What follows belongs to an exercise in optimizing a design on an open flow for small area; a production flow would make more cautious choices. At most, simulation tests tie the RTL to the original design; equivalence was not proved. Some runs may be left out. An edit can pass the tests and still lose a function that they never use. Function not checked in runs 4, 6 and 7: the RTL went through the layout flow alone.

<file path="flow/config.mk">
export PLATFORM = sky130hd
export DESIGN_NAME = mac
export DESIGN_NICKNAME = mac
export VERILOG_FILES = /design/flow/design.v
export SDC_FILE = /design/flow/constraint.sdc
export NUM_CORES = 4
export LEC_CHECK = 0
export CAP_MARGIN = 20
export CORE_MARGIN = 2
export CORE_UTILIZATION = 40
export SLEW_MARGIN = 20
</file>
<file path="flow/constraint.sdc">
create_clock -name core_clock -period 13.0 [get_ports {clk}]
set_input_delay 2.6000 -clock core_clock [delete_from_list [all_inputs] [get_ports {clk}]]
set_output_delay 2.6000 -clock core_clock [all_outputs]
set_load 0.01 [all_outputs]
</file>
<file path="flow/design.v">
module dline #(parameter W = 32, parameter N = 1) (clk, d, q);
  input          clk;
  input  [W-1:0] d;
  output [W-1:0] q;
  reg [W-1:0] r [0:N-1];
  integer i;
  always @(posedge clk) begin
    r[0] <= d;
    for (i = 1; i < N; i = i + 1)
      r[i] <= r[i-1];
  end
  assign q = r[N-1];
endmodule
module lzc24(x, n);
  input  [23:0] x;
  output reg [4:0] n;
  integer i;
  always @* begin
    n = 5'd24;
    for (i = 0; i < 24; i = i + 1)
      if (x[i]) n = 5'd23 - i[4:0];
  end
endmodule
module tzc24(x, n);
  input  [23:0] x;
  output reg [4:0] n;
  integer i;
  always @* begin
    n = 5'd24;
    for (i = 23; i >= 0; i = i - 1)
      if (x[i]) n = i[4:0];
  end
endmodule
module mul(a, b, z);
  input  [31:0] a, b;
  output [31:0] z;
  wire       s    = a[31] ^ b[31];
  wire [7:0] ea   = a[30:23];
  wire [7:0] eb   = b[30:23];
  wire       anz  = |ea;
  wire       bnz  = |eb;
  wire       amax = &ea;
  wire       bmax = &eb;
  wire       amz  = ~|a[22:0];
  wire       bmz  = ~|b[22:0];
  wire       nan  = (amax & ~amz) | (bmax & ~bmz) |
                    (amax & ~bnz & bmz) | (bmax & ~anz & amz);
  wire       inf  = amax | bmax;
  wire [23:0] ma = {anz, a[22:0]};
  wire [23:0] mb = {bnz, b[22:0]};
  wire [47:0] p  = ma * mb;
  wire [4:0] la, lb, ta, tb;
  lzc24 u_la(ma, la);
  lzc24 u_lb(mb, lb);
  tzc24 u_ta(ma, ta);
  tzc24 u_tb(mb, tb);
  wire [5:0] lza = la + lb;
  wire [5:0] tz  = ta + tb;
  wire signed [9:0] zb = $signed({2'b00, ea[7:1], ea[0] | ~anz}) +
                         $signed({2'b00, eb[7:1], eb[0] | ~bnz}) - 10'sd126;
  wire signed [9:0] zm1 = zb - 10'sd1;
  wire signed [9:0] lzs = $signed({4'b0000, lza});
  wire              lim = zm1 <= lzs;            
  wire signed [9:0] l0f = lim ? zm1 : lzs;       
  wire signed [6:0] l0  = (l0f < -10'sd31) ? -7'sd31 :
                          (l0f >  10'sd31) ?  7'sd31 : l0f[6:0];
  wire [5:0]        u   = 6'd31 - l0[5:0];       
  wire [109:0] w = {31'b0, p, 31'b0} >> u;
  wire [26:0]  q = w[47:21];
  wire extra = ~q[26] & ~lim;
  wire [23:0] m  = extra ? q[25:2] : q[26:3];
  wire        g  = extra ? q[1] : q[2];
  wire        r  = extra ? q[0] : q[1];
  wire signed [7:0] lowlim = 8'sd21 - {l0[6], l0};
  wire        st0 = ~lowlim[7] & ($signed({2'b00, tz}) < lowlim);
  wire        st = st0 | (~extra & q[0]);
  wire        up = g & (r | st | m[0]);
  wire [24:0] mr = {1'b0, m} + {24'b0, up};
  wire [23:0] mant = {mr[24] | mr[23], mr[22:0]};
  wire signed [9:0] e = zb - {{3{l0[6]}}, l0} - {9'b0, extra} + {9'b0, mr[24]};
  wire ovf = e > 10'sd254;
  assign z = nan         ? {s, 9'h1ff, 22'b0} :
             (inf | ovf) ? {s, 8'hff, 23'b0} :
                           {s, mant[23] ? e[7:0] : 8'h00, mant[22:0]};
endmodule
module add(x, y, z);
  input  [31:0] x, y;
  output [31:0] z;
  wire       sx   = x[31];
  wire       sy   = y[31];
  wire       xmax = &x[30:23];
  wire       ymax = &y[30:23];
  wire       xmz  = ~|x[22:0];
  wire       ymz  = ~|y[22:0];
  wire       xn   = xmax & ~xmz;
  wire       yn   = ymax & ~ymz;
  wire       xi   = xmax & xmz;
  wire       yi   = ymax & ymz;
  wire [32:0] kx = xmax ? {10'b0000000001, x[22:0]} : {x[30:0], 2'b00};
  wire [32:0] ky = ymax ? {10'b0000000001, y[22:0]} : {y[30:0], 2'b00};
  wire xgt = kx > ky;
  wire tie = kx == ky;
  wire sdp = tie ? (sx & sy) : (xgt ? sx : sy);
  wire sgn = (xi & yi)  ? sy :
             (xi & ~yn) ? sx :
             (yi & ~xn) ? sy : sdp;
  wire nan = xn | yn | (xi & yi & (sx ^ sy));
  wire inf = xi | yi;
  wire [30:0] bg = xgt ? x[30:0] : y[30:0];
  wire [30:0] sm = xgt ? y[30:0] : x[30:0];
  wire        bnz = |bg[30:23];
  wire        snz = |sm[30:23];
  wire [7:0]  eb  = {bg[30:24], bg[23] | ~bnz};
  wire [7:0]  es  = {sm[30:24], sm[23] | ~snz};
  wire [23:0] mb  = {bnz, bg[22:0]};
  wire [23:0] ms  = {snz, sm[22:0]};
  wire [7:0]  d   = eb - es;
  wire [4:0]  dd  = (d > 8'd31) ? 5'd31 : d[4:0];
  wire [26:0] sx3 = {ms, 3'b000};
  wire [26:0] sa  = sx3 >> dd;
  wire [26:0] lost = sx3 & ~({27{1'b1}} << dd);
  wire        stk = |lost;
  wire [27:0] bgx = {1'b0, mb, 3'b000};
  wire [27:0] smx = {1'b0, sa[26:1], sa[0] | stk};
  wire [27:0] sum = (sx ^ sy) ? bgx - smx : bgx + smx;
  reg [4:0] lz;
  integer i;
  always @* begin
    lz = 5'd28;
    for (i = 0; i < 28; i = i + 1)
      if (sum[i]) lz = 5'd27 - i[4:0];
  end
  wire [4:0]  sh  = ({3'b000, lz} <= eb) ? lz : eb[4:0];
  wire [27:0] sn  = sum << sh;
  wire [23:0] m   = sn[27:4];
  wire        g   = sn[3];
  wire        r   = sn[2];
  wire        st  = sn[1] | sn[0];
  wire        up  = g & (r | st | m[0]);
  wire [24:0] mr  = {1'b0, m} + {24'b0, up};
  wire [23:0] mant = {mr[24] | mr[23], mr[22:0]};
  wire [9:0]  e   = {2'b00, eb} + 10'd1 - {5'b0, sh} + {9'b0, mr[24]};
  wire        ovf = e > 10'd254;
  assign z = nan         ? {sgn, 9'h1ff, 22'b0} :
             (inf | ovf) ? {sgn, 8'hff, 23'b0} :
                           {sgn, mant[23] ? e[7:0] : 8'h00, mant[22:0]};
endmodule
module mac(clk, a, b, c, op, z);
  input         clk;
  input  [31:0] a;
  input  [31:0] b;
  input  [31:0] c;
  input         op;
  output [31:0] z;
  reg  [31:0] c1, c2, p2;
  wire [31:0] pm, s;
  mul u_mul(a, b, pm);
  always @(posedge clk) begin
    c1 <= {~op ^ c[31], c[30:0]};
    c2 <= c1;
    p2 <= pm;
  end
  add u_add(p2, c2, s);
  dline #(32, 15) u_dl(clk, s, z);
endmodule
</file>
<file path="flow/run.sh">
#!/bin/bash
# synth_recipe.tcl (not shown) runs the flow's synth.tcl, then flattens the netlist and writes it again
# the make line also repeats each setting of config.mk as NAME=value (left out here)
make -C /OpenROAD-flow-scripts/flow DESIGN_CONFIG=/design/flow/config.mk WORK_HOME=/design/flow/orfs CLKGATE_MAP_FILE= SYNTH_SCRIPT=/design/flow/synth_recipe.tcl finish
</file>
==> reports/results.ini, run 1 <==
[die]
start_util=0.402
ios=130
fp.dieArea_um2=129000

[clock_tree]
cts_sinks=576
hold_buffers=0
root_buffer=clkbuf_16
path_clk_slew_ns=0.07
htree_levels=2
cts_tree=built
clk_latency_ns=0.63
clockBufferDepth=3
numCtsBuffers=50

[setup_path]
critPathCaptureType=flip-flop
crit_fanout=10
start_kind=flip-flop
worstPathRequired_ns=13.48
r2r_cells=94
critPathSlowestCell=or4b_4
crit_arrival_ns=16.95
regToRegEndpoint=u_dl.r[0][25]
cp_slowest_stage_delay_ns=0.49
r2r_start=c2[23]
crit_top_cell=buf_4
rrSetupSlack_ns=-3.47
crit_type=flip-flop to flip-flop

[synth]
synthesis.area_um2=50400
synth_edf_count=0
yosys_warnings=6
synthMostInstantiatedCell=nand2_1
synth_top_cell_by_area=dfxtp_1
ys_seq_area_frac=0.229
syn_avg_cell_area_um2=8.63
synth_top_area_frac=0.229
syn-num-nets=6763
syn_inst=5834
synth_ff_type=dfxtp_1
ys_top_cells_by_area=dfxtp_1 23%, fa_1 19%, ha_1 8.5%
async_reset_ff_frac=0
yosys-top-cells-count=746 x nand2_1, 636 x inv_1, 576 x dfxtp_1, 490 x fa_1, 398 x nor2_1
synth_cell_types=115
ys_seq_elements=576

[timing]
tightestPinTransition_ns=1.19
finalSetupViolCount=62
fin_ws_ns=-3.47
fmax_mhz=60.7
relSlewSlack=0.201
min_period_ns=16.47
rsz0062_at_grt=true
finalHoldViolCount=0
slew_violations=0
skew_ns=0.0328
period_share=1.27

[placement]
place_congestion=0.953
dp_cells=8785
dp_hpwl_mm=146
preCtsSetupSlack_ns=-4.00
io_buffer_count=129

[global_route]
grt_pass1_vias=48000
track_usage=0.269
antenna_found_initial=3
grt_overflow=0
grt_pass1_wl_mm=274
met3_usage=0.0323
grt_use_met2=0.439
grt_most_used_layer=met2
met1_usage=0.374
grt_max_degree=61

[detailed_routing]
vias_per_cell=5.33
first_pass_iters=7
route.detailed.drc=0
ant_nets=0
via_count=48100
dr.first_iter.drc_count=3565
routed_wl_mm=178
wl_per_cell_um=19.8

[worst_hold_path]
min_from=c1[30]
hold_class=flip-flop to flip-flop
min_to=c2[30]
holdPathStages=0

[layout]
fin_util=0.558
syn2layout_area_growth_pct=38.7
nNetsFinal=8256
drive_above_1_share=0.300

[flow_run]
cap_violations=0

[run_status]
so_faults=setup timing
status=failed layout checks

[run 1: layout by cell type (no fill, tap or decap), types with 65 or more instances in the layout]
master,Yosys,final
a211oi_1,85,65
o21ai_0,182,145
nor2_1,398,378
mux2i_1,146,135
buf_4,3,1511
a21oi_1,247,203
clkdlybuf4s50_1,0,93
dfxtp_1,576,565
nand3_1,102,97
inv_1,636,628
ha_1,341,306
xnor2_1,88,83
and2_1,223,220
nand2_1,746,725
buf_12,0,72
fa_1,490,462
nor3_1,105,90
[run 1: timing repair]
item / 4_1_cts / 5_1_grt
resized for setup: 115 / 303
pin swaps: 57 / 144
setup buffers: 44 / 87
cloned: 5 / 9
endpoints found under the setup margin: 62 / 62
[run 1: through the flow]
stage	cell area, µm²	hold WS [ns]	TNS (ns)
floorplan	51700	0.310	-130.55
global placement	65000	0.310	-169.37
detailed placement	65000	0.312	-183.84
CTS	67800	0.303	-140.63
global route	69800	0.323	-177.23
finish	69800	0.311	-138.94
[run 1: layout make-up]
type	instances	area, µm²
fill	11300	55400
multi-input combinational	4285	37000
timing repair buffer	1769	15000
sequential	576	11500
inverter	645	2430
tap	1650	2060
clock buffer	66	1410
clock inverter	27	368
antenna	2	5.00
[run 1: cell families (layout without fill, tap and decap cells)]
kind of cell,after synthesis,count (layout),synth area share
other,0,2,0
DFF,576,576,0.229
muxes,222,222,0.0486
and+or+nand+nor,1948,1949,0.185
xor gates and xnor gates,129,129,0.0230
adders and majority gates,833,833,0.280
buffers and inverters,975,2507,0.0748
AOI/OAI and AO/OA,1151,1152,0.159
[run 1: layer usage]
| layer | routed length, µm | up-vias |
|---|---|---|
| li1 | - | 22800 |
| met1 | 80000 | 23300 |
| met2 | 81200 | 1586 |
| met3 | 11200 | 297 |
| met4 | 6030 | 4 |
| met5 | 27 | - |
[run 1: sequential cells by signal, summed over array words and instances, names as in the netlist]
| name | cells |
|---|---|
| p2 | 32 |
| c1 | 32 |
| u_dl.r | 480 |
| c2 | 32 |
[run 1: worst max path at each step]
| stage | startpoint | end | slack [ns] | cells after the start |
|---|---|---|---|---|
| finish | c2[23] | u_dl.r[0][25] | -3.47 | 94 |
| global route | p2[24] | u_dl.r[0][22] | -4.26 | 93 |
| CTS | p2[28] | u_dl.r[0][22] | -3.32 | 92 |
| detailed placement | c2[28] | u_dl.r[0][28] | -4.00 | 87 |
| global placement | c2[28] | u_dl.r[0][28] | -3.60 | 87 |
| floorplan | c2[25] | u_dl.r[0][23] | -3.42 | 100 |
[run 1: critical path, delay by kind of cell (launching register included)]
family	cells	cell delay, ns
adders and majority gates	8	1.98
and+or+nand+nor	27	5.47
muxes	3	0.55
DFF	1	0.33
buffers and inverters	20	2.54
AOI/OAI and AO/OA	34	5.17
xor gates and xnor gates	2	0.29
Fig. 1: run 1, signal wires on met3
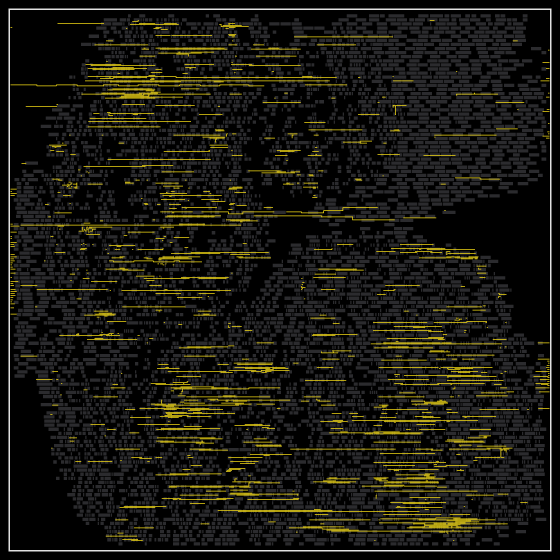
The longest straight run is 162 µm. 637 nets have wire on it.

Fig. 2: run 1, cell outlines without signal wires
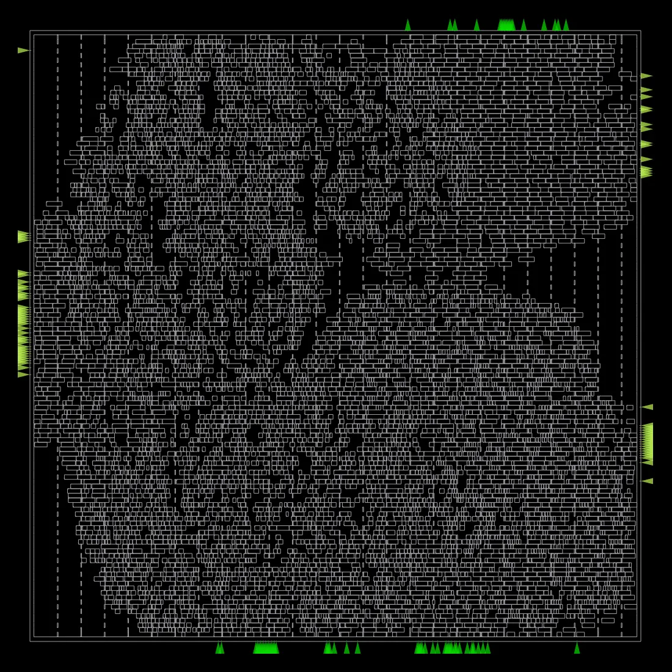
row count: 130
# fillers: 11300
final std cells w/o fill: 9020
fraction of area in registers: 0.165

Fig. 3: run 1, power grid
The bar under the picture is 100 µm long. Pins as bars on the die edge. Tap cells in grey.
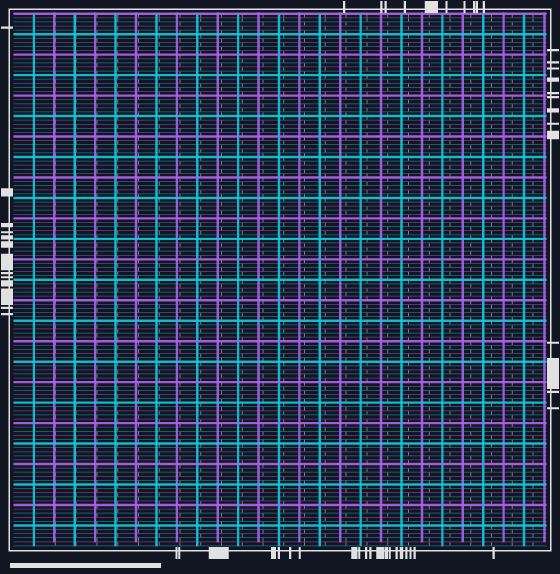
VDD: in purple. VSS: in cyan.
26 straps on met4. 1650 tap cells. 130 signal pins sit on the boundary.
Core Region: 125000 µm²
Die Span X: 359 µm

--- run 2 (changed files replaced; the others as in run 1) ---
==> flow/design.v <==
module dline #(parameter W = 32, parameter N = 1) (clk, d, q);
  input          clk;
  input  [W-1:0] d;
  output [W-1:0] q;
  reg [W-1:0] r [0:N-1];
  integer i;
  always @(posedge clk) begin
    r[0] <= d;
    for (i = 1; i < N; i = i + 1)
      r[i] <= r[i-1];
  end
  assign q = r[N-1];
endmodule
module lzc24(x, n);
  input  [23:0] x;
  output reg [4:0] n;
  integer i;
  always @* begin
    n = 5'd24;
    for (i = 0; i < 24; i = i + 1)
      if (x[i]) n = 5'd23 - i[4:0];
  end
endmodule
module tzc24(x, n);
  input  [23:0] x;
  output reg [4:0] n;
  integer i;
  always @* begin
    n = 5'd24;
    for (i = 23; i >= 0; i = i - 1)
      if (x[i]) n = i[4:0];
  end
endmodule
module mul(a, b, z, up);
  input  [31:0] a, b;
  output [31:0] z;
  output        up;
  wire       s    = a[31] ^ b[31];
  wire [7:0] ea   = a[30:23];
  wire [7:0] eb   = b[30:23];
  wire       anz  = |ea;
  wire       bnz  = |eb;
  wire       amax = &ea;
  wire       bmax = &eb;
  wire       amz  = ~|a[22:0];
  wire       bmz  = ~|b[22:0];
  wire       nan  = (amax & ~amz) | (bmax & ~bmz) |
                    (amax & ~bnz & bmz) | (bmax & ~anz & amz);
  wire       inf  = amax | bmax;
  wire [23:0] ma = {anz, a[22:0]};
  wire [23:0] mb = {bnz, b[22:0]};
  wire [47:0] p  = ma * mb;
  wire [4:0] la, lb, ta, tb;
  lzc24 u_la(ma, la);
  lzc24 u_lb(mb, lb);
  tzc24 u_ta(ma, ta);
  tzc24 u_tb(mb, tb);
  wire [5:0] lza = {1'b0, la | lb};
  wire [5:0] tz  = ta + tb;
  wire signed [9:0] zb = $signed({2'b00, ea[7:1], ea[0] | ~anz}) +
                         $signed({2'b00, eb[7:1], eb[0] | ~bnz}) - 10'sd126;
  wire signed [9:0] zm1 = zb - 10'sd1;
  wire signed [9:0] lzs = $signed({4'b0000, lza});
  wire              lim = zm1 <= lzs;            
  wire signed [9:0] l0f = lim ? zm1 : lzs;       
  wire signed [6:0] l0  = (l0f < -10'sd31) ? -7'sd31 :
                          (l0f >  10'sd31) ?  7'sd31 : l0f[6:0];
  wire [5:0]        u   = 6'd31 - l0[5:0];       
  wire [109:0] w = {31'b0, p, 31'b0} >> u;
  wire [26:0]  q = w[47:21];
  wire extra = ~q[26] & ~lim;
  wire [23:0] m  = extra ? q[25:2] : q[26:3];
  wire        g  = extra ? q[1] : q[2];
  wire        r  = extra ? q[0] : q[1];
  wire signed [7:0] lowlim = 8'sd21 - {l0[6], l0};
  wire        st0 = ~lowlim[7] & ($signed({2'b00, tz}) < lowlim);
  wire        st = st0 | (~extra & q[0]);
  wire        rup = g & (r | st | m[0]);
  wire signed [9:0] e = zb - {{3{l0[6]}}, l0} - {9'b0, extra};
  wire ovf = e > 10'sd254;
  assign z  = nan         ? {s, 9'h1ff, 22'b0} :
              (inf | ovf) ? {s, 8'hff, 23'b0} :
                            {s, m[23] ? e[7:0] : 8'h00, m[22:0]};
  assign up = rup & ~(nan | inf | ovf);
endmodule
module add_align(x, y, sgn, nan, inf, eb, sum);
  input  [31:0] x, y;
  output        sgn, nan, inf;
  output [7:0]  eb;
  output [27:0] sum;
  wire       sx   = x[31];
  wire       sy   = y[31];
  wire       xmax = &x[30:23];
  wire       ymax = &y[30:23];
  wire       xmz  = ~|x[22:0];
  wire       ymz  = ~|y[22:0];
  wire       xn   = xmax & ~xmz;
  wire       yn   = ymax & ~ymz;
  wire       xi   = xmax & xmz;
  wire       yi   = ymax & ymz;
  wire [32:0] kx = xmax ? {10'b0000000001, x[22:0]} : {x[30:0], 2'b00};
  wire [32:0] ky = ymax ? {10'b0000000001, y[22:0]} : {y[30:0], 2'b00};
  wire xgt = kx > ky;
  wire tie = kx == ky;
  wire sdp = tie ? (sx & sy) : (xgt ? sx : sy);
  assign sgn = (xi & yi)  ? sy :
               (xi & ~yn) ? sx :
               (yi & ~xn) ? sy : sdp;
  assign nan = xn | yn | (xi & yi & (sx ^ sy));
  assign inf = xi | yi;
  wire [30:0] bg = xgt ? x[30:0] : y[30:0];
  wire [30:0] sm = xgt ? y[30:0] : x[30:0];
  wire        bnz = |bg[30:23];
  wire        snz = |sm[30:23];
  assign      eb  = {bg[30:24], bg[23] | ~bnz};
  wire [7:0]  es  = {sm[30:24], sm[23] | ~snz};
  wire [23:0] mb  = {bnz, bg[22:0]};
  wire [23:0] ms  = {snz, sm[22:0]};
  wire [7:0]  d   = eb - es;
  wire [4:0]  dd  = (d > 8'd31) ? 5'd31 : d[4:0];
  wire [26:0] sx3 = {ms, 3'b000};
  wire [26:0] sa  = sx3 >> dd;
  wire [26:0] lost = sx3 & ~({27{1'b1}} << dd);
  wire        stk = |lost;
  wire [27:0] bgx = {1'b0, mb, 3'b000};
  wire [27:0] smx = {1'b0, sa[26:1], sa[0] | stk};
  assign sum = (sx ^ sy) ? bgx - smx : bgx + smx;
endmodule
module add_round(sgn, nan, inf, eb, sum, z);
  input         sgn, nan, inf;
  input  [7:0]  eb;
  input  [27:0] sum;
  output [31:0] z;
  reg [4:0] lz;
  integer i;
  always @* begin
    lz = 5'd28;
    for (i = 0; i < 28; i = i + 1)
      if (sum[i]) lz = 5'd27 - i[4:0];
  end
  wire [4:0]  sh  = ({3'b000, lz} <= eb) ? lz : eb[4:0];
  wire [27:0] sn  = sum << sh;
  wire [23:0] m   = sn[27:4];
  wire        g   = sn[3];
  wire        r   = sn[2];
  wire        st  = sn[1] | sn[0];
  wire        up  = g & (r | st | m[0]);
  wire [8:0]  e   = {1'b0, eb} + 9'd1 - {4'b0, sh};
  wire        ovf = e[8] | (&e[7:0]);             
  wire [30:0] zu  = {m[23] ? e[7:0] : 8'h00, m[22:0]};
  wire [30:0] zr  = zu + {30'b0, up};
  assign z = nan         ? {sgn, 9'h1ff, 22'b0} :
             (inf | ovf) ? {sgn, 8'hff, 23'b0} :
                           {sgn, zr};
endmodule
module mac(clk, a, b, c, op, z);
  input         clk;
  input  [31:0] a;
  input  [31:0] b;
  input  [31:0] c;
  input         op;
  output [31:0] z;
  reg  [31:0] c1, c2, p2, r4;
  reg         u2;
  reg         sg3, nan3, inf3;
  reg  [7:0]  eb3;
  reg  [27:0] sum3;
  wire [31:0] pm;
  wire        pu;
  mul u_mul(a, b, pm, pu);
  wire [31:0] x = {p2[31], p2[30:0] + {30'b0, u2}};
  wire        sg, nan, inf;
  wire [7:0]  eb;
  wire [27:0] sum;
  add_align u_al(x, c2, sg, nan, inf, eb, sum);
  wire [31:0] s;
  add_round u_rd(sg3, nan3, inf3, eb3, sum3, s);
  always @(posedge clk) begin
    c1   <= {~op ^ c[31], c[30:0]};
    c2   <= c1;
    p2   <= pm;
    u2   <= pu;
    sg3  <= sg;
    nan3 <= nan;
    inf3 <= inf;
    eb3  <= eb;
    sum3 <= sum;
    r4   <= s;
  end
  dline #(32, 13) u_dl(clk, r4, z);
endmodule
==> flow/config.mk <==
export PLATFORM = sky130hd
export DESIGN_NAME = mac
export DESIGN_NICKNAME = mac
export VERILOG_FILES = /design/flow/design.v
export SDC_FILE = /design/flow/constraint.sdc
export NUM_CORES = 4
export LEC_CHECK = 0
export CAP_MARGIN = 0
export CORE_MARGIN = 2
export CORE_UTILIZATION = 60
export GPL_TIMING_DRIVEN = 0
export SLEW_MARGIN = 0
==> run 2 against run 1 <==
Against the previous run:
- fails the layout checks on capacitance limit, slew limit, setup timing
- hold slack better by 0.0023 ns
- sequential cell count is 8 higher
- utilization is 14 points higher
- register-to-register slack better by 4.0 ns
- sequential share of layout area is 4.6 points higher
- critical path type is now input port to flip-flop
- largest cell class unchanged
==> reports/results.ini, run 2 <==
[run_status]
status=failed layout checks
so_faults=capacitance limit, slew limit, setup timing

[synth]
synth_top_cell_by_area=dfxtp_1
syn-num-nets=6414  ; -5.2%
synth_ff_type=dfxtp_1
syn_inst=5507  ; -5.6%
synth_cell_types=110  ; -4.3%
yosys-top-cells-count=717 x nand2_1, 652 x inv_1, 584 x dfxtp_1, 488 x fa_1, 321 x ha_1
synthesis.area_um2=48000  ; -4.7%
syn_avg_cell_area_um2=8.72  ; +1.0%
ys_seq_elements=584  ; +1.4%
synth_edf_count=0  ; unchanged
async_reset_ff_frac=0  ; unchanged

[global_route]
grt_pass1_vias=43800  ; -8.8%
track_usage=0.418  ; +0.149
antenna_found_initial=12  ; +9
grt_pass1_wl_mm=262  ; -4.2%
grt_overflow=0  ; unchanged

[timing]
min_period_ns=13.24  ; -3.23 ns
relSlewSlack=-0.0719  ; -0.273
slew_violations=3  ; +3
finalSetupViolCount=29  ; -53%
rsz0062_at_grt=true
fin_ws_ns=-0.237  ; +3.23 ns
hold_ws_ns=0.313  ; +0.00230 ns

[detailed_routing]
vias_per_cell=6.44  ; +21%
dr.first_iter.drc_count=5944  ; +67%
first_pass_iters=9  ; +2
wl_per_cell_um=25.3  ; +28%

[clock_tree]
cts_sinks=584  ; +1.4%
clockBufferDepth=3  ; unchanged
path_clk_slew_ns=0.07  ; about the same
root_buffer=clkbuf_16
numCtsBuffers=47  ; -6.0%
clk_latency_ns=0.60  ; -0.03 ns

[layout]
seq_area_um2=11700  ; +1.4%
largest_reg_flops=416  ; -13%
drive_above_1_share=0.122  ; -0.178
final_common_cell=nand2_1
syn2layout_area_growth_pct=15.5
fillers=6120  ; -46%
multiInputGateArea_um2=33700  ; -8.9%
nNetsFinal=6705  ; -19%

[placement]
io_buffer_count=108  ; -16%
place_congestion=1.05  ; +11%
preCtsSetupSlack_ns=-3.51  ; +0.490 ns

[setup_path]
critPathCaptureType=flip-flop
crit_arrival_ns=13.75  ; -3.20 ns
cp_slowest_stage_delay_ns=0.62  ; +0.13 ns
crit_fanout=10  ; unchanged

[die]
design.core.area_um2=79100  ; -37%
ios=130  ; unchanged
fp.dieArea_um2=82300  ; -36%
die_x_um=287  ; -20%

[worst_hold_path]
hold_class=flip-flop to flip-flop

[flow_run]
cap_violations=1  ; +1

## run 2: logic make-up (layout without fill, tap and decap cells)
family / Yosys count / in the layout / share of synthesized area
buffers and inverters: 962 / 1290 / 0.0762
DFF: 584 / 584 / 0.244
other: 0 / 5 / 0
AOI/OAI and AO/OA: 1077 / 1077 / 0.151
adders and majority gates: 811 / 811 / 0.288
muxes: 178 / 178 / 0.0407
and+or+nand+nor: 1729 / 1729 / 0.170
xor gates and xnor gates: 166 / 166 / 0.0312
## run 2: worst max-delay path: cells and delay by family
| family | cells | cell delay (ns) |
|---|---|---|
| fa+ha+maj | 10 | 4.65 |
| compound gates | 21 | 4.01 |
| buf+inv | 8 | 1.30 |
| simple gates | 7 | 0.87 |
| xor+xnor | 2 | 0.31 |
## run 2: routing by layer
| metal | global-route usage | part of all wire | vias up |
|---|---|---|---|
| met5 | 0 | 0.00052 | - |
| met4 | 0.210 | 0.067 | 6 |
| met3 | 0.140 | 0.13 | 916 |
| met2 | 0.636 | 0.43 | 3303 |
| met1 | 0.532 | 0.37 | 21100 |
| li1 | - | - | 19100 |
## run 2: final timing paths
check	slack, ns	cells after the start	startpoint	end
min	0.31	0	u_dl.r[9][3]	u_dl.r[10][3]
min reg2reg	0.31	0	u_dl.r[9][3]	u_dl.r[10][3]
max	-0.24	48	a[1]	u2
max reg2reg	0.50	57	p2[14]	sum3[25]
## run 2: area by class of cell
cell class / instances / share of cell area
clock inverter: 21 / 0.00429
multi-input combinational: 3961 / 0.609
tap: 1050 / 0.0237
clock buffer: 65 / 0.0242
sequential: 584 / 0.211
timing repair buffer: 257 / 0.0396
buffer: 287 / 0.0435
inverter: 660 / 0.0450
antenna: 5 / 0.000226
## run 2: through the flow
step           setup TNS [ns]   util  cells  cell area, µm²
2_1_floorplan          -0.789      -   5507           48200
3_3_place_gp          -156.03  0.639   6665           50600
3_5_place_dp          -155.98  0.639   6665           50600
4_1_cts               -0.0778  0.694   6842           54900
5_1_grt                -12.57  0.701   6886           55400
6_report                -3.97  0.701   6890           55500
## run 2: what timing repair did
| item | CTS | global route |
|---|---|---|
| pin swaps | 107 | 77 |
| cloned | 1 | 1 |
| setup buffers | 101 | 47 |
| gates resized for setup | 661 | 87 |
| endpoints found under the setup margin | 59 | 44 |
Fig. 4: run 2, signal wires on met3
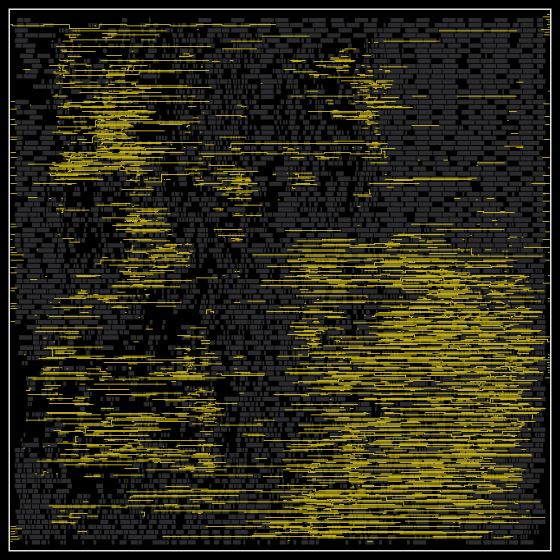
The layer carries 23.0 mm of wire. The wires run mostly horizontal. The layer holds 13% of the routed length. 1133 nets have wire on it.
GR Layer Usage met3: 0.140
Routed WL: 174 mm
DR vias: 44400

Fig. 5: run 2, path with the least slack
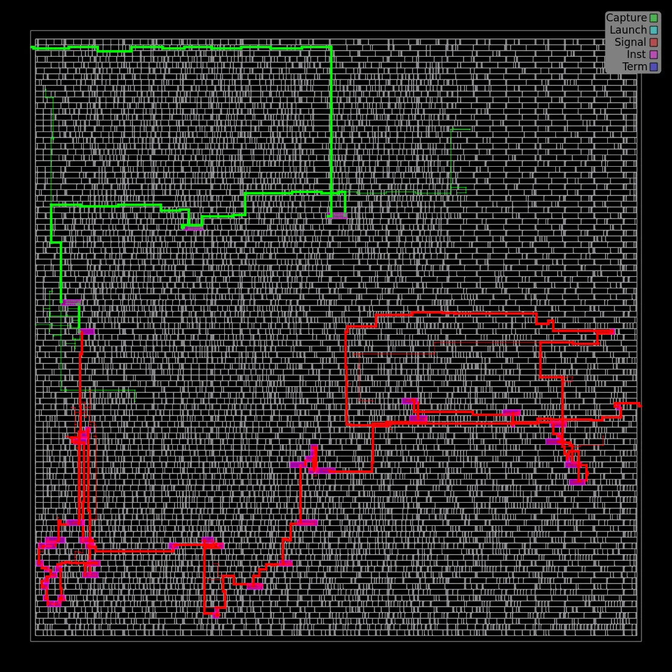
final std cells w/o fill: 6890
setup ws final: -0.237 ns

Fig. 6: run 2, power grid
The bar under the picture is 100 µm long. Pins as bars on the die edge. Tap cells in grey.
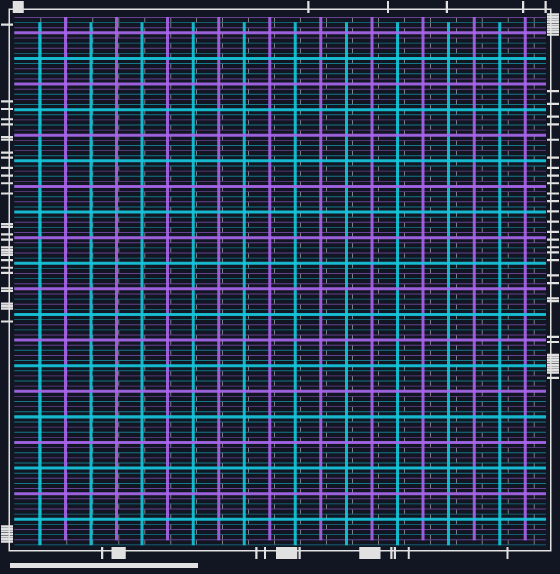
VDD: in purple. VSS: in cyan.
1050 tap cells. 104 met1 rails follow the rows. 20 straps on met4. 20 straps on met5. The core has 103 rows.

Fig. 7: run 2, cells by drive strength
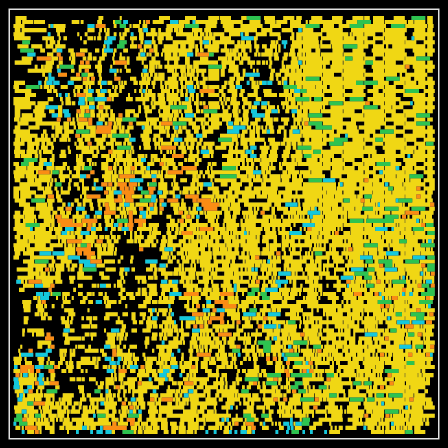
drive 3 to 4: in orange, cells 250, share 4.3%, most used buf_4. drive 2: in cyan, cells 288, share 4.9%, most used buf_2. drive 1 or less: in yellow, cells 5124, share 88%, most used nand2_1. drive 6 and up: in green, cells 173, share 3.0%, most used clkbuf_16.

--- run 3 (diff from run 2) ---
==> flow/config.mk (replaced) <==
export PLATFORM = sky130hd
export DESIGN_NAME = mac
export DESIGN_NICKNAME = mac
export VERILOG_FILES = /design/flow/design.v
export SDC_FILE = /design/flow/constraint.sdc
export NUM_CORES = 4
export LEC_CHECK = 0
export CAP_MARGIN = 20
export CORE_MARGIN = 2
export CORE_UTILIZATION = 40
export SLEW_MARGIN = 20
==> run 3 against run 2 <==
Against the previous run:
- the run now finishes clean
- hold slack got worse by 0.0013 ns
- utilization decreased by 21 points
- first-iteration DRC count decreased by 48%
- routed wire length decreased by 16%
- critical path type unchanged
==> reports/results.ini, run 3 <==
[run_status]
status=timing/DRC/antenna clean

[die]
die_x_um=350  ; +22%
start_util=0.402
ios=130  ; unchanged
dieHeight_um=350
fp.dieArea_um2=123000  ; +49%

[timing]
fmax_mhz=79.4
tightestPinTransition_ns=1.12
finalSetupViolCount=0  ; -100%
hold_ws_ns=0.312  ; -0.00132 ns
period_share=0.968
relSlewSlack=0.237  ; +0.309
skew_ns=0.0314
slew_violations=0  ; -3
rsz0062_at_grt=true
finalHoldViolCount=0

[clock_tree]
cts_sinks=584  ; unchanged
cts_tree=built
htree_levels=2
hold_buffers=0
path_clk_slew_ns=0.07  ; about the same
root_buffer=clkbuf_16
numCtsBuffers=50  ; +6.4%
clockBufferDepth=3  ; unchanged
clk_latency_ns=0.62  ; +0.02 ns

[synth]
synth_cell_types=110  ; unchanged
synthesis.area_um2=48000  ; unchanged
synth_top_area_frac=0.244
yosys-top-cells-count=717 x nand2_1, 652 x inv_1, 584 x dfxtp_1, 488 x fa_1, 321 x ha_1
synth_ff_type=dfxtp_1
syn_avg_cell_area_um2=8.72  ; unchanged
synthMostInstantiatedCell=nand2_1
syn-num-nets=6414  ; unchanged
ys_seq_area_frac=0.244
yosys_warnings=6
ys_top_cells_by_area=dfxtp_1 24%, fa_1 20%, ha_1 8.4%
synth_edf_count=0  ; unchanged
syn_inst=5507  ; unchanged
synth_top_cell_by_area=dfxtp_1
async_reset_ff_frac=0  ; unchanged
ys_seq_elements=584  ; unchanged

[setup_path]
crit_arrival_ns=13.15  ; -0.60 ns
regToRegEndpoint=sum3[24]
r2r_cells=66  ; +16%
crit_fanout=13  ; +3
cp_slowest_stage_delay_ns=0.59  ; -0.03 ns
critPathCaptureType=flip-flop
crit_type=input port to flip-flop
worstPathRequired_ns=13.56
r2r_start=p2[10]
critPathSlowestCell=fa_1
rrSetupSlack_ns=0.60  ; +0.10 ns
crit_top_cell=fa_1

[placement]
preCtsSetupSlack_ns=-0.859  ; +2.65 ns
dp_cells=7553  ; +13%
io_buffer_count=129  ; +19%
dp_hpwl_mm=117
place_congestion=0.950  ; -10%

[global_route]
grt_overflow=0  ; unchanged
grt_pass1_wl_mm=229  ; -13%
track_usage=0.235  ; -0.183
grt_pass1_vias=40600  ; -7.2%
antenna_found_initial=2  ; -10
grt_max_degree=62

[worst_hold_path]
hold_class=flip-flop to flip-flop
holdPathStages=0  ; unchanged
min_from=r4[0]
min_to=u_dl.r[0][0]

[layout]
seq_area_um2=11700  ; about the same
most-common-layout-cells=698 x nand2_1, 636 x inv_1, 578 x dfxtp_1
nNetsFinal=6955  ; +3.7%
largest_reg_flops=416  ; unchanged
top_register=u_dl.r
syn2layout_area_growth_pct=21.8
multiInputGateArea_um2=33500  ; -0.62%
final_common_cell=nand2_1
drive_above_1_share=0.169  ; +0.0474

[detailed_routing]
vias_per_cell=5.34  ; -17%
first_pass_iters=8  ; -1
wl_per_cell_um=19.0  ; -25%
route.detailed.drc=0
dr.first_iter.drc_count=3116  ; -48%
ant_nets=0

[flow_run]
cap_violations=0  ; -1

run 3: timing repair:
item,4_1_cts,5_1_grt
endpoints found under the setup margin,32,42
pin swaps,2,159
resized for setup,11,293
gates cloned,0,6
buffers inserted,0,49
run 3: worst max path at each step:
stage / cells past startpoint / end / start / slack [ns]
finish: 50 / u2 / b[0] / 0.41
global route: 63 / sum3[24] / p2[10] / -0.06
CTS: 51 / u2 / b[28] / 0.008
detailed placement: 51 / u2 / b[28] / -0.86
global placement: 47 / u2 / b[2] / -0.83
floorplan: 48 / u2 / a[29] / -0.07
run 3: area by class of cell:
cell class                 instances  share of cell area
antenna                            1           0.0000428
clock buffer                      66              0.0236
clock inverter                    24             0.00531
inverter                         660              0.0424
multi-input combinational       3961               0.574
sequential                       584               0.200
tap                             1612              0.0345
timing repair buffer             791               0.120
run 3: layer usage:
metal	vias to the layer above	global-route usage	wire length [µm]
met5	-	0	64
met4	2	0.0512	3440
li1	19600	-	-
met3	189	0.0516	11600
met1	20000	0.337	67400
met2	1394	0.363	63500
run 3: critical path, delay by kind of cell:
| kind | cells | cell delay, ns |
|---|---|---|
| fa+ha+maj | 10 | 4.37 |
| simple gates | 8 | 0.96 |
| compound gates | 19 | 3.36 |
| xor+xnor | 3 | 0.47 |
| buf+inv | 10 | 1.35 |
run 3: cells by family after synthesis:
kind of cell,after synthesis,share of synthesized area
mux,178,0.0407
xor+xnor,166,0.0312
fa+ha+maj,811,0.288
simple gates,1729,0.170
compound gates,1077,0.151
flops,584,0.244
buf+inv,962,0.0762
run 3: through the flow:
| step | cell area [µm²] | util |
|---|---|---|
| floorplan | 48200 | - |
| global placement | 55100 | 0.461 |
| detailed placement | 55100 | 0.461 |
| CTS | 56900 | 0.476 |
| global route | 58500 | 0.489 |
| finish | 58500 | 0.489 |
Fig. 8: run 3, wire density map
The die is cut into 35 by 35 equal tiles; dark blue is low, red is high, scaled to the fullest tile. Values are wire area over tile area, all layers added.
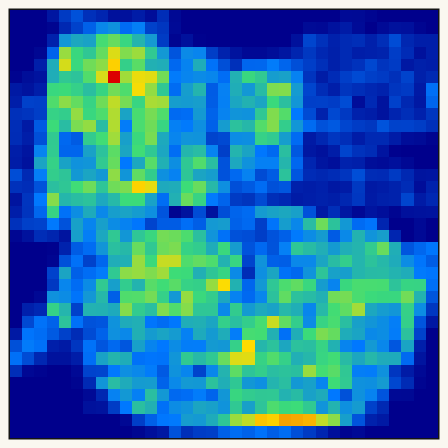
14% of the tiles are nearly empty. The fullest tile reaches 0.75. The densest ninth of the die: bottom centre.

Fig. 9: run 3, signal wires on met3
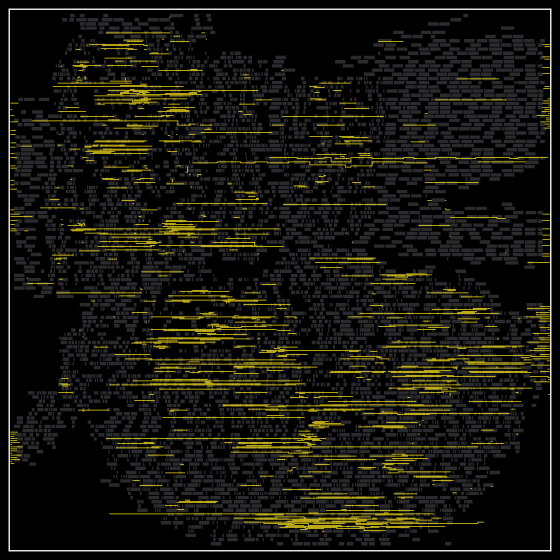
The longest straight run is 210 µm. The layer carries 11600 µm of wire. The wires run mostly horizontal.
DR vias: 41100
Routed WL: 146 mm
GR Layer Usage met3: 0.0516

Fig. 10: run 3, cell outlines without signal wires
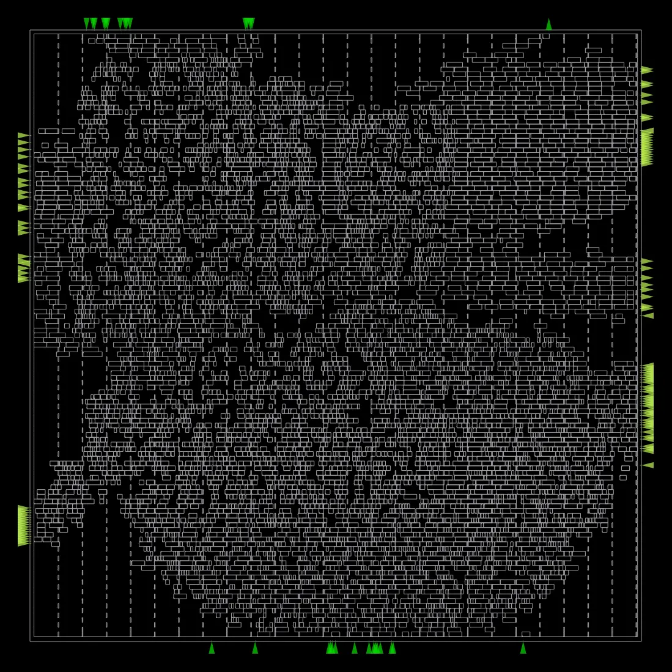
sequential cell count: 584
# fillers: 11400
Core Region: 119000 µm²
row count: 127

Fig. 11: run 3, path with the least slack
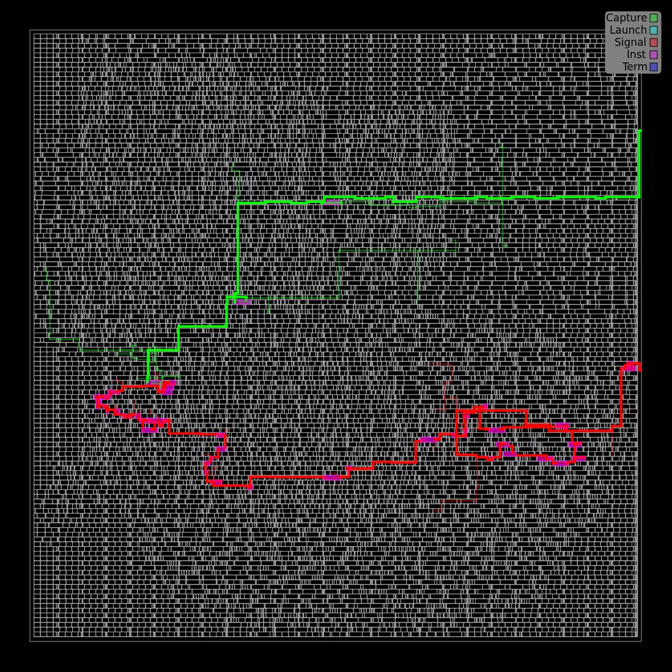
TNS Setup: 0 ns
setup ws final: 0.411 ns
minimum clock period: 12.59 ns
final std cells w/o fill: 7699

--- run 4: outline of the changes from run 3 ---
flow/design.v: 191 -> 1467 lines; modules unchanged: 6
  mul: edited, 52 -> 53 lines
  mult24: new, 1275 lines
==> module mul as of run 4 <==
module mul(a, b, z, up);
  input  [31:0] a, b;
  output [31:0] z;
  output        up;
  wire       s    = a[31] ^ b[31];
  wire [7:0] ea   = a[30:23];
  wire [7:0] eb   = b[30:23];
  wire       anz  = |ea;
  wire       bnz  = |eb;
  wire       amax = &ea;
  wire       bmax = &eb;
  wire       amz  = ~|a[22:0];
  wire       bmz  = ~|b[22:0];
  wire       nan  = (amax & ~amz) | (bmax & ~bmz) |
                    (amax & ~bnz & bmz) | (bmax & ~anz & amz);
  wire       inf  = amax | bmax;
  wire [23:0] ma = {anz, a[22:0]};
  wire [23:0] mb = {bnz, b[22:0]};
  wire [47:0] p;
  mult24 u_mult(ma, mb, p);
  wire [4:0] la, lb, ta, tb;
  lzc24 u_la(ma, la);
  lzc24 u_lb(mb, lb);
  tzc24 u_ta(ma, ta);
  tzc24 u_tb(mb, tb);
  wire [5:0] lza = {1'b0, la | lb};
  wire [5:0] tz  = ta + tb;
  wire signed [9:0] zb = $signed({2'b00, ea[7:1], ea[0] | ~anz}) +
                         $signed({2'b00, eb[7:1], eb[0] | ~bnz}) - 10'sd126;
  wire signed [9:0] zm1 = zb - 10'sd1;
  wire signed [9:0] lzs = $signed({4'b0000, lza});
  wire              lim = zm1 <= lzs;            
  wire signed [9:0] l0f = lim ? zm1 : lzs;       
  wire signed [6:0] l0  = (l0f < -10'sd31) ? -7'sd31 :
                          (l0f >  10'sd31) ?  7'sd31 : l0f[6:0];
  wire [5:0]        u   = 6'd31 - l0[5:0];       
  wire [109:0] w = {31'b0, p, 31'b0} >> u;
  wire [26:0]  q = w[47:21];
  wire extra = ~q[26] & ~lim;
  wire [23:0] m  = extra ? q[25:2] : q[26:3];
  wire        g  = extra ? q[1] : q[2];
  wire        r  = extra ? q[0] : q[1];
  wire signed [7:0] lowlim = 8'sd21 - {l0[6], l0};
  wire        st0 = ~lowlim[7] & ($signed({2'b00, tz}) < lowlim);
  wire        st = st0 | (~extra & q[0]);
  wire        rup = g & (r | st | m[0]);
  wire signed [9:0] e = zb - {{3{l0[6]}}, l0} - {9'b0, extra};
  wire ovf = e > 10'sd254;
  assign z  = nan         ? {s, 9'h1ff, 22'b0} :
              (inf | ovf) ? {s, 8'hff, 23'b0} :
                            {s, m[23] ? e[7:0] : 8'h00, m[22:0]};
  assign up = rup & ~(nan | inf | ovf);
endmodule
==> run 4 against run 3 <==
Against the previous run:
- still clean
- register-to-register slack improved by 0.20 ns
- utilization down 2.5 points
- global-route usage up 1.5 points
- routed wire length is 0.93% higher
- clock-buffer cell count is 6 higher
- first-iteration DRC count rose by 11%
- via count fell by 2.4%
- cell area shrank 11%
- non-clock buffer count is 292 lower
==> reports/results.ini, run 4 <==
[timing]
timing.setup.tns_ns=0  ; unchanged
skew_ns=0.0421  ; +0.0108 ns
finalHoldViolCount=0  ; unchanged
min_period_ns=12.32  ; -0.266 ns
rsz0062_at_grt=false
finalSetupViolCount=0  ; unchanged
slew_violations=0  ; unchanged
fmax_mhz=81.1  ; +2.2%
period_share=0.948  ; -0.0205

[die]
fp.dieArea_um2=115000  ; -6.2%
num_rows=123  ; -3.1%
design.core.area_um2=112000  ; -6.2%
die_x_um=339  ; -3.2%
dieHeight_um=339  ; -3.2%
ios=130  ; unchanged

[setup_path]
worstPathRequired_ns=13.56  ; about the same
crit_top_cell=fa_1
rrSetupSlack_ns=0.80  ; +0.20 ns
r2r_start=p2[24]
critPathSlowestCell=fa_1
regToRegEndpoint=sum3[23]
crit_arrival_ns=12.88  ; -0.27 ns
cp_slowest_stage_delay_ns=0.53  ; -0.06 ns
critPathCaptureType=flip-flop
r2r_cells=55  ; -17%

[synth]
synth_cell_types=118  ; +7.3%
synthMostInstantiatedCell=dfxtp_1
yosys_warnings=6  ; unchanged
syn_avg_cell_area_um2=8.53  ; -2.2%
synth_top_area_frac=0.260  ; +0.0164
synth_ff_type=dfxtp_1
syn_inst=5274  ; -4.2%
async_reset_ff_frac=0  ; unchanged
synth_edf_count=0  ; unchanged
yosys-top-cells-count=584 x dfxtp_1, 443 x inv_1, 399 x nor2_1, 374 x nand2_1, 360 x a21oi_1
ys_seq_area_frac=0.260  ; +0.0164
ys_seq_elements=584  ; unchanged

[layout]
largest_reg_flops=416  ; unchanged
top_register=u_dl.r
final_common_cell=dfxtp_1
seq_area_um2=11700  ; about the same
most-common-layout-cells=584 x dfxtp_1, 443 x inv_1, 394 x nor2_1
fin_area_um2=52000  ; -11%

[detailed_routing]
first_pass_iters=6  ; -2
wl_per_cell_um=20.8  ; +9.9%
routed_wl_mm=147  ; +0.93%
dr.first_iter.drc_count=3474  ; +11%
vias_per_cell=5.67  ; +6.2%
route.detailed.drc=0  ; unchanged

[global_route]
track_usage=0.251  ; +0.0151
grt_overflow=0  ; unchanged
grt_most_used_layer=met2
grt_max_degree=77  ; +24%
antenna_found_initial=2  ; unchanged
grt_pass1_wl_mm=227  ; -0.66%

[clock_tree]
clockBufferDepth=3  ; unchanged
htree_levels=2  ; unchanged
path_clk_slew_ns=0.06  ; about the same
root_buffer=clkbuf_16
cts_sinks=584  ; unchanged
clk_latency_ns=0.66  ; +0.04 ns

[placement]
dp_hpwl_mm=119  ; +1.4%
place_congestion=0.971  ; +2.2%

[run_status]
status=timing/DRC/antenna clean

-- run 4: cell types whose count changed in the layout (fill, tap and decap cells not counted), moves of 48 or more --
cell             before  now
nand2_1             698  374
xnor2_1             102  353
buf_4               575  359
fa_1                470  259
inv_1               636  443
and2_1              182   26
o22ai_1              17  171
nor2_1              304  394
a21oi_1             278  357
o21ai_0             173  235
ha_1                300  247
mux2i_1             130  179
clkdlybuf4s50_1      79  127
-- run 4: worst max-delay path: cells and delay by family --
| family | cells | cell delay, ns |
|---|---|---|
| compound gates | 17 | 3.69 |
| xor+xnor | 3 | 0.39 |
| fa+ha+maj | 9 | 3.58 |
| buf+inv | 8 | 1.26 |
| mux | 1 | 0.28 |
| simple gates | 8 | 1.07 |
-- run 4: worst min-delay path by stage --
stage	to	slack [ns]	cells after the start
floorplan	c2[0]	0.31	0
global placement	u_dl.r[9][20]	0.31	0
detailed placement	c2[19]	0.31	0
CTS	u_dl.r[1][11]	0.29	0
global route	u_dl.r[1][11]	0.29	0
finish	u_dl.r[6][30]	0.29	0
-- run 4: what timing repair did --
action / 4_1_cts / 5_1_grt
endpoints found under the setup margin: 0 / 38
endpoints found under the hold margin: 0 / 0
buffers inserted: 0 / 2
hold buffers: 0 / 0
resized for setup: 0 / 16
-- run 4: kinds of logic after synthesis --
group           share of synthesized area
simple gates                        0.146
mux                                0.0549
buf+inv                            0.0662
fa+ha+maj                           0.184
xor+xnor                           0.0880
flops                               0.260
compound gates                      0.201
-- run 4: cell type report --
class	count	share of cell area
clock buffers	72	0.0300
clock inverters	32	0.00770
well taps	1500	0.0361
repair buffers	499	0.0809
inverters	464	0.0337
flip-flops and latches	584	0.225
multi-input cells	3921	0.587
-- run 4: metrics by stage --
step | util | instances | setup WS [ns]
after detailed placement | 0.446 | 6965 | -0.161
final | 0.464 | 7072 | 0.677
after global routing | 0.464 | 7072 | 0.0181
after floorplan | - | 5274 | 0.0426
after CTS | 0.463 | 7069 | 0.448
after global placement | 0.446 | 6965 | -0.152
-- run 4: routing by layer --
metal / vias up / part of all wire
met3: 274 / 0.075
li1: 19000 / -
met2: 1598 / 0.45
met1: 19300 / 0.44
met5: - / 0.000068
met4: 2 / 0.040
Fig. 12: run 4, cell outlines without signal wires
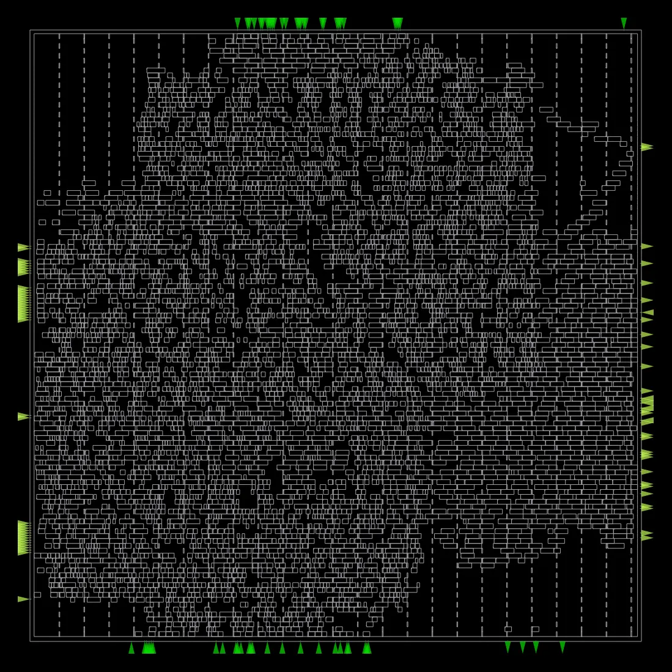
final std cells w/o fill: 7072
# fillers: 11100
Tapcells: 1500

Fig. 13: run 4, wire density map
The die is cut into 34 by 34 equal tiles; dark blue is low, red is high, scaled to the fullest tile. Values are wire area over tile area, all layers added.
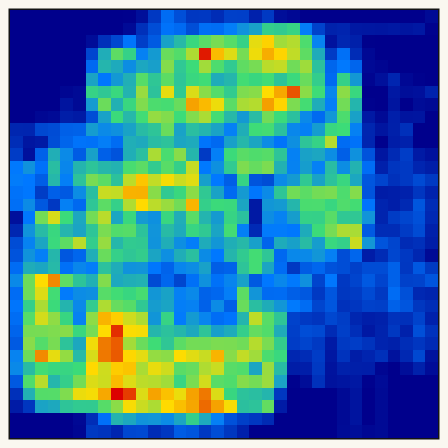
14% of the tiles are nearly empty. The emptiest ninth of the die: lower right. 24% of the tiles are over half the peak. The mean over all tiles is 0.21. The fullest tile reaches 0.68.

Fig. 14: run 4, signal wires on met3
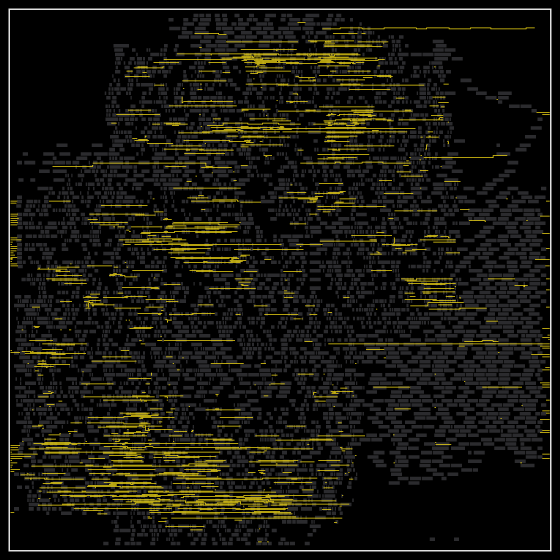
The layer carries 11000 µm of wire. The longest straight run is 139 µm. The wires run mostly horizontal.

Fig. 15: run 4, path with the least slack
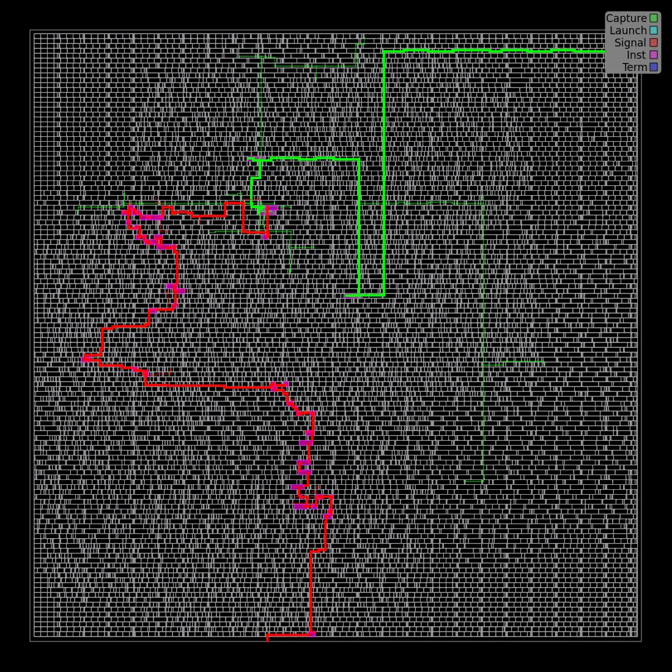
setup ws final: 0.677 ns
fin util: 0.464

--- run 5 (diff from run 4) ---
--- a/flow/design.v
+++ b/flow/design.v
@@ -60,12 +60,11 @@
   wire [5:0] tz  = ta + tb;
   wire signed [9:0] zb = $signed({2'b00, ea[7:1], ea[0] | ~anz}) +
                          $signed({2'b00, eb[7:1], eb[0] | ~bnz}) - 10'sd126;
+  wire signed [9:0] t   = zb - 10'sd1 - $signed({4'b0000, lza});
+  wire              lim = t[9] | (t == 10'sd0);   
   wire signed [9:0] zm1 = zb - 10'sd1;
-  wire signed [9:0] lzs = $signed({4'b0000, lza});
-  wire              lim = zm1 <= lzs;            
-  wire signed [9:0] l0f = lim ? zm1 : lzs;       
-  wire signed [6:0] l0  = (l0f < -10'sd31) ? -7'sd31 :
-                          (l0f >  10'sd31) ?  7'sd31 : l0f[6:0];
+  wire signed [6:0] l0  = lim ? ((zm1 < -10'sd31) ? -7'sd31 : zm1[6:0])
+                            : ((lza > 6'd31) ? 7'sd31 : {1'b0, lza});
   wire [5:0]        u   = 6'd31 - l0[5:0];       
   wire [109:0] w = {31'b0, p, 31'b0} >> u;
   wire [26:0]  q = w[47:21];
@@ -77,8 +76,8 @@
   wire        st0 = ~lowlim[7] & ($signed({2'b00, tz}) < lowlim);
   wire        st = st0 | (~extra & q[0]);
   wire        rup = g & (r | st | m[0]);
-  wire signed [9:0] e = zb - {{3{l0[6]}}, l0} - {9'b0, extra};
-  wire ovf = e > 10'sd254;
+  wire signed [9:0] e = lim ? 10'sd1 : t + 10'sd1 - {9'b0, extra};
+  wire ovf = ~lim & (e > 10'sd254);
   assign z  = nan         ? {s, 9'h1ff, 22'b0} :
               (inf | ovf) ? {s, 8'hff, 23'b0} :
                             {s, m[23] ? e[7:0] : 8'h00, m[22:0]};
@@ -1400,7 +1399,8 @@
   wire        stk = |lost;
   wire [27:0] bgx = {1'b0, mb, 3'b000};
   wire [27:0] smx = {1'b0, sa[26:1], sa[0] | stk};
-  assign sum = (sx ^ sy) ? bgx - smx : bgx + smx;
+  wire        sub = sx ^ sy;
+  assign sum = bgx + (smx ^ {28{sub}}) + {27'b0, sub};
 endmodule
 module add_round(sgn, nan, inf, eb, sum, z);
   input         sgn, nan, inf;
==> run 5 against run 4 <==
Against the previous run:
- via count shrank 5.2%
- register-to-register slack lost 0.08 ns
- die area shrank 2.9%
- fmax grew 0.39%
- sequential cell count is the same
- non-clock buffer count shrank 40
- utilization shrank 0.30 points
- cell area shrank 3.7%
- critical endpoint is now sum3[20]
==> reports/results.ini, run 5 <==
[layout]
most-common-layout-cells=584 x dfxtp_1, 420 x nor2_1, 374 x inv_1
top_register=u_dl.r
drive_above_1_share=0.106
fin_area_um2=50000  ; -3.7%
fillers=10600  ; -4.9%
seq_area_um2=11700  ; unchanged

[worst_hold_path]
min_from=u_dl.r[0][5]
hold_class=flip-flop to flip-flop
min_to=u_dl.r[1][5]

[timing]
rsz0062_at_grt=false
finalSetupViolCount=0  ; unchanged
skew_ns=0.0421  ; -0.0000451 ns
finalHoldViolCount=0  ; unchanged
fmax_mhz=81.5  ; +0.39%
slew_violations=0  ; unchanged
period_share=0.944  ; -0.00368
timing.setup.tns_ns=0  ; unchanged

[die]
fp.dieArea_um2=112000  ; -2.9%
dieHeight_um=334  ; -1.5%
die_x_um=334  ; -1.5%
design.core.area_um2=109000  ; -3.1%
ios=130  ; unchanged
num_rows=121  ; -1.6%

[clock_tree]
clockBufferDepth=3  ; unchanged
cts_resized=0  ; unchanged
hold_buffers=0  ; unchanged
cts_sinks=584  ; unchanged
htree_levels=2  ; unchanged
root_buffer=clkbuf_16
path_clk_slew_ns=0.06  ; about the same
postCtsSetupBuffers=0  ; unchanged

[synth]
ys_seq_area_frac=0.268  ; +0.00793
synth_ff_type=dfxtp_1
synth_edf_count=0  ; unchanged
synth_top_area_frac=0.268  ; +0.00793
syn_inst=5045  ; -4.3%
async_reset_ff_frac=0  ; unchanged
ys_seq_elements=584  ; unchanged
yosys-top-cells-count=584 x dfxtp_1, 422 x nor2_1, 375 x inv_1, 350 x a21oi_1, 333 x xnor2_1
yosys_warnings=6  ; unchanged
synth_cell_types=98  ; -17%
syn_avg_cell_area_um2=8.65  ; +1.4%

[global_route]
grt_pass1_wl_mm=214  ; -6.0%
grt_max_degree=81  ; +5.2%
track_usage=0.243  ; -0.00729
grt_overflow=0  ; unchanged
grt_pass1_vias=36500
antenna_found_initial=2  ; unchanged

[placement]
dp_cells=6602  ; -5.2%
place_congestion=0.961  ; -1.0%
preCtsSetupSlack_ns=0.0318  ; +0.193 ns
dp_hpwl_mm=111  ; -6.5%

[detailed_routing]
routed_wl_mm=139  ; -5.8%
dr.first_iter.drc_count=3579  ; +3.0%
via_count=38000
first_pass_iters=6  ; unchanged
route.detailed.drc=0  ; unchanged
wl_per_cell_um=20.7  ; -0.61%

[setup_path]
worstPathRequired_ns=13.52  ; -0.04 ns
critPathCaptureType=flip-flop
r2r_cells=51  ; -7.3%
regToRegEndpoint=sum3[20]
rrSetupSlack_ns=0.72  ; -0.08 ns
cp_slowest_stage_delay_ns=0.58  ; +0.05 ns
crit_arrival_ns=12.79  ; -0.09 ns
r2r_start=p2[0]
critPathSlowestCell=a221oi_1

[run_status]
status=timing/DRC/antenna clean

-- run 5: changes by cell type after synthesis, moves of 22 or more --
cell,before,now
o21ai_0,235,189
nor2_1,399,422
nand2_1,374,323
inv_1,443,375
clkbuf_1,206,241
ha_1,247,222
buf_2,37,11
xnor2_1,355,333
xor2_1,76,111
-- run 5: logic make-up (layout without fill, tap and decap cells) --
| group | Yosys count | count (layout) | share of synthesized area |
|---|---|---|---|
| adder cells (fa/ha/maj) | 479 | 479 | 0.182 |
| flip-flops | 584 | 584 | 0.268 |
| AND/OR/NAND/NOR | 1258 | 1258 | 0.135 |
| multiplexers | 267 | 267 | 0.0690 |
| buffers and inverters | 714 | 958 | 0.0622 |
| AO/OA/AOI/OAI | 1296 | 1296 | 0.194 |
| XOR/XNOR | 447 | 447 | 0.0907 |
-- run 5: how the worst max path moves through the flow --
stage / slack, ns / endpoint / from / cells past startpoint
finish: 0.72 / sum3[20] / p2[0] / 51
global route: 0.004 / p2[22] / b[1] / 43
detailed placement: 0.03 / u2 / b[1] / 42
floorplan: 0.49 / p2[12] / b[7] / 42
global placement: 0.25 / u2 / b[1] / 46
CTS: 0.65 / p2[14] / b[1] / 42
-- run 5: metal layers --
layer	wire length (µm)	GRT usage	vias up
li1	-	-	18100
met1	63300	0.344	18300
met2	61000	0.380	1418
met3	10100	0.0371	225
met4	4380	0.0774	0
met5	0	0	-
-- run 5: cell type report --
type	count	share of cell area
Timing Repair Buffer	459	0.0771
Multi-Input combinational cell	3747	0.586
Clock buffer	79	0.0313
Tap cell	1414	0.0354
Sequential cell	584	0.234
Clock inverter	22	0.00638
Inverter	398	0.0300
-- run 5: worst max-delay path, delay by kind of cell (launching register included) --
kind            cells  cell delay, ns
simple gates       19            5.28
xor+xnor            1            0.13
fa+ha+maj           7            1.59
mux                 1            0.12
flops               1            0.32
compound gates     16            3.31
buf+inv             7            1.40
Fig. 16: run 5, cell outlines without signal wires
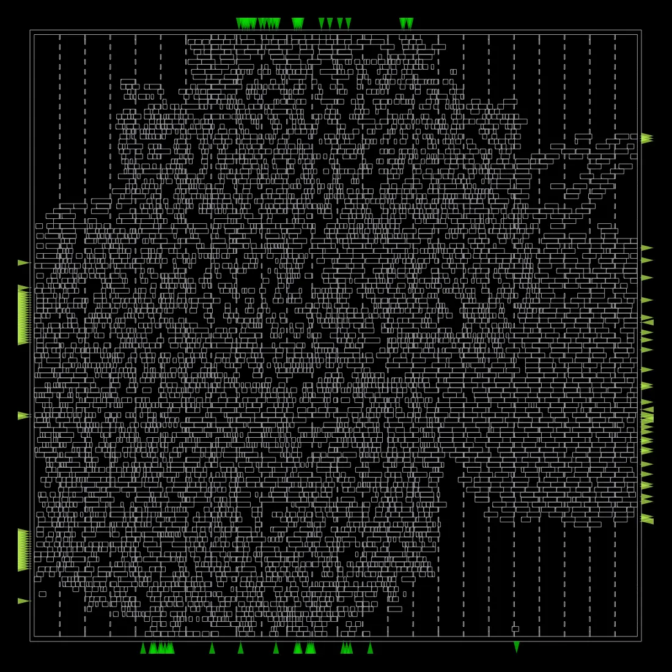
final std cells w/o fill: 6703
fraction of area in registers: 0.234
Tapcells: 1414
fin util: 0.461

Fig. 17: run 5, signal wires on met3
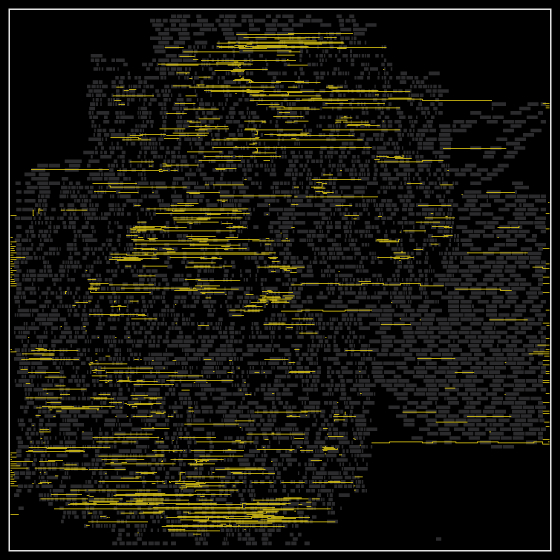
The layer carries 10100 µm of wire. The wires run mostly horizontal. The layer holds 7.2% of the routed length. 551 nets have wire on it. The longest straight run is 171 µm.

Fig. 18: run 5, wire density map
The die is cut into 33 by 33 equal tiles; dark blue is low, red is high, scaled to the fullest tile. Values are wire area over tile area, all layers added.
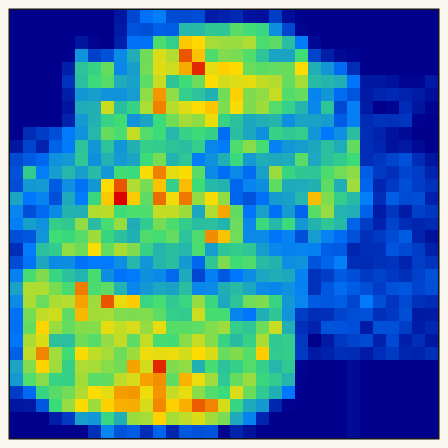
The fullest tile reaches 0.62. The emptiest ninth of the die: lower right. 17% of the tiles are nearly empty. 28% of the tiles are over half the peak.

Fig. 19: run 5, path with the least slack
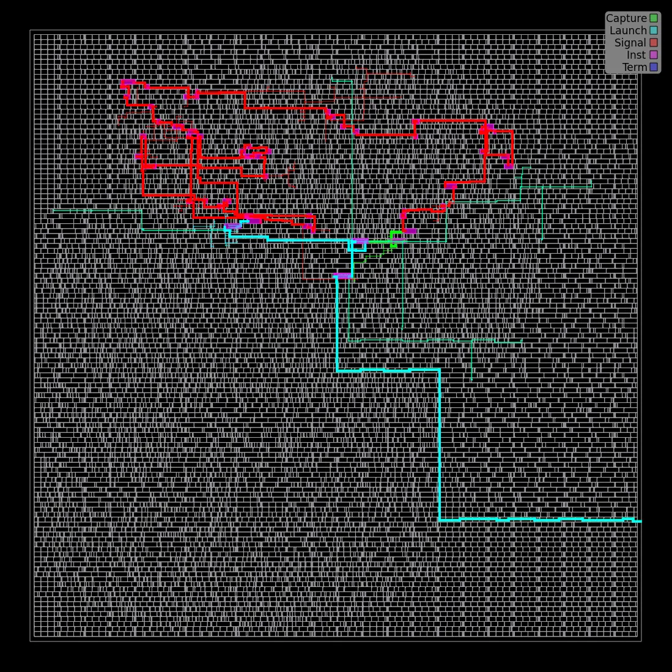
setup ws final: 0.725 ns
minimum clock period: 12.28 ns

--- run 6 (diff from run 5) ---
--- a/flow/design.v
+++ b/flow/design.v
@@ -31,11 +31,14 @@
       if (x[i]) n = i[4:0];
   end
 endmodule
-module mul(a, b, z, up);
+module mul(a, b, s, nan, inf, lim, q, st0, e8, ovf0, ovf1);
   input  [31:0] a, b;
-  output [31:0] z;
-  output        up;
-  wire       s    = a[31] ^ b[31];
+  output        s, nan, inf, lim;
+  output [26:0] q;
+  output        st0;
+  output [7:0]  e8;
+  output        ovf0, ovf1;
+  assign     s    = a[31] ^ b[31];
   wire [7:0] ea   = a[30:23];
   wire [7:0] eb   = b[30:23];
   wire       anz  = |ea;
@@ -44,9 +47,9 @@
   wire       bmax = &eb;
   wire       amz  = ~|a[22:0];
   wire       bmz  = ~|b[22:0];
-  wire       nan  = (amax & ~amz) | (bmax & ~bmz) |
+  assign     nan  = (amax & ~amz) | (bmax & ~bmz) |
                     (amax & ~bnz & bmz) | (bmax & ~anz & amz);
-  wire       inf  = amax | bmax;
+  assign     inf  = amax | bmax;
   wire [23:0] ma = {anz, a[22:0]};
   wire [23:0] mb = {bnz, b[22:0]};
   wire [47:0] p;
@@ -61,26 +64,39 @@
   wire signed [9:0] zb = $signed({2'b00, ea[7:1], ea[0] | ~anz}) +
                          $signed({2'b00, eb[7:1], eb[0] | ~bnz}) - 10'sd126;
   wire signed [9:0] t   = zb - 10'sd1 - $signed({4'b0000, lza});
-  wire              lim = t[9] | (t == 10'sd0);   
+  assign            lim = t[9] | (t == 10'sd0);   
   wire signed [9:0] zm1 = zb - 10'sd1;
   wire signed [6:0] l0  = lim ? ((zm1 < -10'sd31) ? -7'sd31 : zm1[6:0])
                             : ((lza > 6'd31) ? 7'sd31 : {1'b0, lza});
   wire [5:0]        u   = 6'd31 - l0[5:0];       
   wire [109:0] w = {31'b0, p, 31'b0} >> u;
-  wire [26:0]  q = w[47:21];
+  assign       q = w[47:21];
+  wire signed [7:0] lowlim = 8'sd21 - {l0[6], l0};
+  assign st0 = ~lowlim[7] & ($signed({2'b00, tz}) < lowlim);
+  wire signed [9:0] et = t + 10'sd1;
+  assign e8   = lim ? 8'd1 : et[7:0];
+  assign ovf0 = ~lim & (et > 10'sd255);
+  assign ovf1 = ~lim & (et == 10'sd255);
+endmodule
+module mul_fin(s, nan, inf, lim, q, st0, e8, ovf0, ovf1, z, up);
+  input         s, nan, inf, lim;
+  input  [26:0] q;
+  input         st0;
+  input  [7:0]  e8;
+  input         ovf0, ovf1;
+  output [31:0] z;
+  output        up;
   wire extra = ~q[26] & ~lim;
   wire [23:0] m  = extra ? q[25:2] : q[26:3];
   wire        g  = extra ? q[1] : q[2];
   wire        r  = extra ? q[0] : q[1];
-  wire signed [7:0] lowlim = 8'sd21 - {l0[6], l0};
-  wire        st0 = ~lowlim[7] & ($signed({2'b00, tz}) < lowlim);
   wire        st = st0 | (~extra & q[0]);
   wire        rup = g & (r | st | m[0]);
-  wire signed [9:0] e = lim ? 10'sd1 : t + 10'sd1 - {9'b0, extra};
-  wire ovf = ~lim & (e > 10'sd254);
+  wire [7:0]  e  = e8 - {7'b0, extra};
+  wire        ovf = ovf0 | (ovf1 & ~extra);
   assign z  = nan         ? {s, 9'h1ff, 22'b0} :
               (inf | ovf) ? {s, 8'hff, 23'b0} :
-                            {s, m[23] ? e[7:0] : 8'h00, m[22:0]};
+                            {s, m[23] ? e : 8'h00, m[22:0]};
   assign up = rup & ~(nan | inf | ovf);
 endmodule
 module mult24(x, y, p);
@@ -1436,15 +1452,21 @@
   input  [31:0] c;
   input         op;
   output [31:0] z;
-  reg  [31:0] c1, c2, p2, r4;
-  reg         u2;
+  reg  [31:0] c1, c2, r4;
+  reg         ps2, pn2, pi2, pl2, pst2, po02, po12;
+  reg  [26:0] pq2;
+  reg  [7:0]  pe2;
   reg         sg3, nan3, inf3;
   reg  [7:0]  eb3;
   reg  [27:0] sum3;
-  wire [31:0] pm;
+  wire        ps, pn, pi, pl, pst, po0, po1;
+  wire [26:0] pq;
+  wire [7:0]  pe;
+  mul u_mul(a, b, ps, pn, pi, pl, pq, pst, pe, po0, po1);
+  wire [31:0] pz;
   wire        pu;
-  mul u_mul(a, b, pm, pu);
-  wire [31:0] x = {p2[31], p2[30:0] + {30'b0, u2}};
+  mul_fin u_fin(ps2, pn2, pi2, pl2, pq2, pst2, pe2, po02, po12, pz, pu);
+  wire [31:0] x = {pz[31], pz[30:0] + {30'b0, pu}};
   wire        sg, nan, inf;
   wire [7:0]  eb;
   wire [27:0] sum;
@@ -1454,8 +1476,15 @@
   always @(posedge clk) begin
     c1   <= {~op ^ c[31], c[30:0]};
     c2   <= c1;
-    p2   <= pm;
-    u2   <= pu;
+    ps2  <= ps;
+    pn2  <= pn;
+    pi2  <= pi;
+    pl2  <= pl;
+    pq2  <= pq;
+    pst2 <= pst;
+    pe2  <= pe;
+    po02 <= po0;
+    po12 <= po1;
     sg3  <= sg;
     nan3 <= nan;
     inf3 <= inf;
==> run 6 against run 5 <==
Against the previous run:
- global-route usage shrank 0.86 points
- cell area shrank 2.4%
- critical endpoint is now sum3[25]
- sequential cell count grew 9
- final cell count shrank 2.3%
- register-to-register slack lost 0.13 ns
- worst setup slack lost 0.13 ns
==> reports/results.ini, run 6 <==
[synth]
syn_inst=5057  ; +0.24%
synth_top_area_frac=0.274  ; +0.00615
yosys-top-cells-count=593 x dfxtp_1, 417 x nand2_1, 378 x nor2_1, 367 x inv_1, 339 x xnor2_1
syn-num-nets=5625
ys_seq_area_frac=0.274  ; +0.00615
async_reset_ff_frac=0  ; unchanged
synth_cell_types=102  ; +4.1%
ys_seq_elements=593  ; +1.5%
syn_avg_cell_area_um2=8.57  ; -0.98%
synth_edf_count=0  ; unchanged
yosys_warnings=6  ; unchanged
synth_top_cell_by_area=dfxtp_1
synth_ff_type=dfxtp_1

[timing]
fmax_mhz=80.6  ; -1.0%
period_share=0.954  ; +0.00969
finalSetupViolCount=0  ; unchanged
fin_ws_ns=0.599  ; -0.126 ns
skew_ns=0.0340  ; -0.00811 ns
hold_ws_ns=0.307
relSlewSlack=0.250
finalHoldViolCount=0  ; unchanged
slew_violations=0  ; unchanged
min_period_ns=12.40  ; +0.126 ns

[die]
start_util=0.404
fp.dieArea_um2=111000  ; -0.73%
design.core.area_um2=107000  ; -1.2%
die_x_um=333  ; -0.37%
dieHeight_um=333  ; -0.37%
ios=130  ; unchanged

[clock_tree]
clk_latency_ns=0.62
cts_sinks=593  ; +1.5%
clockBufferDepth=3  ; unchanged
root_buffer=clkbuf_16
htree_levels=2  ; unchanged
path_clk_slew_ns=0.06  ; about the same
numCtsBuffers=50
hold_buffers=0  ; unchanged

[global_route]
grt_pass1_wl_mm=207  ; -3.4%
grt_max_degree=76  ; -6.2%
grt_pass1_vias=35300  ; -3.3%
antenna_found_initial=2  ; unchanged
grt_overflow=0  ; unchanged

[layout]
fillers=10600  ; +0.019%
drive_above_1_share=0.0809  ; -0.0252
fin_area_um2=48800  ; -2.4%
most-common-layout-cells=593 x dfxtp_1, 416 x nand2_1, 373 x nor2_1
top_register=u_dl.r
final_common_cell=dfxtp_1
largest_reg_flops=416
seq_area_um2=11900  ; +1.5%
nNetsFinal=5675
fin_util=0.455  ; -0.00563

[setup_path]
crit_arrival_ns=12.88  ; +0.09 ns
worstPathRequired_ns=13.48  ; -0.04 ns
cp_top_family=simple AND/OR/NAND/NOR gates
critPathSlowestCell=or4_4
start_kind=flip-flop
crit_type=flip-flop to flip-flop
cp_slowest_stage_delay_ns=0.59  ; about the same
critPathCaptureType=flip-flop
cp_num_buf_inv=7  ; unchanged

[placement]
preCtsSetupSlack_ns=0.0649  ; +0.0332 ns
dp_cells=6427  ; -2.7%
place_congestion=0.968  ; +0.72%
dp_hpwl_mm=104  ; -6.4%

[run_status]
status=timing/DRC/antenna clean

[detailed_routing]
first_pass_iters=6  ; unchanged
route.detailed.drc=0  ; unchanged
dr.first_iter.drc_count=3243  ; -9.4%

[flow_run]
cap_violations=0

[worst_hold_path]
hold_class=flip-flop to flip-flop

run 6: cell types whose count changed after synthesis, moves of 19 or more:
cell,change
a211oi_1,-19
a21oi_1,-47
mux2i_1,-42
nand2_1,+94
nand2b_1,+25
nor2_1,-44
o21a_1,+20
o21ai_0,+78
xor2_1,+22
run 6: cell type report:
type | count | area share
Clock buffer | 62 | 0.0276
Clock inverter | 26 | 0.0105
Inverter | 380 | 0.0292
Multi-Input combinational cell | 3782 | 0.599
Sequential cell | 593 | 0.243
Tap cell | 1403 | 0.0360
Timing Repair Buffer | 300 | 0.0544
run 6: path summary, 6_finish.rpt:
path | startpoint | slack [ns] | depth (start not counted) | to
worst max-delay path | po02 | 0.60 | 57 | sum3[25]
worst min-delay path | u_dl.r[0][16] | 0.31 | 0 | u_dl.r[1][16]
worst max register to register | po02 | 0.60 | 57 | sum3[25]
worst min register to register | u_dl.r[0][16] | 0.31 | 0 | u_dl.r[1][16]
run 6: logic make-up after synthesis:
logic type / Yosys count / share of synthesized area
AND/OR/NAND/NOR: 1340 / 0.146
adder cells (fa/ha/maj): 474 / 0.181
flip-flops: 593 / 0.274
AO/OA/AOI/OAI: 1287 / 0.191
XOR/XNOR: 476 / 0.0973
buffers and inverters: 684 / 0.0598
multiplexers: 203 / 0.0509
run 6: per-layer routing:
| layer | part of all wire | vias up | global-route usage |
|---|---|---|---|
| li1 | - | 17700 | - |
| met1 | 0.46 | 17900 | 0.335 |
| met2 | 0.43 | 1300 | 0.361 |
| met3 | 0.074 | 246 | 0.0410 |
| met4 | 0.031 | 0 | 0.0679 |
| met5 | 0 | - | 0 |
run 6: worst register-to-register path, delay by kind of cell, from the launching register on:
family / cells / cell delay (ns)
fa+ha+maj: 5 / 1.13
flops: 1 / 0.34
compound gates: 14 / 2.54
simple gates: 25 / 6.31
buf+inv: 7 / 0.97
xor+xnor: 2 / 0.30
mux: 4 / 0.71
run 6: through the flow:
stage          TNS (ns)
2_1_floorplan         0
3_3_place_gp          0
3_5_place_dp          0
4_1_cts               0
5_1_grt          -0.248
6_report              0
run 6: timing repair:
item	in CTS	in global routing
resized for setup	0	36
setup buffers	0	25
endpoints found under the setup margin	0	21
Fig. 20: run 6, cell outlines without signal wires
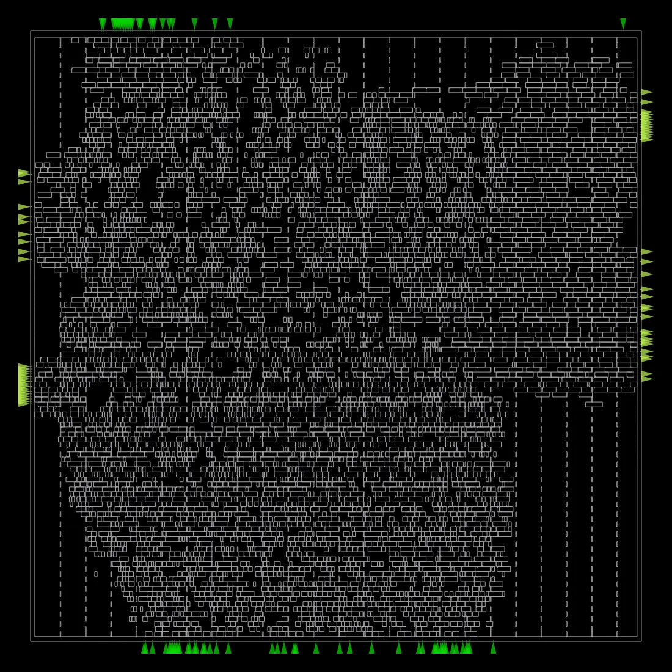
sequential cell count: 593
Tapcells: 1403
fraction of area in registers: 0.243
final std cells w/o fill: 6546
row count: 120

Fig. 21: run 6, signal wires on met3
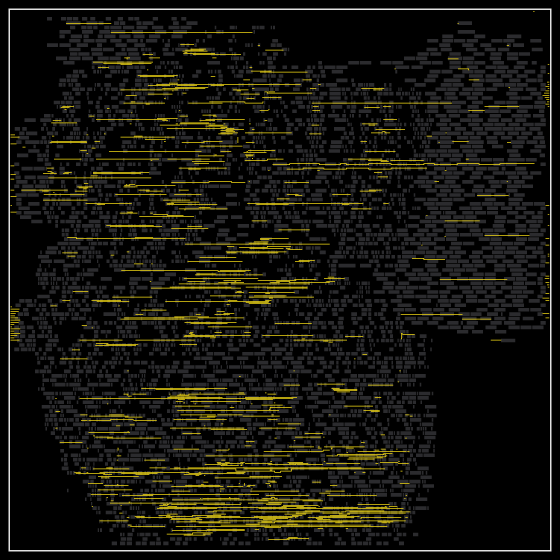
The layer carries 9900 µm of wire. The layer holds 7.4% of the routed length. The wires run mostly horizontal. The longest straight run is 132 µm. 471 nets have wire on it.

Fig. 22: run 6, wire density map
The die is cut into 33 by 33 equal tiles; dark blue is low, red is high, scaled to the fullest tile. Values are wire area over tile area, all layers added.
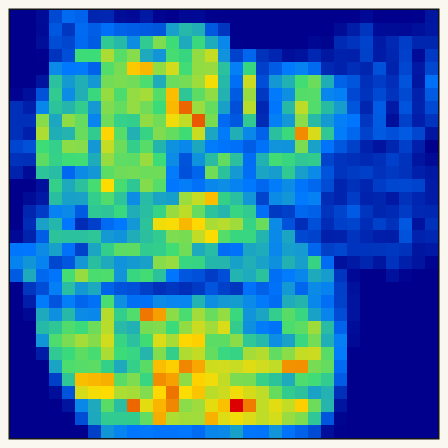
The mean over all tiles is 0.20. The densest ninth of the die: bottom centre. The emptiest ninth of the die: middle right. 24% of the tiles are over half the peak. 17% of the tiles are nearly empty.
routed length per instance: 20.4 µm
GRT Total Usage: 0.235
DR vias: 37100
Routed WL: 134 mm

Fig. 23: run 6, power grid
The bar under the picture is 100 µm long. Pins as bars on the die edge. Tap cells in grey.
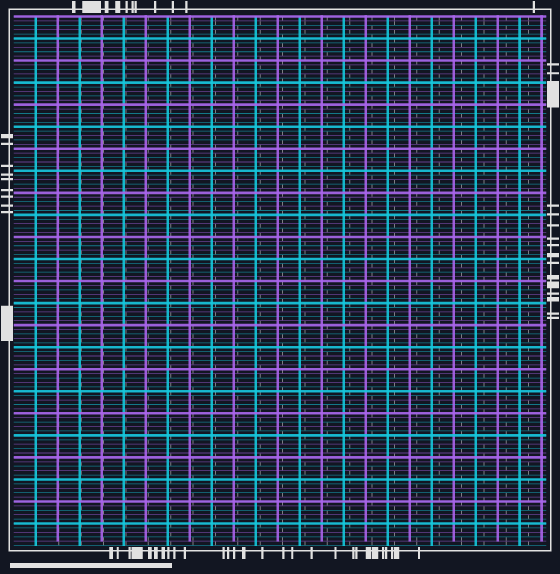
VSS: in cyan. VDD: in purple.
24 straps on met5. 130 signal pins sit on the boundary. 24 straps on met4. The core has 120 rows.

--- run 7 (diff from run 6) ---
--- a/flow/design.v
+++ b/flow/design.v
@@ -31,6 +31,34 @@
       if (x[i]) n = i[4:0];
   end
 endmodule
+module inc_rip #(parameter W = 31) (a, ci, s);
+  input  [W-1:0] a;
+  input          ci;
+  output [W-1:0] s;
+  wire [W:0] c;
+  assign c[0] = ci;
+  genvar i;
+  generate
+    for (i = 0; i < W; i = i + 1) begin : g
+      assign s[i]   = a[i] ^ c[i];
+      assign c[i+1] = a[i] & c[i];
+    end
+  endgenerate
+endmodule
+module add_rip #(parameter W = 8) (a, b, ci, s);
+  input  [W-1:0] a, b;
+  input          ci;
+  output [W-1:0] s;
+  wire [W:0] c;
+  assign c[0] = ci;
+  genvar i;
+  generate
+    for (i = 0; i < W; i = i + 1) begin : g
+      assign s[i]   = a[i] ^ b[i] ^ c[i];
+      assign c[i+1] = (a[i] & b[i]) | (c[i] & (a[i] ^ b[i]));
+    end
+  endgenerate
+endmodule
 module mul(a, b, s, nan, inf, lim, q, st0, e8, ovf0, ovf1);
   input  [31:0] a, b;
   output        s, nan, inf, lim;
@@ -60,23 +88,25 @@
   tzc24 u_ta(ma, ta);
   tzc24 u_tb(mb, tb);
   wire [5:0] lza = {1'b0, la | lb};
-  wire [5:0] tz  = ta + tb;
-  wire signed [9:0] zb = $signed({2'b00, ea[7:1], ea[0] | ~anz}) +
-                         $signed({2'b00, eb[7:1], eb[0] | ~bnz}) - 10'sd126;
-  wire signed [9:0] t   = zb - 10'sd1 - $signed({4'b0000, lza});
-  assign            lim = t[9] | (t == 10'sd0);   
-  wire signed [9:0] zm1 = zb - 10'sd1;
-  wire signed [6:0] l0  = lim ? ((zm1 < -10'sd31) ? -7'sd31 : zm1[6:0])
-                            : ((lza > 6'd31) ? 7'sd31 : {1'b0, lza});
-  wire [5:0]        u   = 6'd31 - l0[5:0];       
+  wire [5:0] tz;
+  add_rip #(6) u_tz({1'b0, ta}, {1'b0, tb}, 1'b0, tz);
+  wire [9:0] es, zb, et, zm1;
+  add_rip #(10) u_es({2'b00, ea[7:1], ea[0] | ~anz}, {2'b00, eb[7:1], eb[0] | ~bnz}, 1'b0, es);
+  add_rip #(10) u_zb(es, -10'd126, 1'b0, zb);
+  add_rip #(10) u_zm(es, -10'd127, 1'b0, zm1);
+  add_rip #(10) u_et(zb, {4'b1111, ~lza}, 1'b1, et);
+  assign lim = et[9] | (et[8:1] == 8'd0);        
+  wire signed [6:0] l0  = lim ? ((zm1[9] & ~(&zm1[8:5] & |zm1[4:0])) ? -7'sd31 : zm1[6:0])
+                            : (lza[5] ? 7'sd31 : {1'b0, lza});
+  wire [5:0] u = {l0[5], ~l0[4:0]};              
   wire [109:0] w = {31'b0, p, 31'b0} >> u;
   assign       q = w[47:21];
-  wire signed [7:0] lowlim = 8'sd21 - {l0[6], l0};
-  assign st0 = ~lowlim[7] & ($signed({2'b00, tz}) < lowlim);
-  wire signed [9:0] et = t + 10'sd1;
+  wire [7:0] tl;
+  add_rip #(8) u_tl({2'b00, tz}, {l0[6], l0}, 1'b0, tl);
+  assign st0 = tl[7] | (tl < 8'd21);
   assign e8   = lim ? 8'd1 : et[7:0];
-  assign ovf0 = ~lim & (et > 10'sd255);
-  assign ovf1 = ~lim & (et == 10'sd255);
+  assign ovf0 = ~lim & ~et[9] & et[8];
+  assign ovf1 = ~lim & ~et[9] & ~et[8] & (&et[7:0]);
 endmodule
 module mul_fin(s, nan, inf, lim, q, st0, e8, ovf0, ovf1, z, up);
   input         s, nan, inf, lim;
@@ -1440,7 +1470,8 @@
   wire [8:0]  e   = {1'b0, eb} + 9'd1 - {4'b0, sh};
   wire        ovf = e[8] | (&e[7:0]);             
   wire [30:0] zu  = {m[23] ? e[7:0] : 8'h00, m[22:0]};
-  wire [30:0] zr  = zu + {30'b0, up};
+  wire [30:0] zr;
+  inc_rip #(31) u_inc(zu, up, zr);
   assign z = nan         ? {sgn, 9'h1ff, 22'b0} :
              (inf | ovf) ? {sgn, 8'hff, 23'b0} :
                            {sgn, zr};
==> run 7 against run 6 <==
Against the previous run:
- clock skew rose by 0.010 ns
- still clean on timing, DRC and antenna
- sequential share of layout area increased by 0.15 points
- die area grew 0.10%
- utilization is 0.34 points lower
- first-iteration DRC count is 10% higher
- cell area shrank 0.62%
- synthesized cell count shrank 0.91%
- sequential cell count did not move
- critical path depth shrank 4
==> reports/results.ini, run 7 <==
[run_status]
status=timing/DRC/antenna clean

[detailed_routing]
wl_per_cell_um=20.9  ; +2.4%
dr.first_iter.drc_count=3571  ; +10%
route.detailed.drc=0  ; unchanged
ant_nets=0
vias_per_cell=5.71
first_pass_iters=9  ; +3

[timing]
timing.setup.tns_ns=0  ; unchanged
fmax_mhz=82.5  ; +2.4%
finalHoldViolCount=0  ; unchanged
period_share=0.932  ; -0.0220
tightestPinTransition_ns=1.20
slew_violations=0  ; unchanged
fin_ws_ns=0.885  ; +0.286 ns
rsz0062_at_grt=false
finalSetupViolCount=0  ; unchanged
skew_ns=0.0440  ; +0.0101 ns
relSlewSlack=0.177  ; -0.0735

[worst_hold_path]
hold_class=flip-flop to flip-flop

[layout]
largest_reg_flops=416  ; unchanged
num_antenna_cells=0
nNetsFinal=5645  ; -0.53%
top_register=u_dl.r
most-common-layout-cells=592 x dfxtp_1, 409 x nand2_1, 409 x inv_1
syn2layout_area_growth_pct=11.9
final_common_cell=dfxtp_1
drive_above_1_share=0.0722  ; -0.00864

[setup_path]
critPathCaptureType=flip-flop
rrSetupSlack_ns=0.89  ; +0.29 ns
crit_fanout=21
cp_slowest_stage_delay_ns=0.69  ; +0.10 ns
crit_type=flip-flop to flip-flop
crit_arrival_ns=12.63  ; -0.25 ns
critPathSlowestCell=or4b_2
start_kind=flip-flop
worstPathRequired_ns=13.51  ; +0.03 ns
crit_top_cell=ha_1

[placement]
place_congestion=0.982  ; +1.5%
io_buffer_count=129
dp_hpwl_mm=106  ; +1.9%
preCtsSetupSlack_ns=0.0935  ; +0.0285 ns

[synth]
syn_inst=5011  ; -0.91%
synth_top_area_frac=0.274  ; -0.000285
synth_ff_type=dfxtp_1
ys_seq_area_frac=0.274  ; -0.000285
synth_cell_types=107  ; +4.9%
synth_edf_count=0  ; unchanged
synthMostInstantiatedCell=dfxtp_1
ys_seq_elements=593  ; unchanged
synthesis.area_um2=43400
ys_top_cells_by_area=dfxtp_1 27%, fa_1 13%, ha_1 6.8%
syn-num-nets=5618  ; -0.12%
yosys_warnings=6  ; unchanged
synth_top_cell_by_area=dfxtp_1
async_reset_ff_frac=0  ; unchanged
syn_avg_cell_area_um2=8.66  ; +1.0%
yosys-top-cells-count=593 x dfxtp_1, 411 x nand2_1, 410 x inv_1, 376 x nor2_1

[clock_tree]
numCtsBuffers=55  ; +10%
clockBufferDepth=3  ; unchanged
cts_resized=0  ; unchanged
cts_sinks=593  ; unchanged
postCtsSetupBuffers=0  ; unchanged
htree_levels=2  ; unchanged
cts_tree=built
hold_buffers=0  ; unchanged
clk_latency_ns=0.63  ; about the same
root_buffer=clkbuf_16
path_clk_slew_ns=0.07  ; about the same

[global_route]
track_usage=0.239  ; +0.00445
grt_overflow=0  ; unchanged
grt_pass1_vias=35300  ; -0.0028%
grt_max_degree=61  ; -20%
grt_pass1_wl_mm=210  ; +1.5%
antenna_found_initial=2  ; unchanged

[die]
ios=130  ; unchanged
fp.dieArea_um2=111000  ; +0.10%
start_util=0.404  ; about the same
num_rows=120  ; unchanged

[flow_run]
cap_violations=0  ; unchanged

==> run 7: changes by cell type after synthesis, sizes merged, moves of 18 or more <==
cell / change
and3: +35
o21ai: -35
ha: +21
nand3: -36
xor2: -32
fa: +18
xnor2: -21
inv: +41
nand2b: -18
mux2i: +32
==> run 7: cell families after synthesis <==
group           Yosys count  share of synthesized area
simple gates           1286                      0.140
flops                   593                      0.274
xor+xnor                420                     0.0852
compound gates         1242                      0.185
buf+inv                 726                     0.0635
mux                     231                     0.0570
fa+ha+maj               513                      0.195
==> run 7: path summary, 6_finish.rpt <==
path | from | end | cells past startpoint
min reg2reg | u_dl.r[11][7] | u_dl.r[12][7] | 0
max | pl2 | sum3[26] | 53
min | u_dl.r[11][7] | u_dl.r[12][7] | 0
max reg2reg | pl2 | sum3[26] | 53
==> run 7: cell type report <==
class,instances,area (µm²)
clock buffers,72,1530
clock inverters,27,498
fillers,10500,58800
inverters,426,1600
multi-input cells,3692,28900
flip-flops and latches,593,11900
well taps,1403,1760
repair buffers,270,2360
==> run 7: metrics by stage <==
step                      area [µm²]  instances  hold slack, ns
after global routing           48500       6483           0.302
final                          48500       6483           0.292
after detailed placement       46400       6384           0.312
after global placement         46400       6383           0.310
after floorplan                43400       5011           0.310
after CTS                      48400       6483           0.293
==> run 7: critical path, delay by kind of cell, from the launching register on <==
kind	cells	cell delay, ns
fa+ha+maj	6	1.57
simple gates	24	5.80
buf+inv	7	1.13
flops	1	0.39
compound gates	14	2.81
mux	2	0.31
==> run 7: metal layers <==
layer / vias to the layer above / track usage / routed length [µm] / part of all wire
met5: - / 0 / 13 / 0.000096
met2: 1483 / 0.371 / 59200 / 0.44
met1: 17900 / 0.342 / 61400 / 0.45
li1: 17400 / - / - / -
met4: 2 / 0.0726 / 4180 / 0.031
met3: 242 / 0.0351 / 10800 / 0.080
Fig. 24: run 7, signal wires on met3
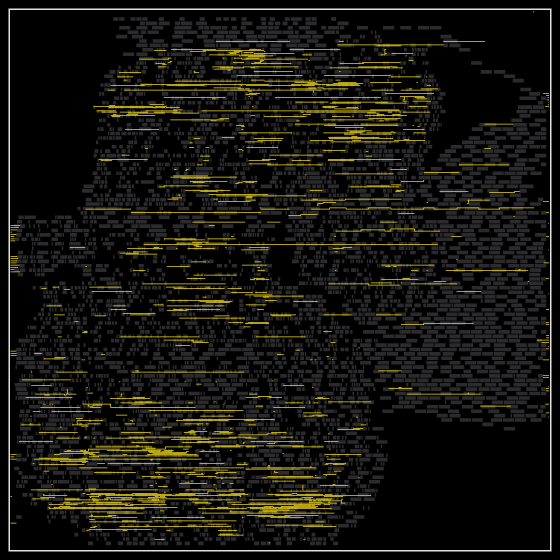
The layer holds 8.0% of the routed length. The layer carries 10800 µm of wire. The longest straight run is 181 µm. 499 nets have wire on it. The wires run mostly horizontal.
DR vias: 37000
Routed WL: 136 mm
GR Layer Usage met3: 0.0351

Fig. 25: run 7, path with the least slack
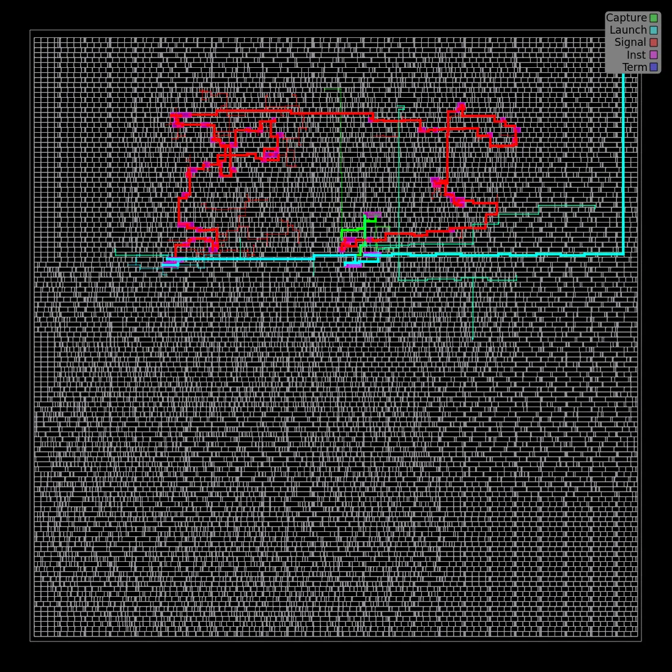
minimum clock period: 12.11 ns
fin util: 0.452

Fig. 26: run 7, cell outlines without signal wires
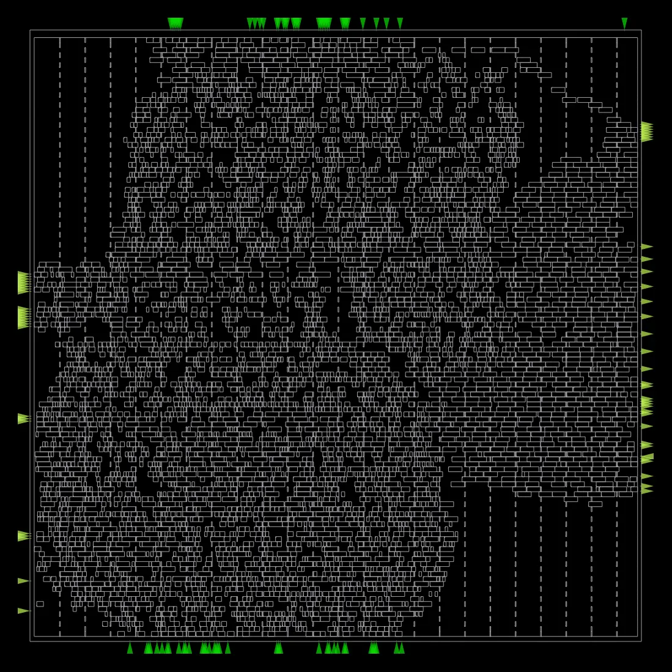
fraction of area in registers: 0.245
# fillers: 10500
Core Region: 107000 µm²
final std cells w/o fill: 6483

Fig. 27: run 7, power grid
The bar under the picture is 100 µm long. Pins as bars on the die edge. Tap cells in grey.
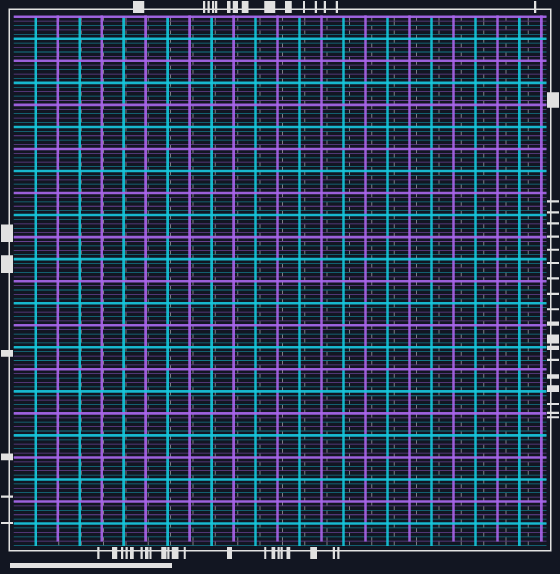
VDD: in purple. VSS: in cyan.
The core has 120 rows. 24 straps on met5. 1403 tap cells. 121 met1 rails follow the rows. 24 straps on met4.
Die Span X: 333 µm
DIE HEIGHT: 333 µm

--- run 8 (diff from run 7) ---
--- a/flow/design.v
+++ b/flow/design.v
@@ -1402,7 +1402,326 @@
   wire c1268 = (ns647 & pl672) | (ns647 & c1176) | (pl672 & c1176);
   wire [47:0] r0 = {c1266, c1264, c1262, c1260, c1258, c1256, c1254, c1252, c1250, c1248, c1246, c1244, c1242, c1240, c1238, c1236, c1234, c1232, c1230, c1228, c1226, c1224, c1222, c1220, c1218, c1216, c1214, c1212, c1210, c1208, c1206, c1204, c1202, c1200, c1198, c1196, c1194, c1192, c1190, c1188, c1186, c1184, c1182, c1180, c1178, ng108, bp29, bp28};
   wire [47:0] r1 = {s1267, s1265, s1263, s1261, s1259, s1257, s1255, s1253, s1251, s1249, s1247, s1245, s1243, s1241, s1239, s1237, s1235, s1233, s1231, s1229, s1227, s1225, s1223, s1221, s1219, s1217, s1215, s1213, s1211, s1209, s1207, s1205, s1203, s1201, s1199, s1197, s1195, s1193, s1191, s1189, s1187, s1185, s1183, s1181, s1179, s1177, 1'b0, ng54};
-  assign p = r0 + r1;
+  wire g0_0 = r0[0] & r1[0];
+  wire p0_0 = r0[0] ^ r1[0];
+  wire g0_1 = r0[1] & r1[1];
+  wire p0_1 = r0[1] ^ r1[1];
+  wire g0_2 = r0[2] & r1[2];
+  wire p0_2 = r0[2] ^ r1[2];
+  wire g0_3 = r0[3] & r1[3];
+  wire p0_3 = r0[3] ^ r1[3];
+  wire g0_4 = r0[4] & r1[4];
+  wire p0_4 = r0[4] ^ r1[4];
+  wire g0_5 = r0[5] & r1[5];
+  wire p0_5 = r0[5] ^ r1[5];
+  wire g0_6 = r0[6] & r1[6];
+  wire p0_6 = r0[6] ^ r1[6];
+  wire g0_7 = r0[7] & r1[7];
+  wire p0_7 = r0[7] ^ r1[7];
+  wire g0_8 = r0[8] & r1[8];
+  wire p0_8 = r0[8] ^ r1[8];
+  wire g0_9 = r0[9] & r1[9];
+  wire p0_9 = r0[9] ^ r1[9];
+  wire g0_10 = r0[10] & r1[10];
+  wire p0_10 = r0[10] ^ r1[10];
+  wire g0_11 = r0[11] & r1[11];
+  wire p0_11 = r0[11] ^ r1[11];
+  wire g0_12 = r0[12] & r1[12];
+  wire p0_12 = r0[12] ^ r1[12];
+  wire g0_13 = r0[13] & r1[13];
+  wire p0_13 = r0[13] ^ r1[13];
+  wire g0_14 = r0[14] & r1[14];
+  wire p0_14 = r0[14] ^ r1[14];
+  wire g0_15 = r0[15] & r1[15];
+  wire p0_15 = r0[15] ^ r1[15];
+  wire g0_16 = r0[16] & r1[16];
+  wire p0_16 = r0[16] ^ r1[16];
+  wire g0_17 = r0[17] & r1[17];
+  wire p0_17 = r0[17] ^ r1[17];
+  wire g0_18 = r0[18] & r1[18];
+  wire p0_18 = r0[18] ^ r1[18];
+  wire g0_19 = r0[19] & r1[19];
+  wire p0_19 = r0[19] ^ r1[19];
+  wire g0_20 = r0[20] & r1[20];
+  wire p0_20 = r0[20] ^ r1[20];
+  wire g0_21 = r0[21] & r1[21];
+  wire p0_21 = r0[21] ^ r1[21];
+  wire g0_22 = r0[22] & r1[22];
+  wire p0_22 = r0[22] ^ r1[22];
+  wire g0_23 = r0[23] & r1[23];
+  wire p0_23 = r0[23] ^ r1[23];
+  wire g0_24 = r0[24] & r1[24];
+  wire p0_24 = r0[24] ^ r1[24];
+  wire g0_25 = r0[25] & r1[25];
+  wire p0_25 = r0[25] ^ r1[25];
+  wire g0_26 = r0[26] & r1[26];
+  wire p0_26 = r0[26] ^ r1[26];
+  wire g0_27 = r0[27] & r1[27];
+  wire p0_27 = r0[27] ^ r1[27];
+  wire g0_28 = r0[28] & r1[28];
+  wire p0_28 = r0[28] ^ r1[28];
+  wire g0_29 = r0[29] & r1[29];
+  wire p0_29 = r0[29] ^ r1[29];
+  wire g0_30 = r0[30] & r1[30];
+  wire p0_30 = r0[30] ^ r1[30];
+  wire g0_31 = r0[31] & r1[31];
+  wire p0_31 = r0[31] ^ r1[31];
+  wire g0_32 = r0[32] & r1[32];
+  wire p0_32 = r0[32] ^ r1[32];
+  wire g0_33 = r0[33] & r1[33];
+  wire p0_33 = r0[33] ^ r1[33];
+  wire g0_34 = r0[34] & r1[34];
+  wire p0_34 = r0[34] ^ r1[34];
+  wire g0_35 = r0[35] & r1[35];
+  wire p0_35 = r0[35] ^ r1[35];
+  wire g0_36 = r0[36] & r1[36];
+  wire p0_36 = r0[36] ^ r1[36];
+  wire g0_37 = r0[37] & r1[37];
+  wire p0_37 = r0[37] ^ r1[37];
+  wire g0_38 = r0[38] & r1[38];
+  wire p0_38 = r0[38] ^ r1[38];
+  wire g0_39 = r0[39] & r1[39];
+  wire p0_39 = r0[39] ^ r1[39];
+  wire g0_40 = r0[40] & r1[40];
+  wire p0_40 = r0[40] ^ r1[40];
+  wire g0_41 = r0[41] & r1[41];
+  wire p0_41 = r0[41] ^ r1[41];
+  wire g0_42 = r0[42] & r1[42];
+  wire p0_42 = r0[42] ^ r1[42];
+  wire g0_43 = r0[43] & r1[43];
+  wire p0_43 = r0[43] ^ r1[43];
+  wire g0_44 = r0[44] & r1[44];
+  wire p0_44 = r0[44] ^ r1[44];
+  wire g0_45 = r0[45] & r1[45];
+  wire p0_45 = r0[45] ^ r1[45];
+  wire g0_46 = r0[46] & r1[46];
+  wire p0_46 = r0[46] ^ r1[46];
+  wire g0_47 = r0[47] & r1[47];
+  wire p0_47 = r0[47] ^ r1[47];
+  wire gg1 = g0_1 | (p0_1 & g0_0);
+  wire pg1 = p0_1 & p0_0;
+  wire gg2 = g0_3 | (p0_3 & g0_2);
+  wire pg2 = p0_3 & p0_2;
+  wire gg3 = g0_5 | (p0_5 & g0_4);
+  wire pg3 = p0_5 & p0_4;
+  wire gg4 = g0_7 | (p0_7 & g0_6);
+  wire pg4 = p0_7 & p0_6;
+  wire gg5 = g0_9 | (p0_9 & g0_8);
+  wire pg5 = p0_9 & p0_8;
+  wire gg6 = g0_11 | (p0_11 & g0_10);
+  wire pg6 = p0_11 & p0_10;
+  wire gg7 = g0_13 | (p0_13 & g0_12);
+  wire pg7 = p0_13 & p0_12;
+  wire gg8 = g0_15 | (p0_15 & g0_14);
+  wire pg8 = p0_15 & p0_14;
+  wire gg9 = g0_17 | (p0_17 & g0_16);
+  wire pg9 = p0_17 & p0_16;
+  wire gg10 = g0_19 | (p0_19 & g0_18);
+  wire pg10 = p0_19 & p0_18;
+  wire gg11 = g0_21 | (p0_21 & g0_20);
+  wire pg11 = p0_21 & p0_20;
+  wire gg12 = g0_23 | (p0_23 & g0_22);
+  wire pg12 = p0_23 & p0_22;
+  wire gg13 = g0_25 | (p0_25 & g0_24);
+  wire pg13 = p0_25 & p0_24;
+  wire gg14 = g0_27 | (p0_27 & g0_26);
+  wire pg14 = p0_27 & p0_26;
+  wire gg15 = g0_29 | (p0_29 & g0_28);
+  wire pg15 = p0_29 & p0_28;
+  wire gg16 = g0_31 | (p0_31 & g0_30);
+  wire pg16 = p0_31 & p0_30;
+  wire gg17 = g0_33 | (p0_33 & g0_32);
+  wire pg17 = p0_33 & p0_32;
+  wire gg18 = g0_35 | (p0_35 & g0_34);
+  wire pg18 = p0_35 & p0_34;
+  wire gg19 = g0_37 | (p0_37 & g0_36);
+  wire pg19 = p0_37 & p0_36;
+  wire gg20 = g0_39 | (p0_39 & g0_38);
+  wire pg20 = p0_39 & p0_38;
+  wire gg21 = g0_41 | (p0_41 & g0_40);
+  wire pg21 = p0_41 & p0_40;
+  wire gg22 = g0_43 | (p0_43 & g0_42);
+  wire pg22 = p0_43 & p0_42;
+  wire gg23 = g0_45 | (p0_45 & g0_44);
+  wire pg23 = p0_45 & p0_44;
+  wire gg24 = g0_47 | (p0_47 & g0_46);
+  wire pg24 = p0_47 & p0_46;
+  wire gg25 = gg2 | (pg2 & gg1);
+  wire pg25 = pg2 & pg1;
+  wire gg26 = gg4 | (pg4 & gg3);
+  wire pg26 = pg4 & pg3;
+  wire gg27 = gg6 | (pg6 & gg5);
+  wire pg27 = pg6 & pg5;
+  wire gg28 = gg8 | (pg8 & gg7);
+  wire pg28 = pg8 & pg7;
+  wire gg29 = gg10 | (pg10 & gg9);
+  wire pg29 = pg10 & pg9;
+  wire gg30 = gg12 | (pg12 & gg11);
+  wire pg30 = pg12 & pg11;
+  wire gg31 = gg14 | (pg14 & gg13);
+  wire pg31 = pg14 & pg13;
+  wire gg32 = gg16 | (pg16 & gg15);
+  wire pg32 = pg16 & pg15;
+  wire gg33 = gg18 | (pg18 & gg17);
+  wire pg33 = pg18 & pg17;
+  wire gg34 = gg20 | (pg20 & gg19);
+  wire pg34 = pg20 & pg19;
+  wire gg35 = gg22 | (pg22 & gg21);
+  wire pg35 = pg22 & pg21;
+  wire gg36 = gg24 | (pg24 & gg23);
+  wire pg36 = pg24 & pg23;
+  wire gg37 = gg26 | (pg26 & gg25);
+  wire pg37 = pg26 & pg25;
+  wire gg38 = gg28 | (pg28 & gg27);
+  wire pg38 = pg28 & pg27;
+  wire gg39 = gg30 | (pg30 & gg29);
+  wire pg39 = pg30 & pg29;
+  wire gg40 = gg32 | (pg32 & gg31);
+  wire pg40 = pg32 & pg31;
+  wire gg41 = gg34 | (pg34 & gg33);
+  wire pg41 = pg34 & pg33;
+  wire gg42 = gg36 | (pg36 & gg35);
+  wire pg42 = pg36 & pg35;
+  wire gg43 = gg38 | (pg38 & gg37);
+  wire pg43 = pg38 & pg37;
+  wire gg44 = gg40 | (pg40 & gg39);
+  wire pg44 = pg40 & pg39;
+  wire gg45 = gg42 | (pg42 & gg41);
+  wire pg45 = pg42 & pg41;
+  wire gg46 = gg44 | (pg44 & gg43);
+  wire pg46 = pg44 & pg43;
+  wire gg47 = gg45 | (pg45 & gg46);
+  wire pg47 = pg45 & pg46;
+  wire gg48 = gg39 | (pg39 & gg43);
+  wire pg48 = pg39 & pg43;
+  wire gg49 = gg41 | (pg41 & gg46);
+  wire pg49 = pg41 & pg46;
+  wire gg50 = gg27 | (pg27 & gg37);
+  wire pg50 = pg27 & pg37;
+  wire gg51 = gg29 | (pg29 & gg43);
+  wire pg51 = pg29 & pg43;
+  wire gg52 = gg31 | (pg31 & gg48);
+  wire pg52 = pg31 & pg48;
+  wire gg53 = gg33 | (pg33 & gg46);
+  wire pg53 = pg33 & pg46;
+  wire gg54 = gg35 | (pg35 & gg49);
+  wire pg54 = pg35 & pg49;
+  wire gg55 = gg3 | (pg3 & gg25);
+  wire pg55 = pg3 & pg25;
+  wire gg56 = gg5 | (pg5 & gg37);
+  wire pg56 = pg5 & pg37;
+  wire gg57 = gg7 | (pg7 & gg50);
+  wire pg57 = pg7 & pg50;
+  wire gg58 = gg9 | (pg9 & gg43);
+  wire pg58 = pg9 & pg43;
+  wire gg59 = gg11 | (pg11 & gg51);
+  wire pg59 = pg11 & pg51;
+  wire gg60 = gg13 | (pg13 & gg48);
+  wire pg60 = pg13 & pg48;
+  wire gg61 = gg15 | (pg15 & gg52);
+  wire pg61 = pg15 & pg52;
+  wire gg62 = gg17 | (pg17 & gg46);
+  wire pg62 = pg17 & pg46;
+  wire gg63 = gg19 | (pg19 & gg53);
+  wire pg63 = pg19 & pg53;
+  wire gg64 = gg21 | (pg21 & gg49);
+  wire pg64 = pg21 & pg49;
+  wire gg65 = gg23 | (pg23 & gg54);
+  wire pg65 = pg23 & pg54;
+  wire gg66 = g0_2 | (p0_2 & gg1);
+  wire pg66 = p0_2 & pg1;
+  wire gg67 = g0_4 | (p0_4 & gg25);
+  wire pg67 = p0_4 & pg25;
+  wire gg68 = g0_6 | (p0_6 & gg55);
+  wire pg68 = p0_6 & pg55;
+  wire gg69 = g0_8 | (p0_8 & gg37);
+  wire pg69 = p0_8 & pg37;
+  wire gg70 = g0_10 | (p0_10 & gg56);
+  wire pg70 = p0_10 & pg56;
+  wire gg71 = g0_12 | (p0_12 & gg50);
+  wire pg71 = p0_12 & pg50;
+  wire gg72 = g0_14 | (p0_14 & gg57);
+  wire pg72 = p0_14 & pg57;
+  wire gg73 = g0_16 | (p0_16 & gg43);
+  wire pg73 = p0_16 & pg43;
+  wire gg74 = g0_18 | (p0_18 & gg58);
+  wire pg74 = p0_18 & pg58;
+  wire gg75 = g0_20 | (p0_20 & gg51);
+  wire pg75 = p0_20 & pg51;
+  wire gg76 = g0_22 | (p0_22 & gg59);
+  wire pg76 = p0_22 & pg59;
+  wire gg77 = g0_24 | (p0_24 & gg48);
+  wire pg77 = p0_24 & pg48;
+  wire gg78 = g0_26 | (p0_26 & gg60);
+  wire pg78 = p0_26 & pg60;
+  wire gg79 = g0_28 | (p0_28 & gg52);
+  wire pg79 = p0_28 & pg52;
+  wire gg80 = g0_30 | (p0_30 & gg61);
+  wire pg80 = p0_30 & pg61;
+  wire gg81 = g0_32 | (p0_32 & gg46);
+  wire pg81 = p0_32 & pg46;
+  wire gg82 = g0_34 | (p0_34 & gg62);
+  wire pg82 = p0_34 & pg62;
+  wire gg83 = g0_36 | (p0_36 & gg53);
+  wire pg83 = p0_36 & pg53;
+  wire gg84 = g0_38 | (p0_38 & gg63);
+  wire pg84 = p0_38 & pg63;
+  wire gg85 = g0_40 | (p0_40 & gg49);
+  wire pg85 = p0_40 & pg49;
+  wire gg86 = g0_42 | (p0_42 & gg64);
+  wire pg86 = p0_42 & pg64;
+  wire gg87 = g0_44 | (p0_44 & gg54);
+  wire pg87 = p0_44 & pg54;
+  wire gg88 = g0_46 | (p0_46 & gg65);
+  wire pg88 = p0_46 & pg65;
+  assign p[0] = p0_0;
+  assign p[1] = p0_1 ^ g0_0;
+  assign p[2] = p0_2 ^ gg1;
+  assign p[3] = p0_3 ^ gg66;
+  assign p[4] = p0_4 ^ gg25;
+  assign p[5] = p0_5 ^ gg67;
+  assign p[6] = p0_6 ^ gg55;
+  assign p[7] = p0_7 ^ gg68;
+  assign p[8] = p0_8 ^ gg37;
+  assign p[9] = p0_9 ^ gg69;
+  assign p[10] = p0_10 ^ gg56;
+  assign p[11] = p0_11 ^ gg70;
+  assign p[12] = p0_12 ^ gg50;
+  assign p[13] = p0_13 ^ gg71;
+  assign p[14] = p0_14 ^ gg57;
+  assign p[15] = p0_15 ^ gg72;
+  assign p[16] = p0_16 ^ gg43;
+  assign p[17] = p0_17 ^ gg73;
+  assign p[18] = p0_18 ^ gg58;
+  assign p[19] = p0_19 ^ gg74;
+  assign p[20] = p0_20 ^ gg51;
+  assign p[21] = p0_21 ^ gg75;
+  assign p[22] = p0_22 ^ gg59;
+  assign p[23] = p0_23 ^ gg76;
+  assign p[24] = p0_24 ^ gg48;
+  assign p[25] = p0_25 ^ gg77;
+  assign p[26] = p0_26 ^ gg60;
+  assign p[27] = p0_27 ^ gg78;
+  assign p[28] = p0_28 ^ gg52;
+  assign p[29] = p0_29 ^ gg79;
+  assign p[30] = p0_30 ^ gg61;
+  assign p[31] = p0_31 ^ gg80;
+  assign p[32] = p0_32 ^ gg46;
+  assign p[33] = p0_33 ^ gg81;
+  assign p[34] = p0_34 ^ gg62;
+  assign p[35] = p0_35 ^ gg82;
+  assign p[36] = p0_36 ^ gg53;
+  assign p[37] = p0_37 ^ gg83;
+  assign p[38] = p0_38 ^ gg63;
+  assign p[39] = p0_39 ^ gg84;
+  assign p[40] = p0_40 ^ gg49;
+  assign p[41] = p0_41 ^ gg85;
+  assign p[42] = p0_42 ^ gg64;
+  assign p[43] = p0_43 ^ gg86;
+  assign p[44] = p0_44 ^ gg54;
+  assign p[45] = p0_45 ^ gg87;
+  assign p[46] = p0_46 ^ gg65;
+  assign p[47] = p0_47 ^ gg88;
 endmodule
 module add_align(x, y, sgn, nan, inf, eb, sum);
   input  [31:0] x, y;
==> run 8 against run 7 <==
Against the previous run:
- first-iteration DRC count is 10% lower
- final cell count down 5.5%
- still clean on timing, DRC and antenna
- sequential share of layout area grew 0.84 points
- die area fell by 4.2%
- non-clock buffer count up 26
- largest cell class unchanged
- routed wire length decreased by 7.5%
- critical path type unchanged
- cell area fell by 3.3%
- clock skew grew 0.048 ns
- sequential cell count unchanged
- utilization grew 0.25 points
- fmax is 1.8% lower
==> reports/results.ini, run 8 <==
[setup_path]
critPathSlowestCell=or4_1
cp_num_buf_inv=4  ; -3
crit_fanout=17  ; -19%
start_kind=flip-flop
cp_slowest_stage_delay_ns=0.54  ; -0.15 ns
crit_arrival_ns=12.83  ; +0.20 ns
r2r_start=po02
startpoint=po02
cp_top_family=compound AO/OA/AOI/OAI gates
critPathCaptureType=flip-flop
crit_top_cell=a21oi_1
crit_type=flip-flop to flip-flop
worstPathRequired_ns=13.50  ; about the same

[synth]
async_reset_ff_frac=0  ; unchanged
ys_seq_elements=593  ; unchanged
ys_seq_area_frac=0.286  ; +0.0121
synthesis.area_um2=41500  ; -4.2%
yosys_warnings=6  ; unchanged
synth_edf_count=0  ; unchanged
synth_cell_types=115  ; +7.5%
synth_top_cell_by_area=dfxtp_1
ys_top_cells_by_area=dfxtp_1 29%, fa_1 14%, ha_1 7.0%
syn_inst=4627  ; -7.7%
yosys-top-cells-count=593 x dfxtp_1, 387 x inv_1, 358 x nand2_1, 338 x nor2_1, 307 x xnor2_1
syn-num-nets=5255  ; -6.5%
syn_avg_cell_area_um2=8.98  ; +3.7%
synth_top_area_frac=0.286  ; +0.0121
synth_ff_type=dfxtp_1
synthMostInstantiatedCell=dfxtp_1

[detailed_routing]
vias_per_cell=5.55  ; -2.8%
met2_length_mm=55.1  ; -7.0%
top_layer=met5
ant_nets=0  ; unchanged
route.detailed.drc=0  ; unchanged
first_pass_iters=6  ; -3
dr.first_iter.drc_count=3212  ; -10%
wl_per_cell_um=20.5  ; -2.1%
dr_wl_met3_mm=9.87  ; -8.5%
wl_met1_mm=56.0  ; -8.9%

[layout]
syn2layout_area_growth_pct=12.9
largest_reg_flops=416  ; unchanged
top_register=u_dl.r
final_common_cell=dfxtp_1
seq_area_um2=11900  ; about the same
nNetsFinal=5329  ; -5.6%
multiInputGateArea_um2=27300  ; -5.6%
most-common-layout-cells=593 x dfxtp_1, 386 x inv_1, 358 x nand2_1
fin_util=0.454  ; +0.00246
fillers=10100  ; -4.6%
fin_area_um2=46900  ; -3.3%
drive_above_1_share=0.0790  ; +0.00680

[placement]
io_buffer_count=129  ; unchanged
dpl_cell_area_um2=44900  ; -3.3%
dp_hpwl_mm=98.9  ; -6.6%
preCtsSetupSlack_ns=0.373  ; +0.279 ns
place_congestion=0.976  ; -0.62%

[run_status]
status=timing/DRC/antenna clean

[timing]
relSlewSlack=0.294  ; +0.117
finalSetupViolCount=0  ; unchanged
slew_violations=0  ; unchanged
fin_ws_ns=0.669  ; -0.217 ns
skew_ns=0.0922  ; +0.0481 ns
min_period_ns=12.33  ; +0.217 ns
timing.setup.tns_ns=0  ; unchanged
finalHoldViolCount=0  ; unchanged
period_share=0.949  ; +0.0167
tightestPinTransition_ns=1.06  ; -0.145 ns
fmax_mhz=81.1  ; -1.8%

[clock_tree]
clk_latency_ns=0.65  ; +0.02 ns
path_clk_slew_ns=0.06  ; about the same
numCtsBuffers=54  ; -1.8%
clockBufferDepth=3  ; unchanged
root_buffer=clkbuf_16
cts_tree=built
cts_sinks=593  ; unchanged
hold_buffers=0  ; unchanged
htree_levels=2  ; unchanged

[global_route]
antenna_found_initial=3  ; +1
grt_max_degree=67  ; +9.8%
grt_pass1_vias=33100  ; -6.2%
grt_overflow=0  ; unchanged
grt_pass1_wl_mm=194  ; -7.7%

[die]
die_x_um=326  ; -2.1%
start_util=0.403  ; -0.00148
ios=130  ; unchanged
fp.dieArea_um2=106000  ; -4.2%
dieHeight_um=326  ; -2.1%
design.core.area_um2=103000  ; -3.9%

[worst_hold_path]
min_from=u_dl.r[4][21]
hold_class=flip-flop to flip-flop

[flow_run]
cap_violations=0  ; unchanged

-- run 8: cell types whose count changed in the layout (fill, tap and decap cells not counted), moves of 30 or more --
cell	previous run	this run
nor2_1	373	334
and2_1	29	64
xor2_1	102	71
nand2_1	409	358
mux2i_1	185	241
a21o_1	61	31
-- run 8: final timing paths --
check	endpoint	slack (ns)	cells after the start
setup reg to reg	sum3[22]	0.67	52
hold reg to reg	u_dl.r[5][21]	0.29	0
hold / removal	u_dl.r[5][21]	0.29	0
setup / recovery	sum3[22]	0.67	52
-- run 8: cell type report --
type,instances,area share
diodes,1,0.0000534
clock buffers,69,0.0315
clock inverters,30,0.00896
inverters,398,0.0319
multi-input cells,3358,0.582
flip-flops and latches,593,0.253
well taps,1380,0.0368
repair buffers,296,0.0558
-- run 8: cells by family after synthesis --
family,synth area share
adders and majority gates,0.214
muxes,0.0689
DFF,0.286
AOI/OAI and AO/OA,0.164
buffers and inverters,0.0616
and+or+nand+nor,0.126
xor gates and xnor gates,0.0801
-- run 8: routing by layer --
metal	vias to the layer above	track usage
met5	-	0
met2	1410	0.363
met4	2	0.0783
li1	16000	-
met1	16300	0.325
met3	238	0.0363
-- run 8: repair_timing --
item,CTS,global route
endpoints found under the hold margin,0,0
endpoints found under the setup margin,0,18
setup buffers,0,8
gates resized for setup,0,11
-- run 8: through the flow --
| stage | cells | hold WS, ns |
|---|---|---|
| 2_1_floorplan | 4627 | 0.310 |
| 3_3_place_gp | 6017 | 0.310 |
| 3_5_place_dp | 6017 | 0.312 |
| 4_1_cts | 6116 | 0.283 |
| 5_1_grt | 6124 | 0.292 |
| 6_report | 6125 | 0.290 |
-- run 8: worst reg2reg max path: cells and delay by family, from the launching register on --
| kind | cells | cell delay [ns] |
|---|---|---|
| buffers and inverters | 4 | 0.72 |
| AND/OR/NAND/NOR | 16 | 4.10 |
| multiplexers | 2 | 0.28 |
| AO/OA/AOI/OAI | 22 | 4.99 |
| flip-flops | 1 | 0.31 |
| adder cells (fa/ha/maj) | 6 | 1.50 |
| XOR/XNOR | 2 | 0.28 |
Fig. 28: run 8, cell outlines without signal wires
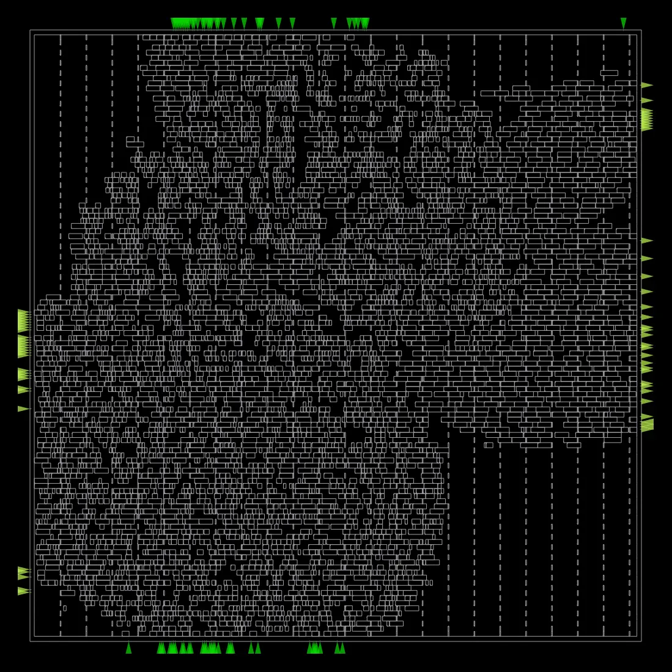
Tapcells: 1380
row count: 118
fraction of area in registers: 0.253

Fig. 29: run 8, wire density map
The die is cut into 33 by 33 equal tiles; dark blue is low, red is high, scaled to the fullest tile. Values are wire area over tile area, all layers added.
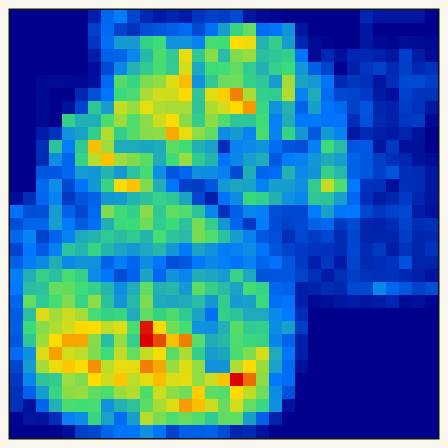
The fullest tile reaches 0.70. The mean over all tiles is 0.19. 20% of the tiles are over half the peak. The emptiest ninth of the die: lower right. 18% of the tiles are nearly empty.
GRT Total Usage: 0.232
DR vias: 34000

Fig. 30: run 8, power grid
The bar under the picture is 100 µm long. Pins as bars on the die edge. Tap cells in grey.
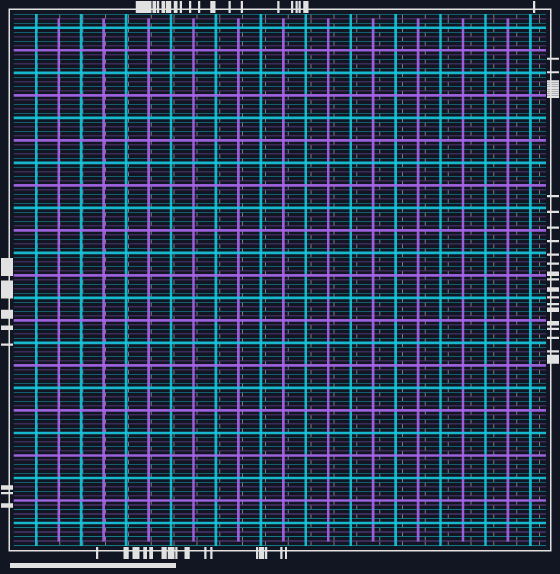
VDD: in purple. VSS: in cyan.
The core has 118 rows. 1380 tap cells. 119 met1 rails follow the rows. 23 straps on met4. 130 signal pins sit on the boundary.

Fig. 31: run 8, signal wires on met3
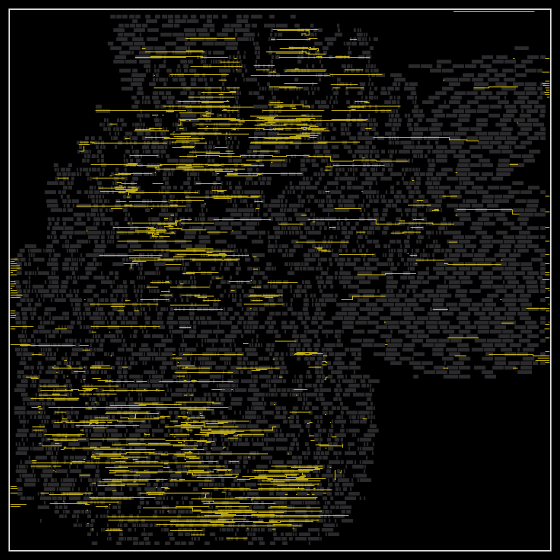
The longest straight run is 108 µm. The wires run mostly horizontal. The layer holds 7.9% of the routed length.
Routed WL: 125 mm
GR Layer Usage met3: 0.0363

what the ideal ports hide:
How much do the figures lean on ideal ports? The routed layouts below were timed once more, with nothing changed but the port constraints. Step 1: set_driving_cell puts a clkbuf_16 on clk and a buf_2 on each other input, an assumption about the parent block. Step 2, shift: input delay + t, output delay - t, t = (earliest + latest rising clock arrival at the registers) / 2. This alone moves slack from input paths to output paths. Three values: no drivers, after step 1, after step 2; two values: the first two.
run	t, ns	setup slack, ns	pins driven straight from the clock port
run 1	0.683	-3.469 / -3.469 / -3.469	1
run 2	0.655	-0.237 / -0.211 / -0.867	1
run 3	0.661	0.411 / 0.422 / -0.239	1
run 4	0.712	0.677 / 0.713 / 0.002	1
run 5	0.688	0.725 / 0.725 / 0.163	1
run 6	0.666	0.599 / 0.599 / 0.599	1
run 7	0.669	0.885 / 0.885 / 0.885	1
run 8	0.672	0.669 / 0.669 / 0.282	1
With both steps, setup timing fails in run 3, where it was met with ideal ports. For run 4, which loses most, drivers alone change the setup slack by +0.036 ns; drivers and shift together by -0.675 ns.
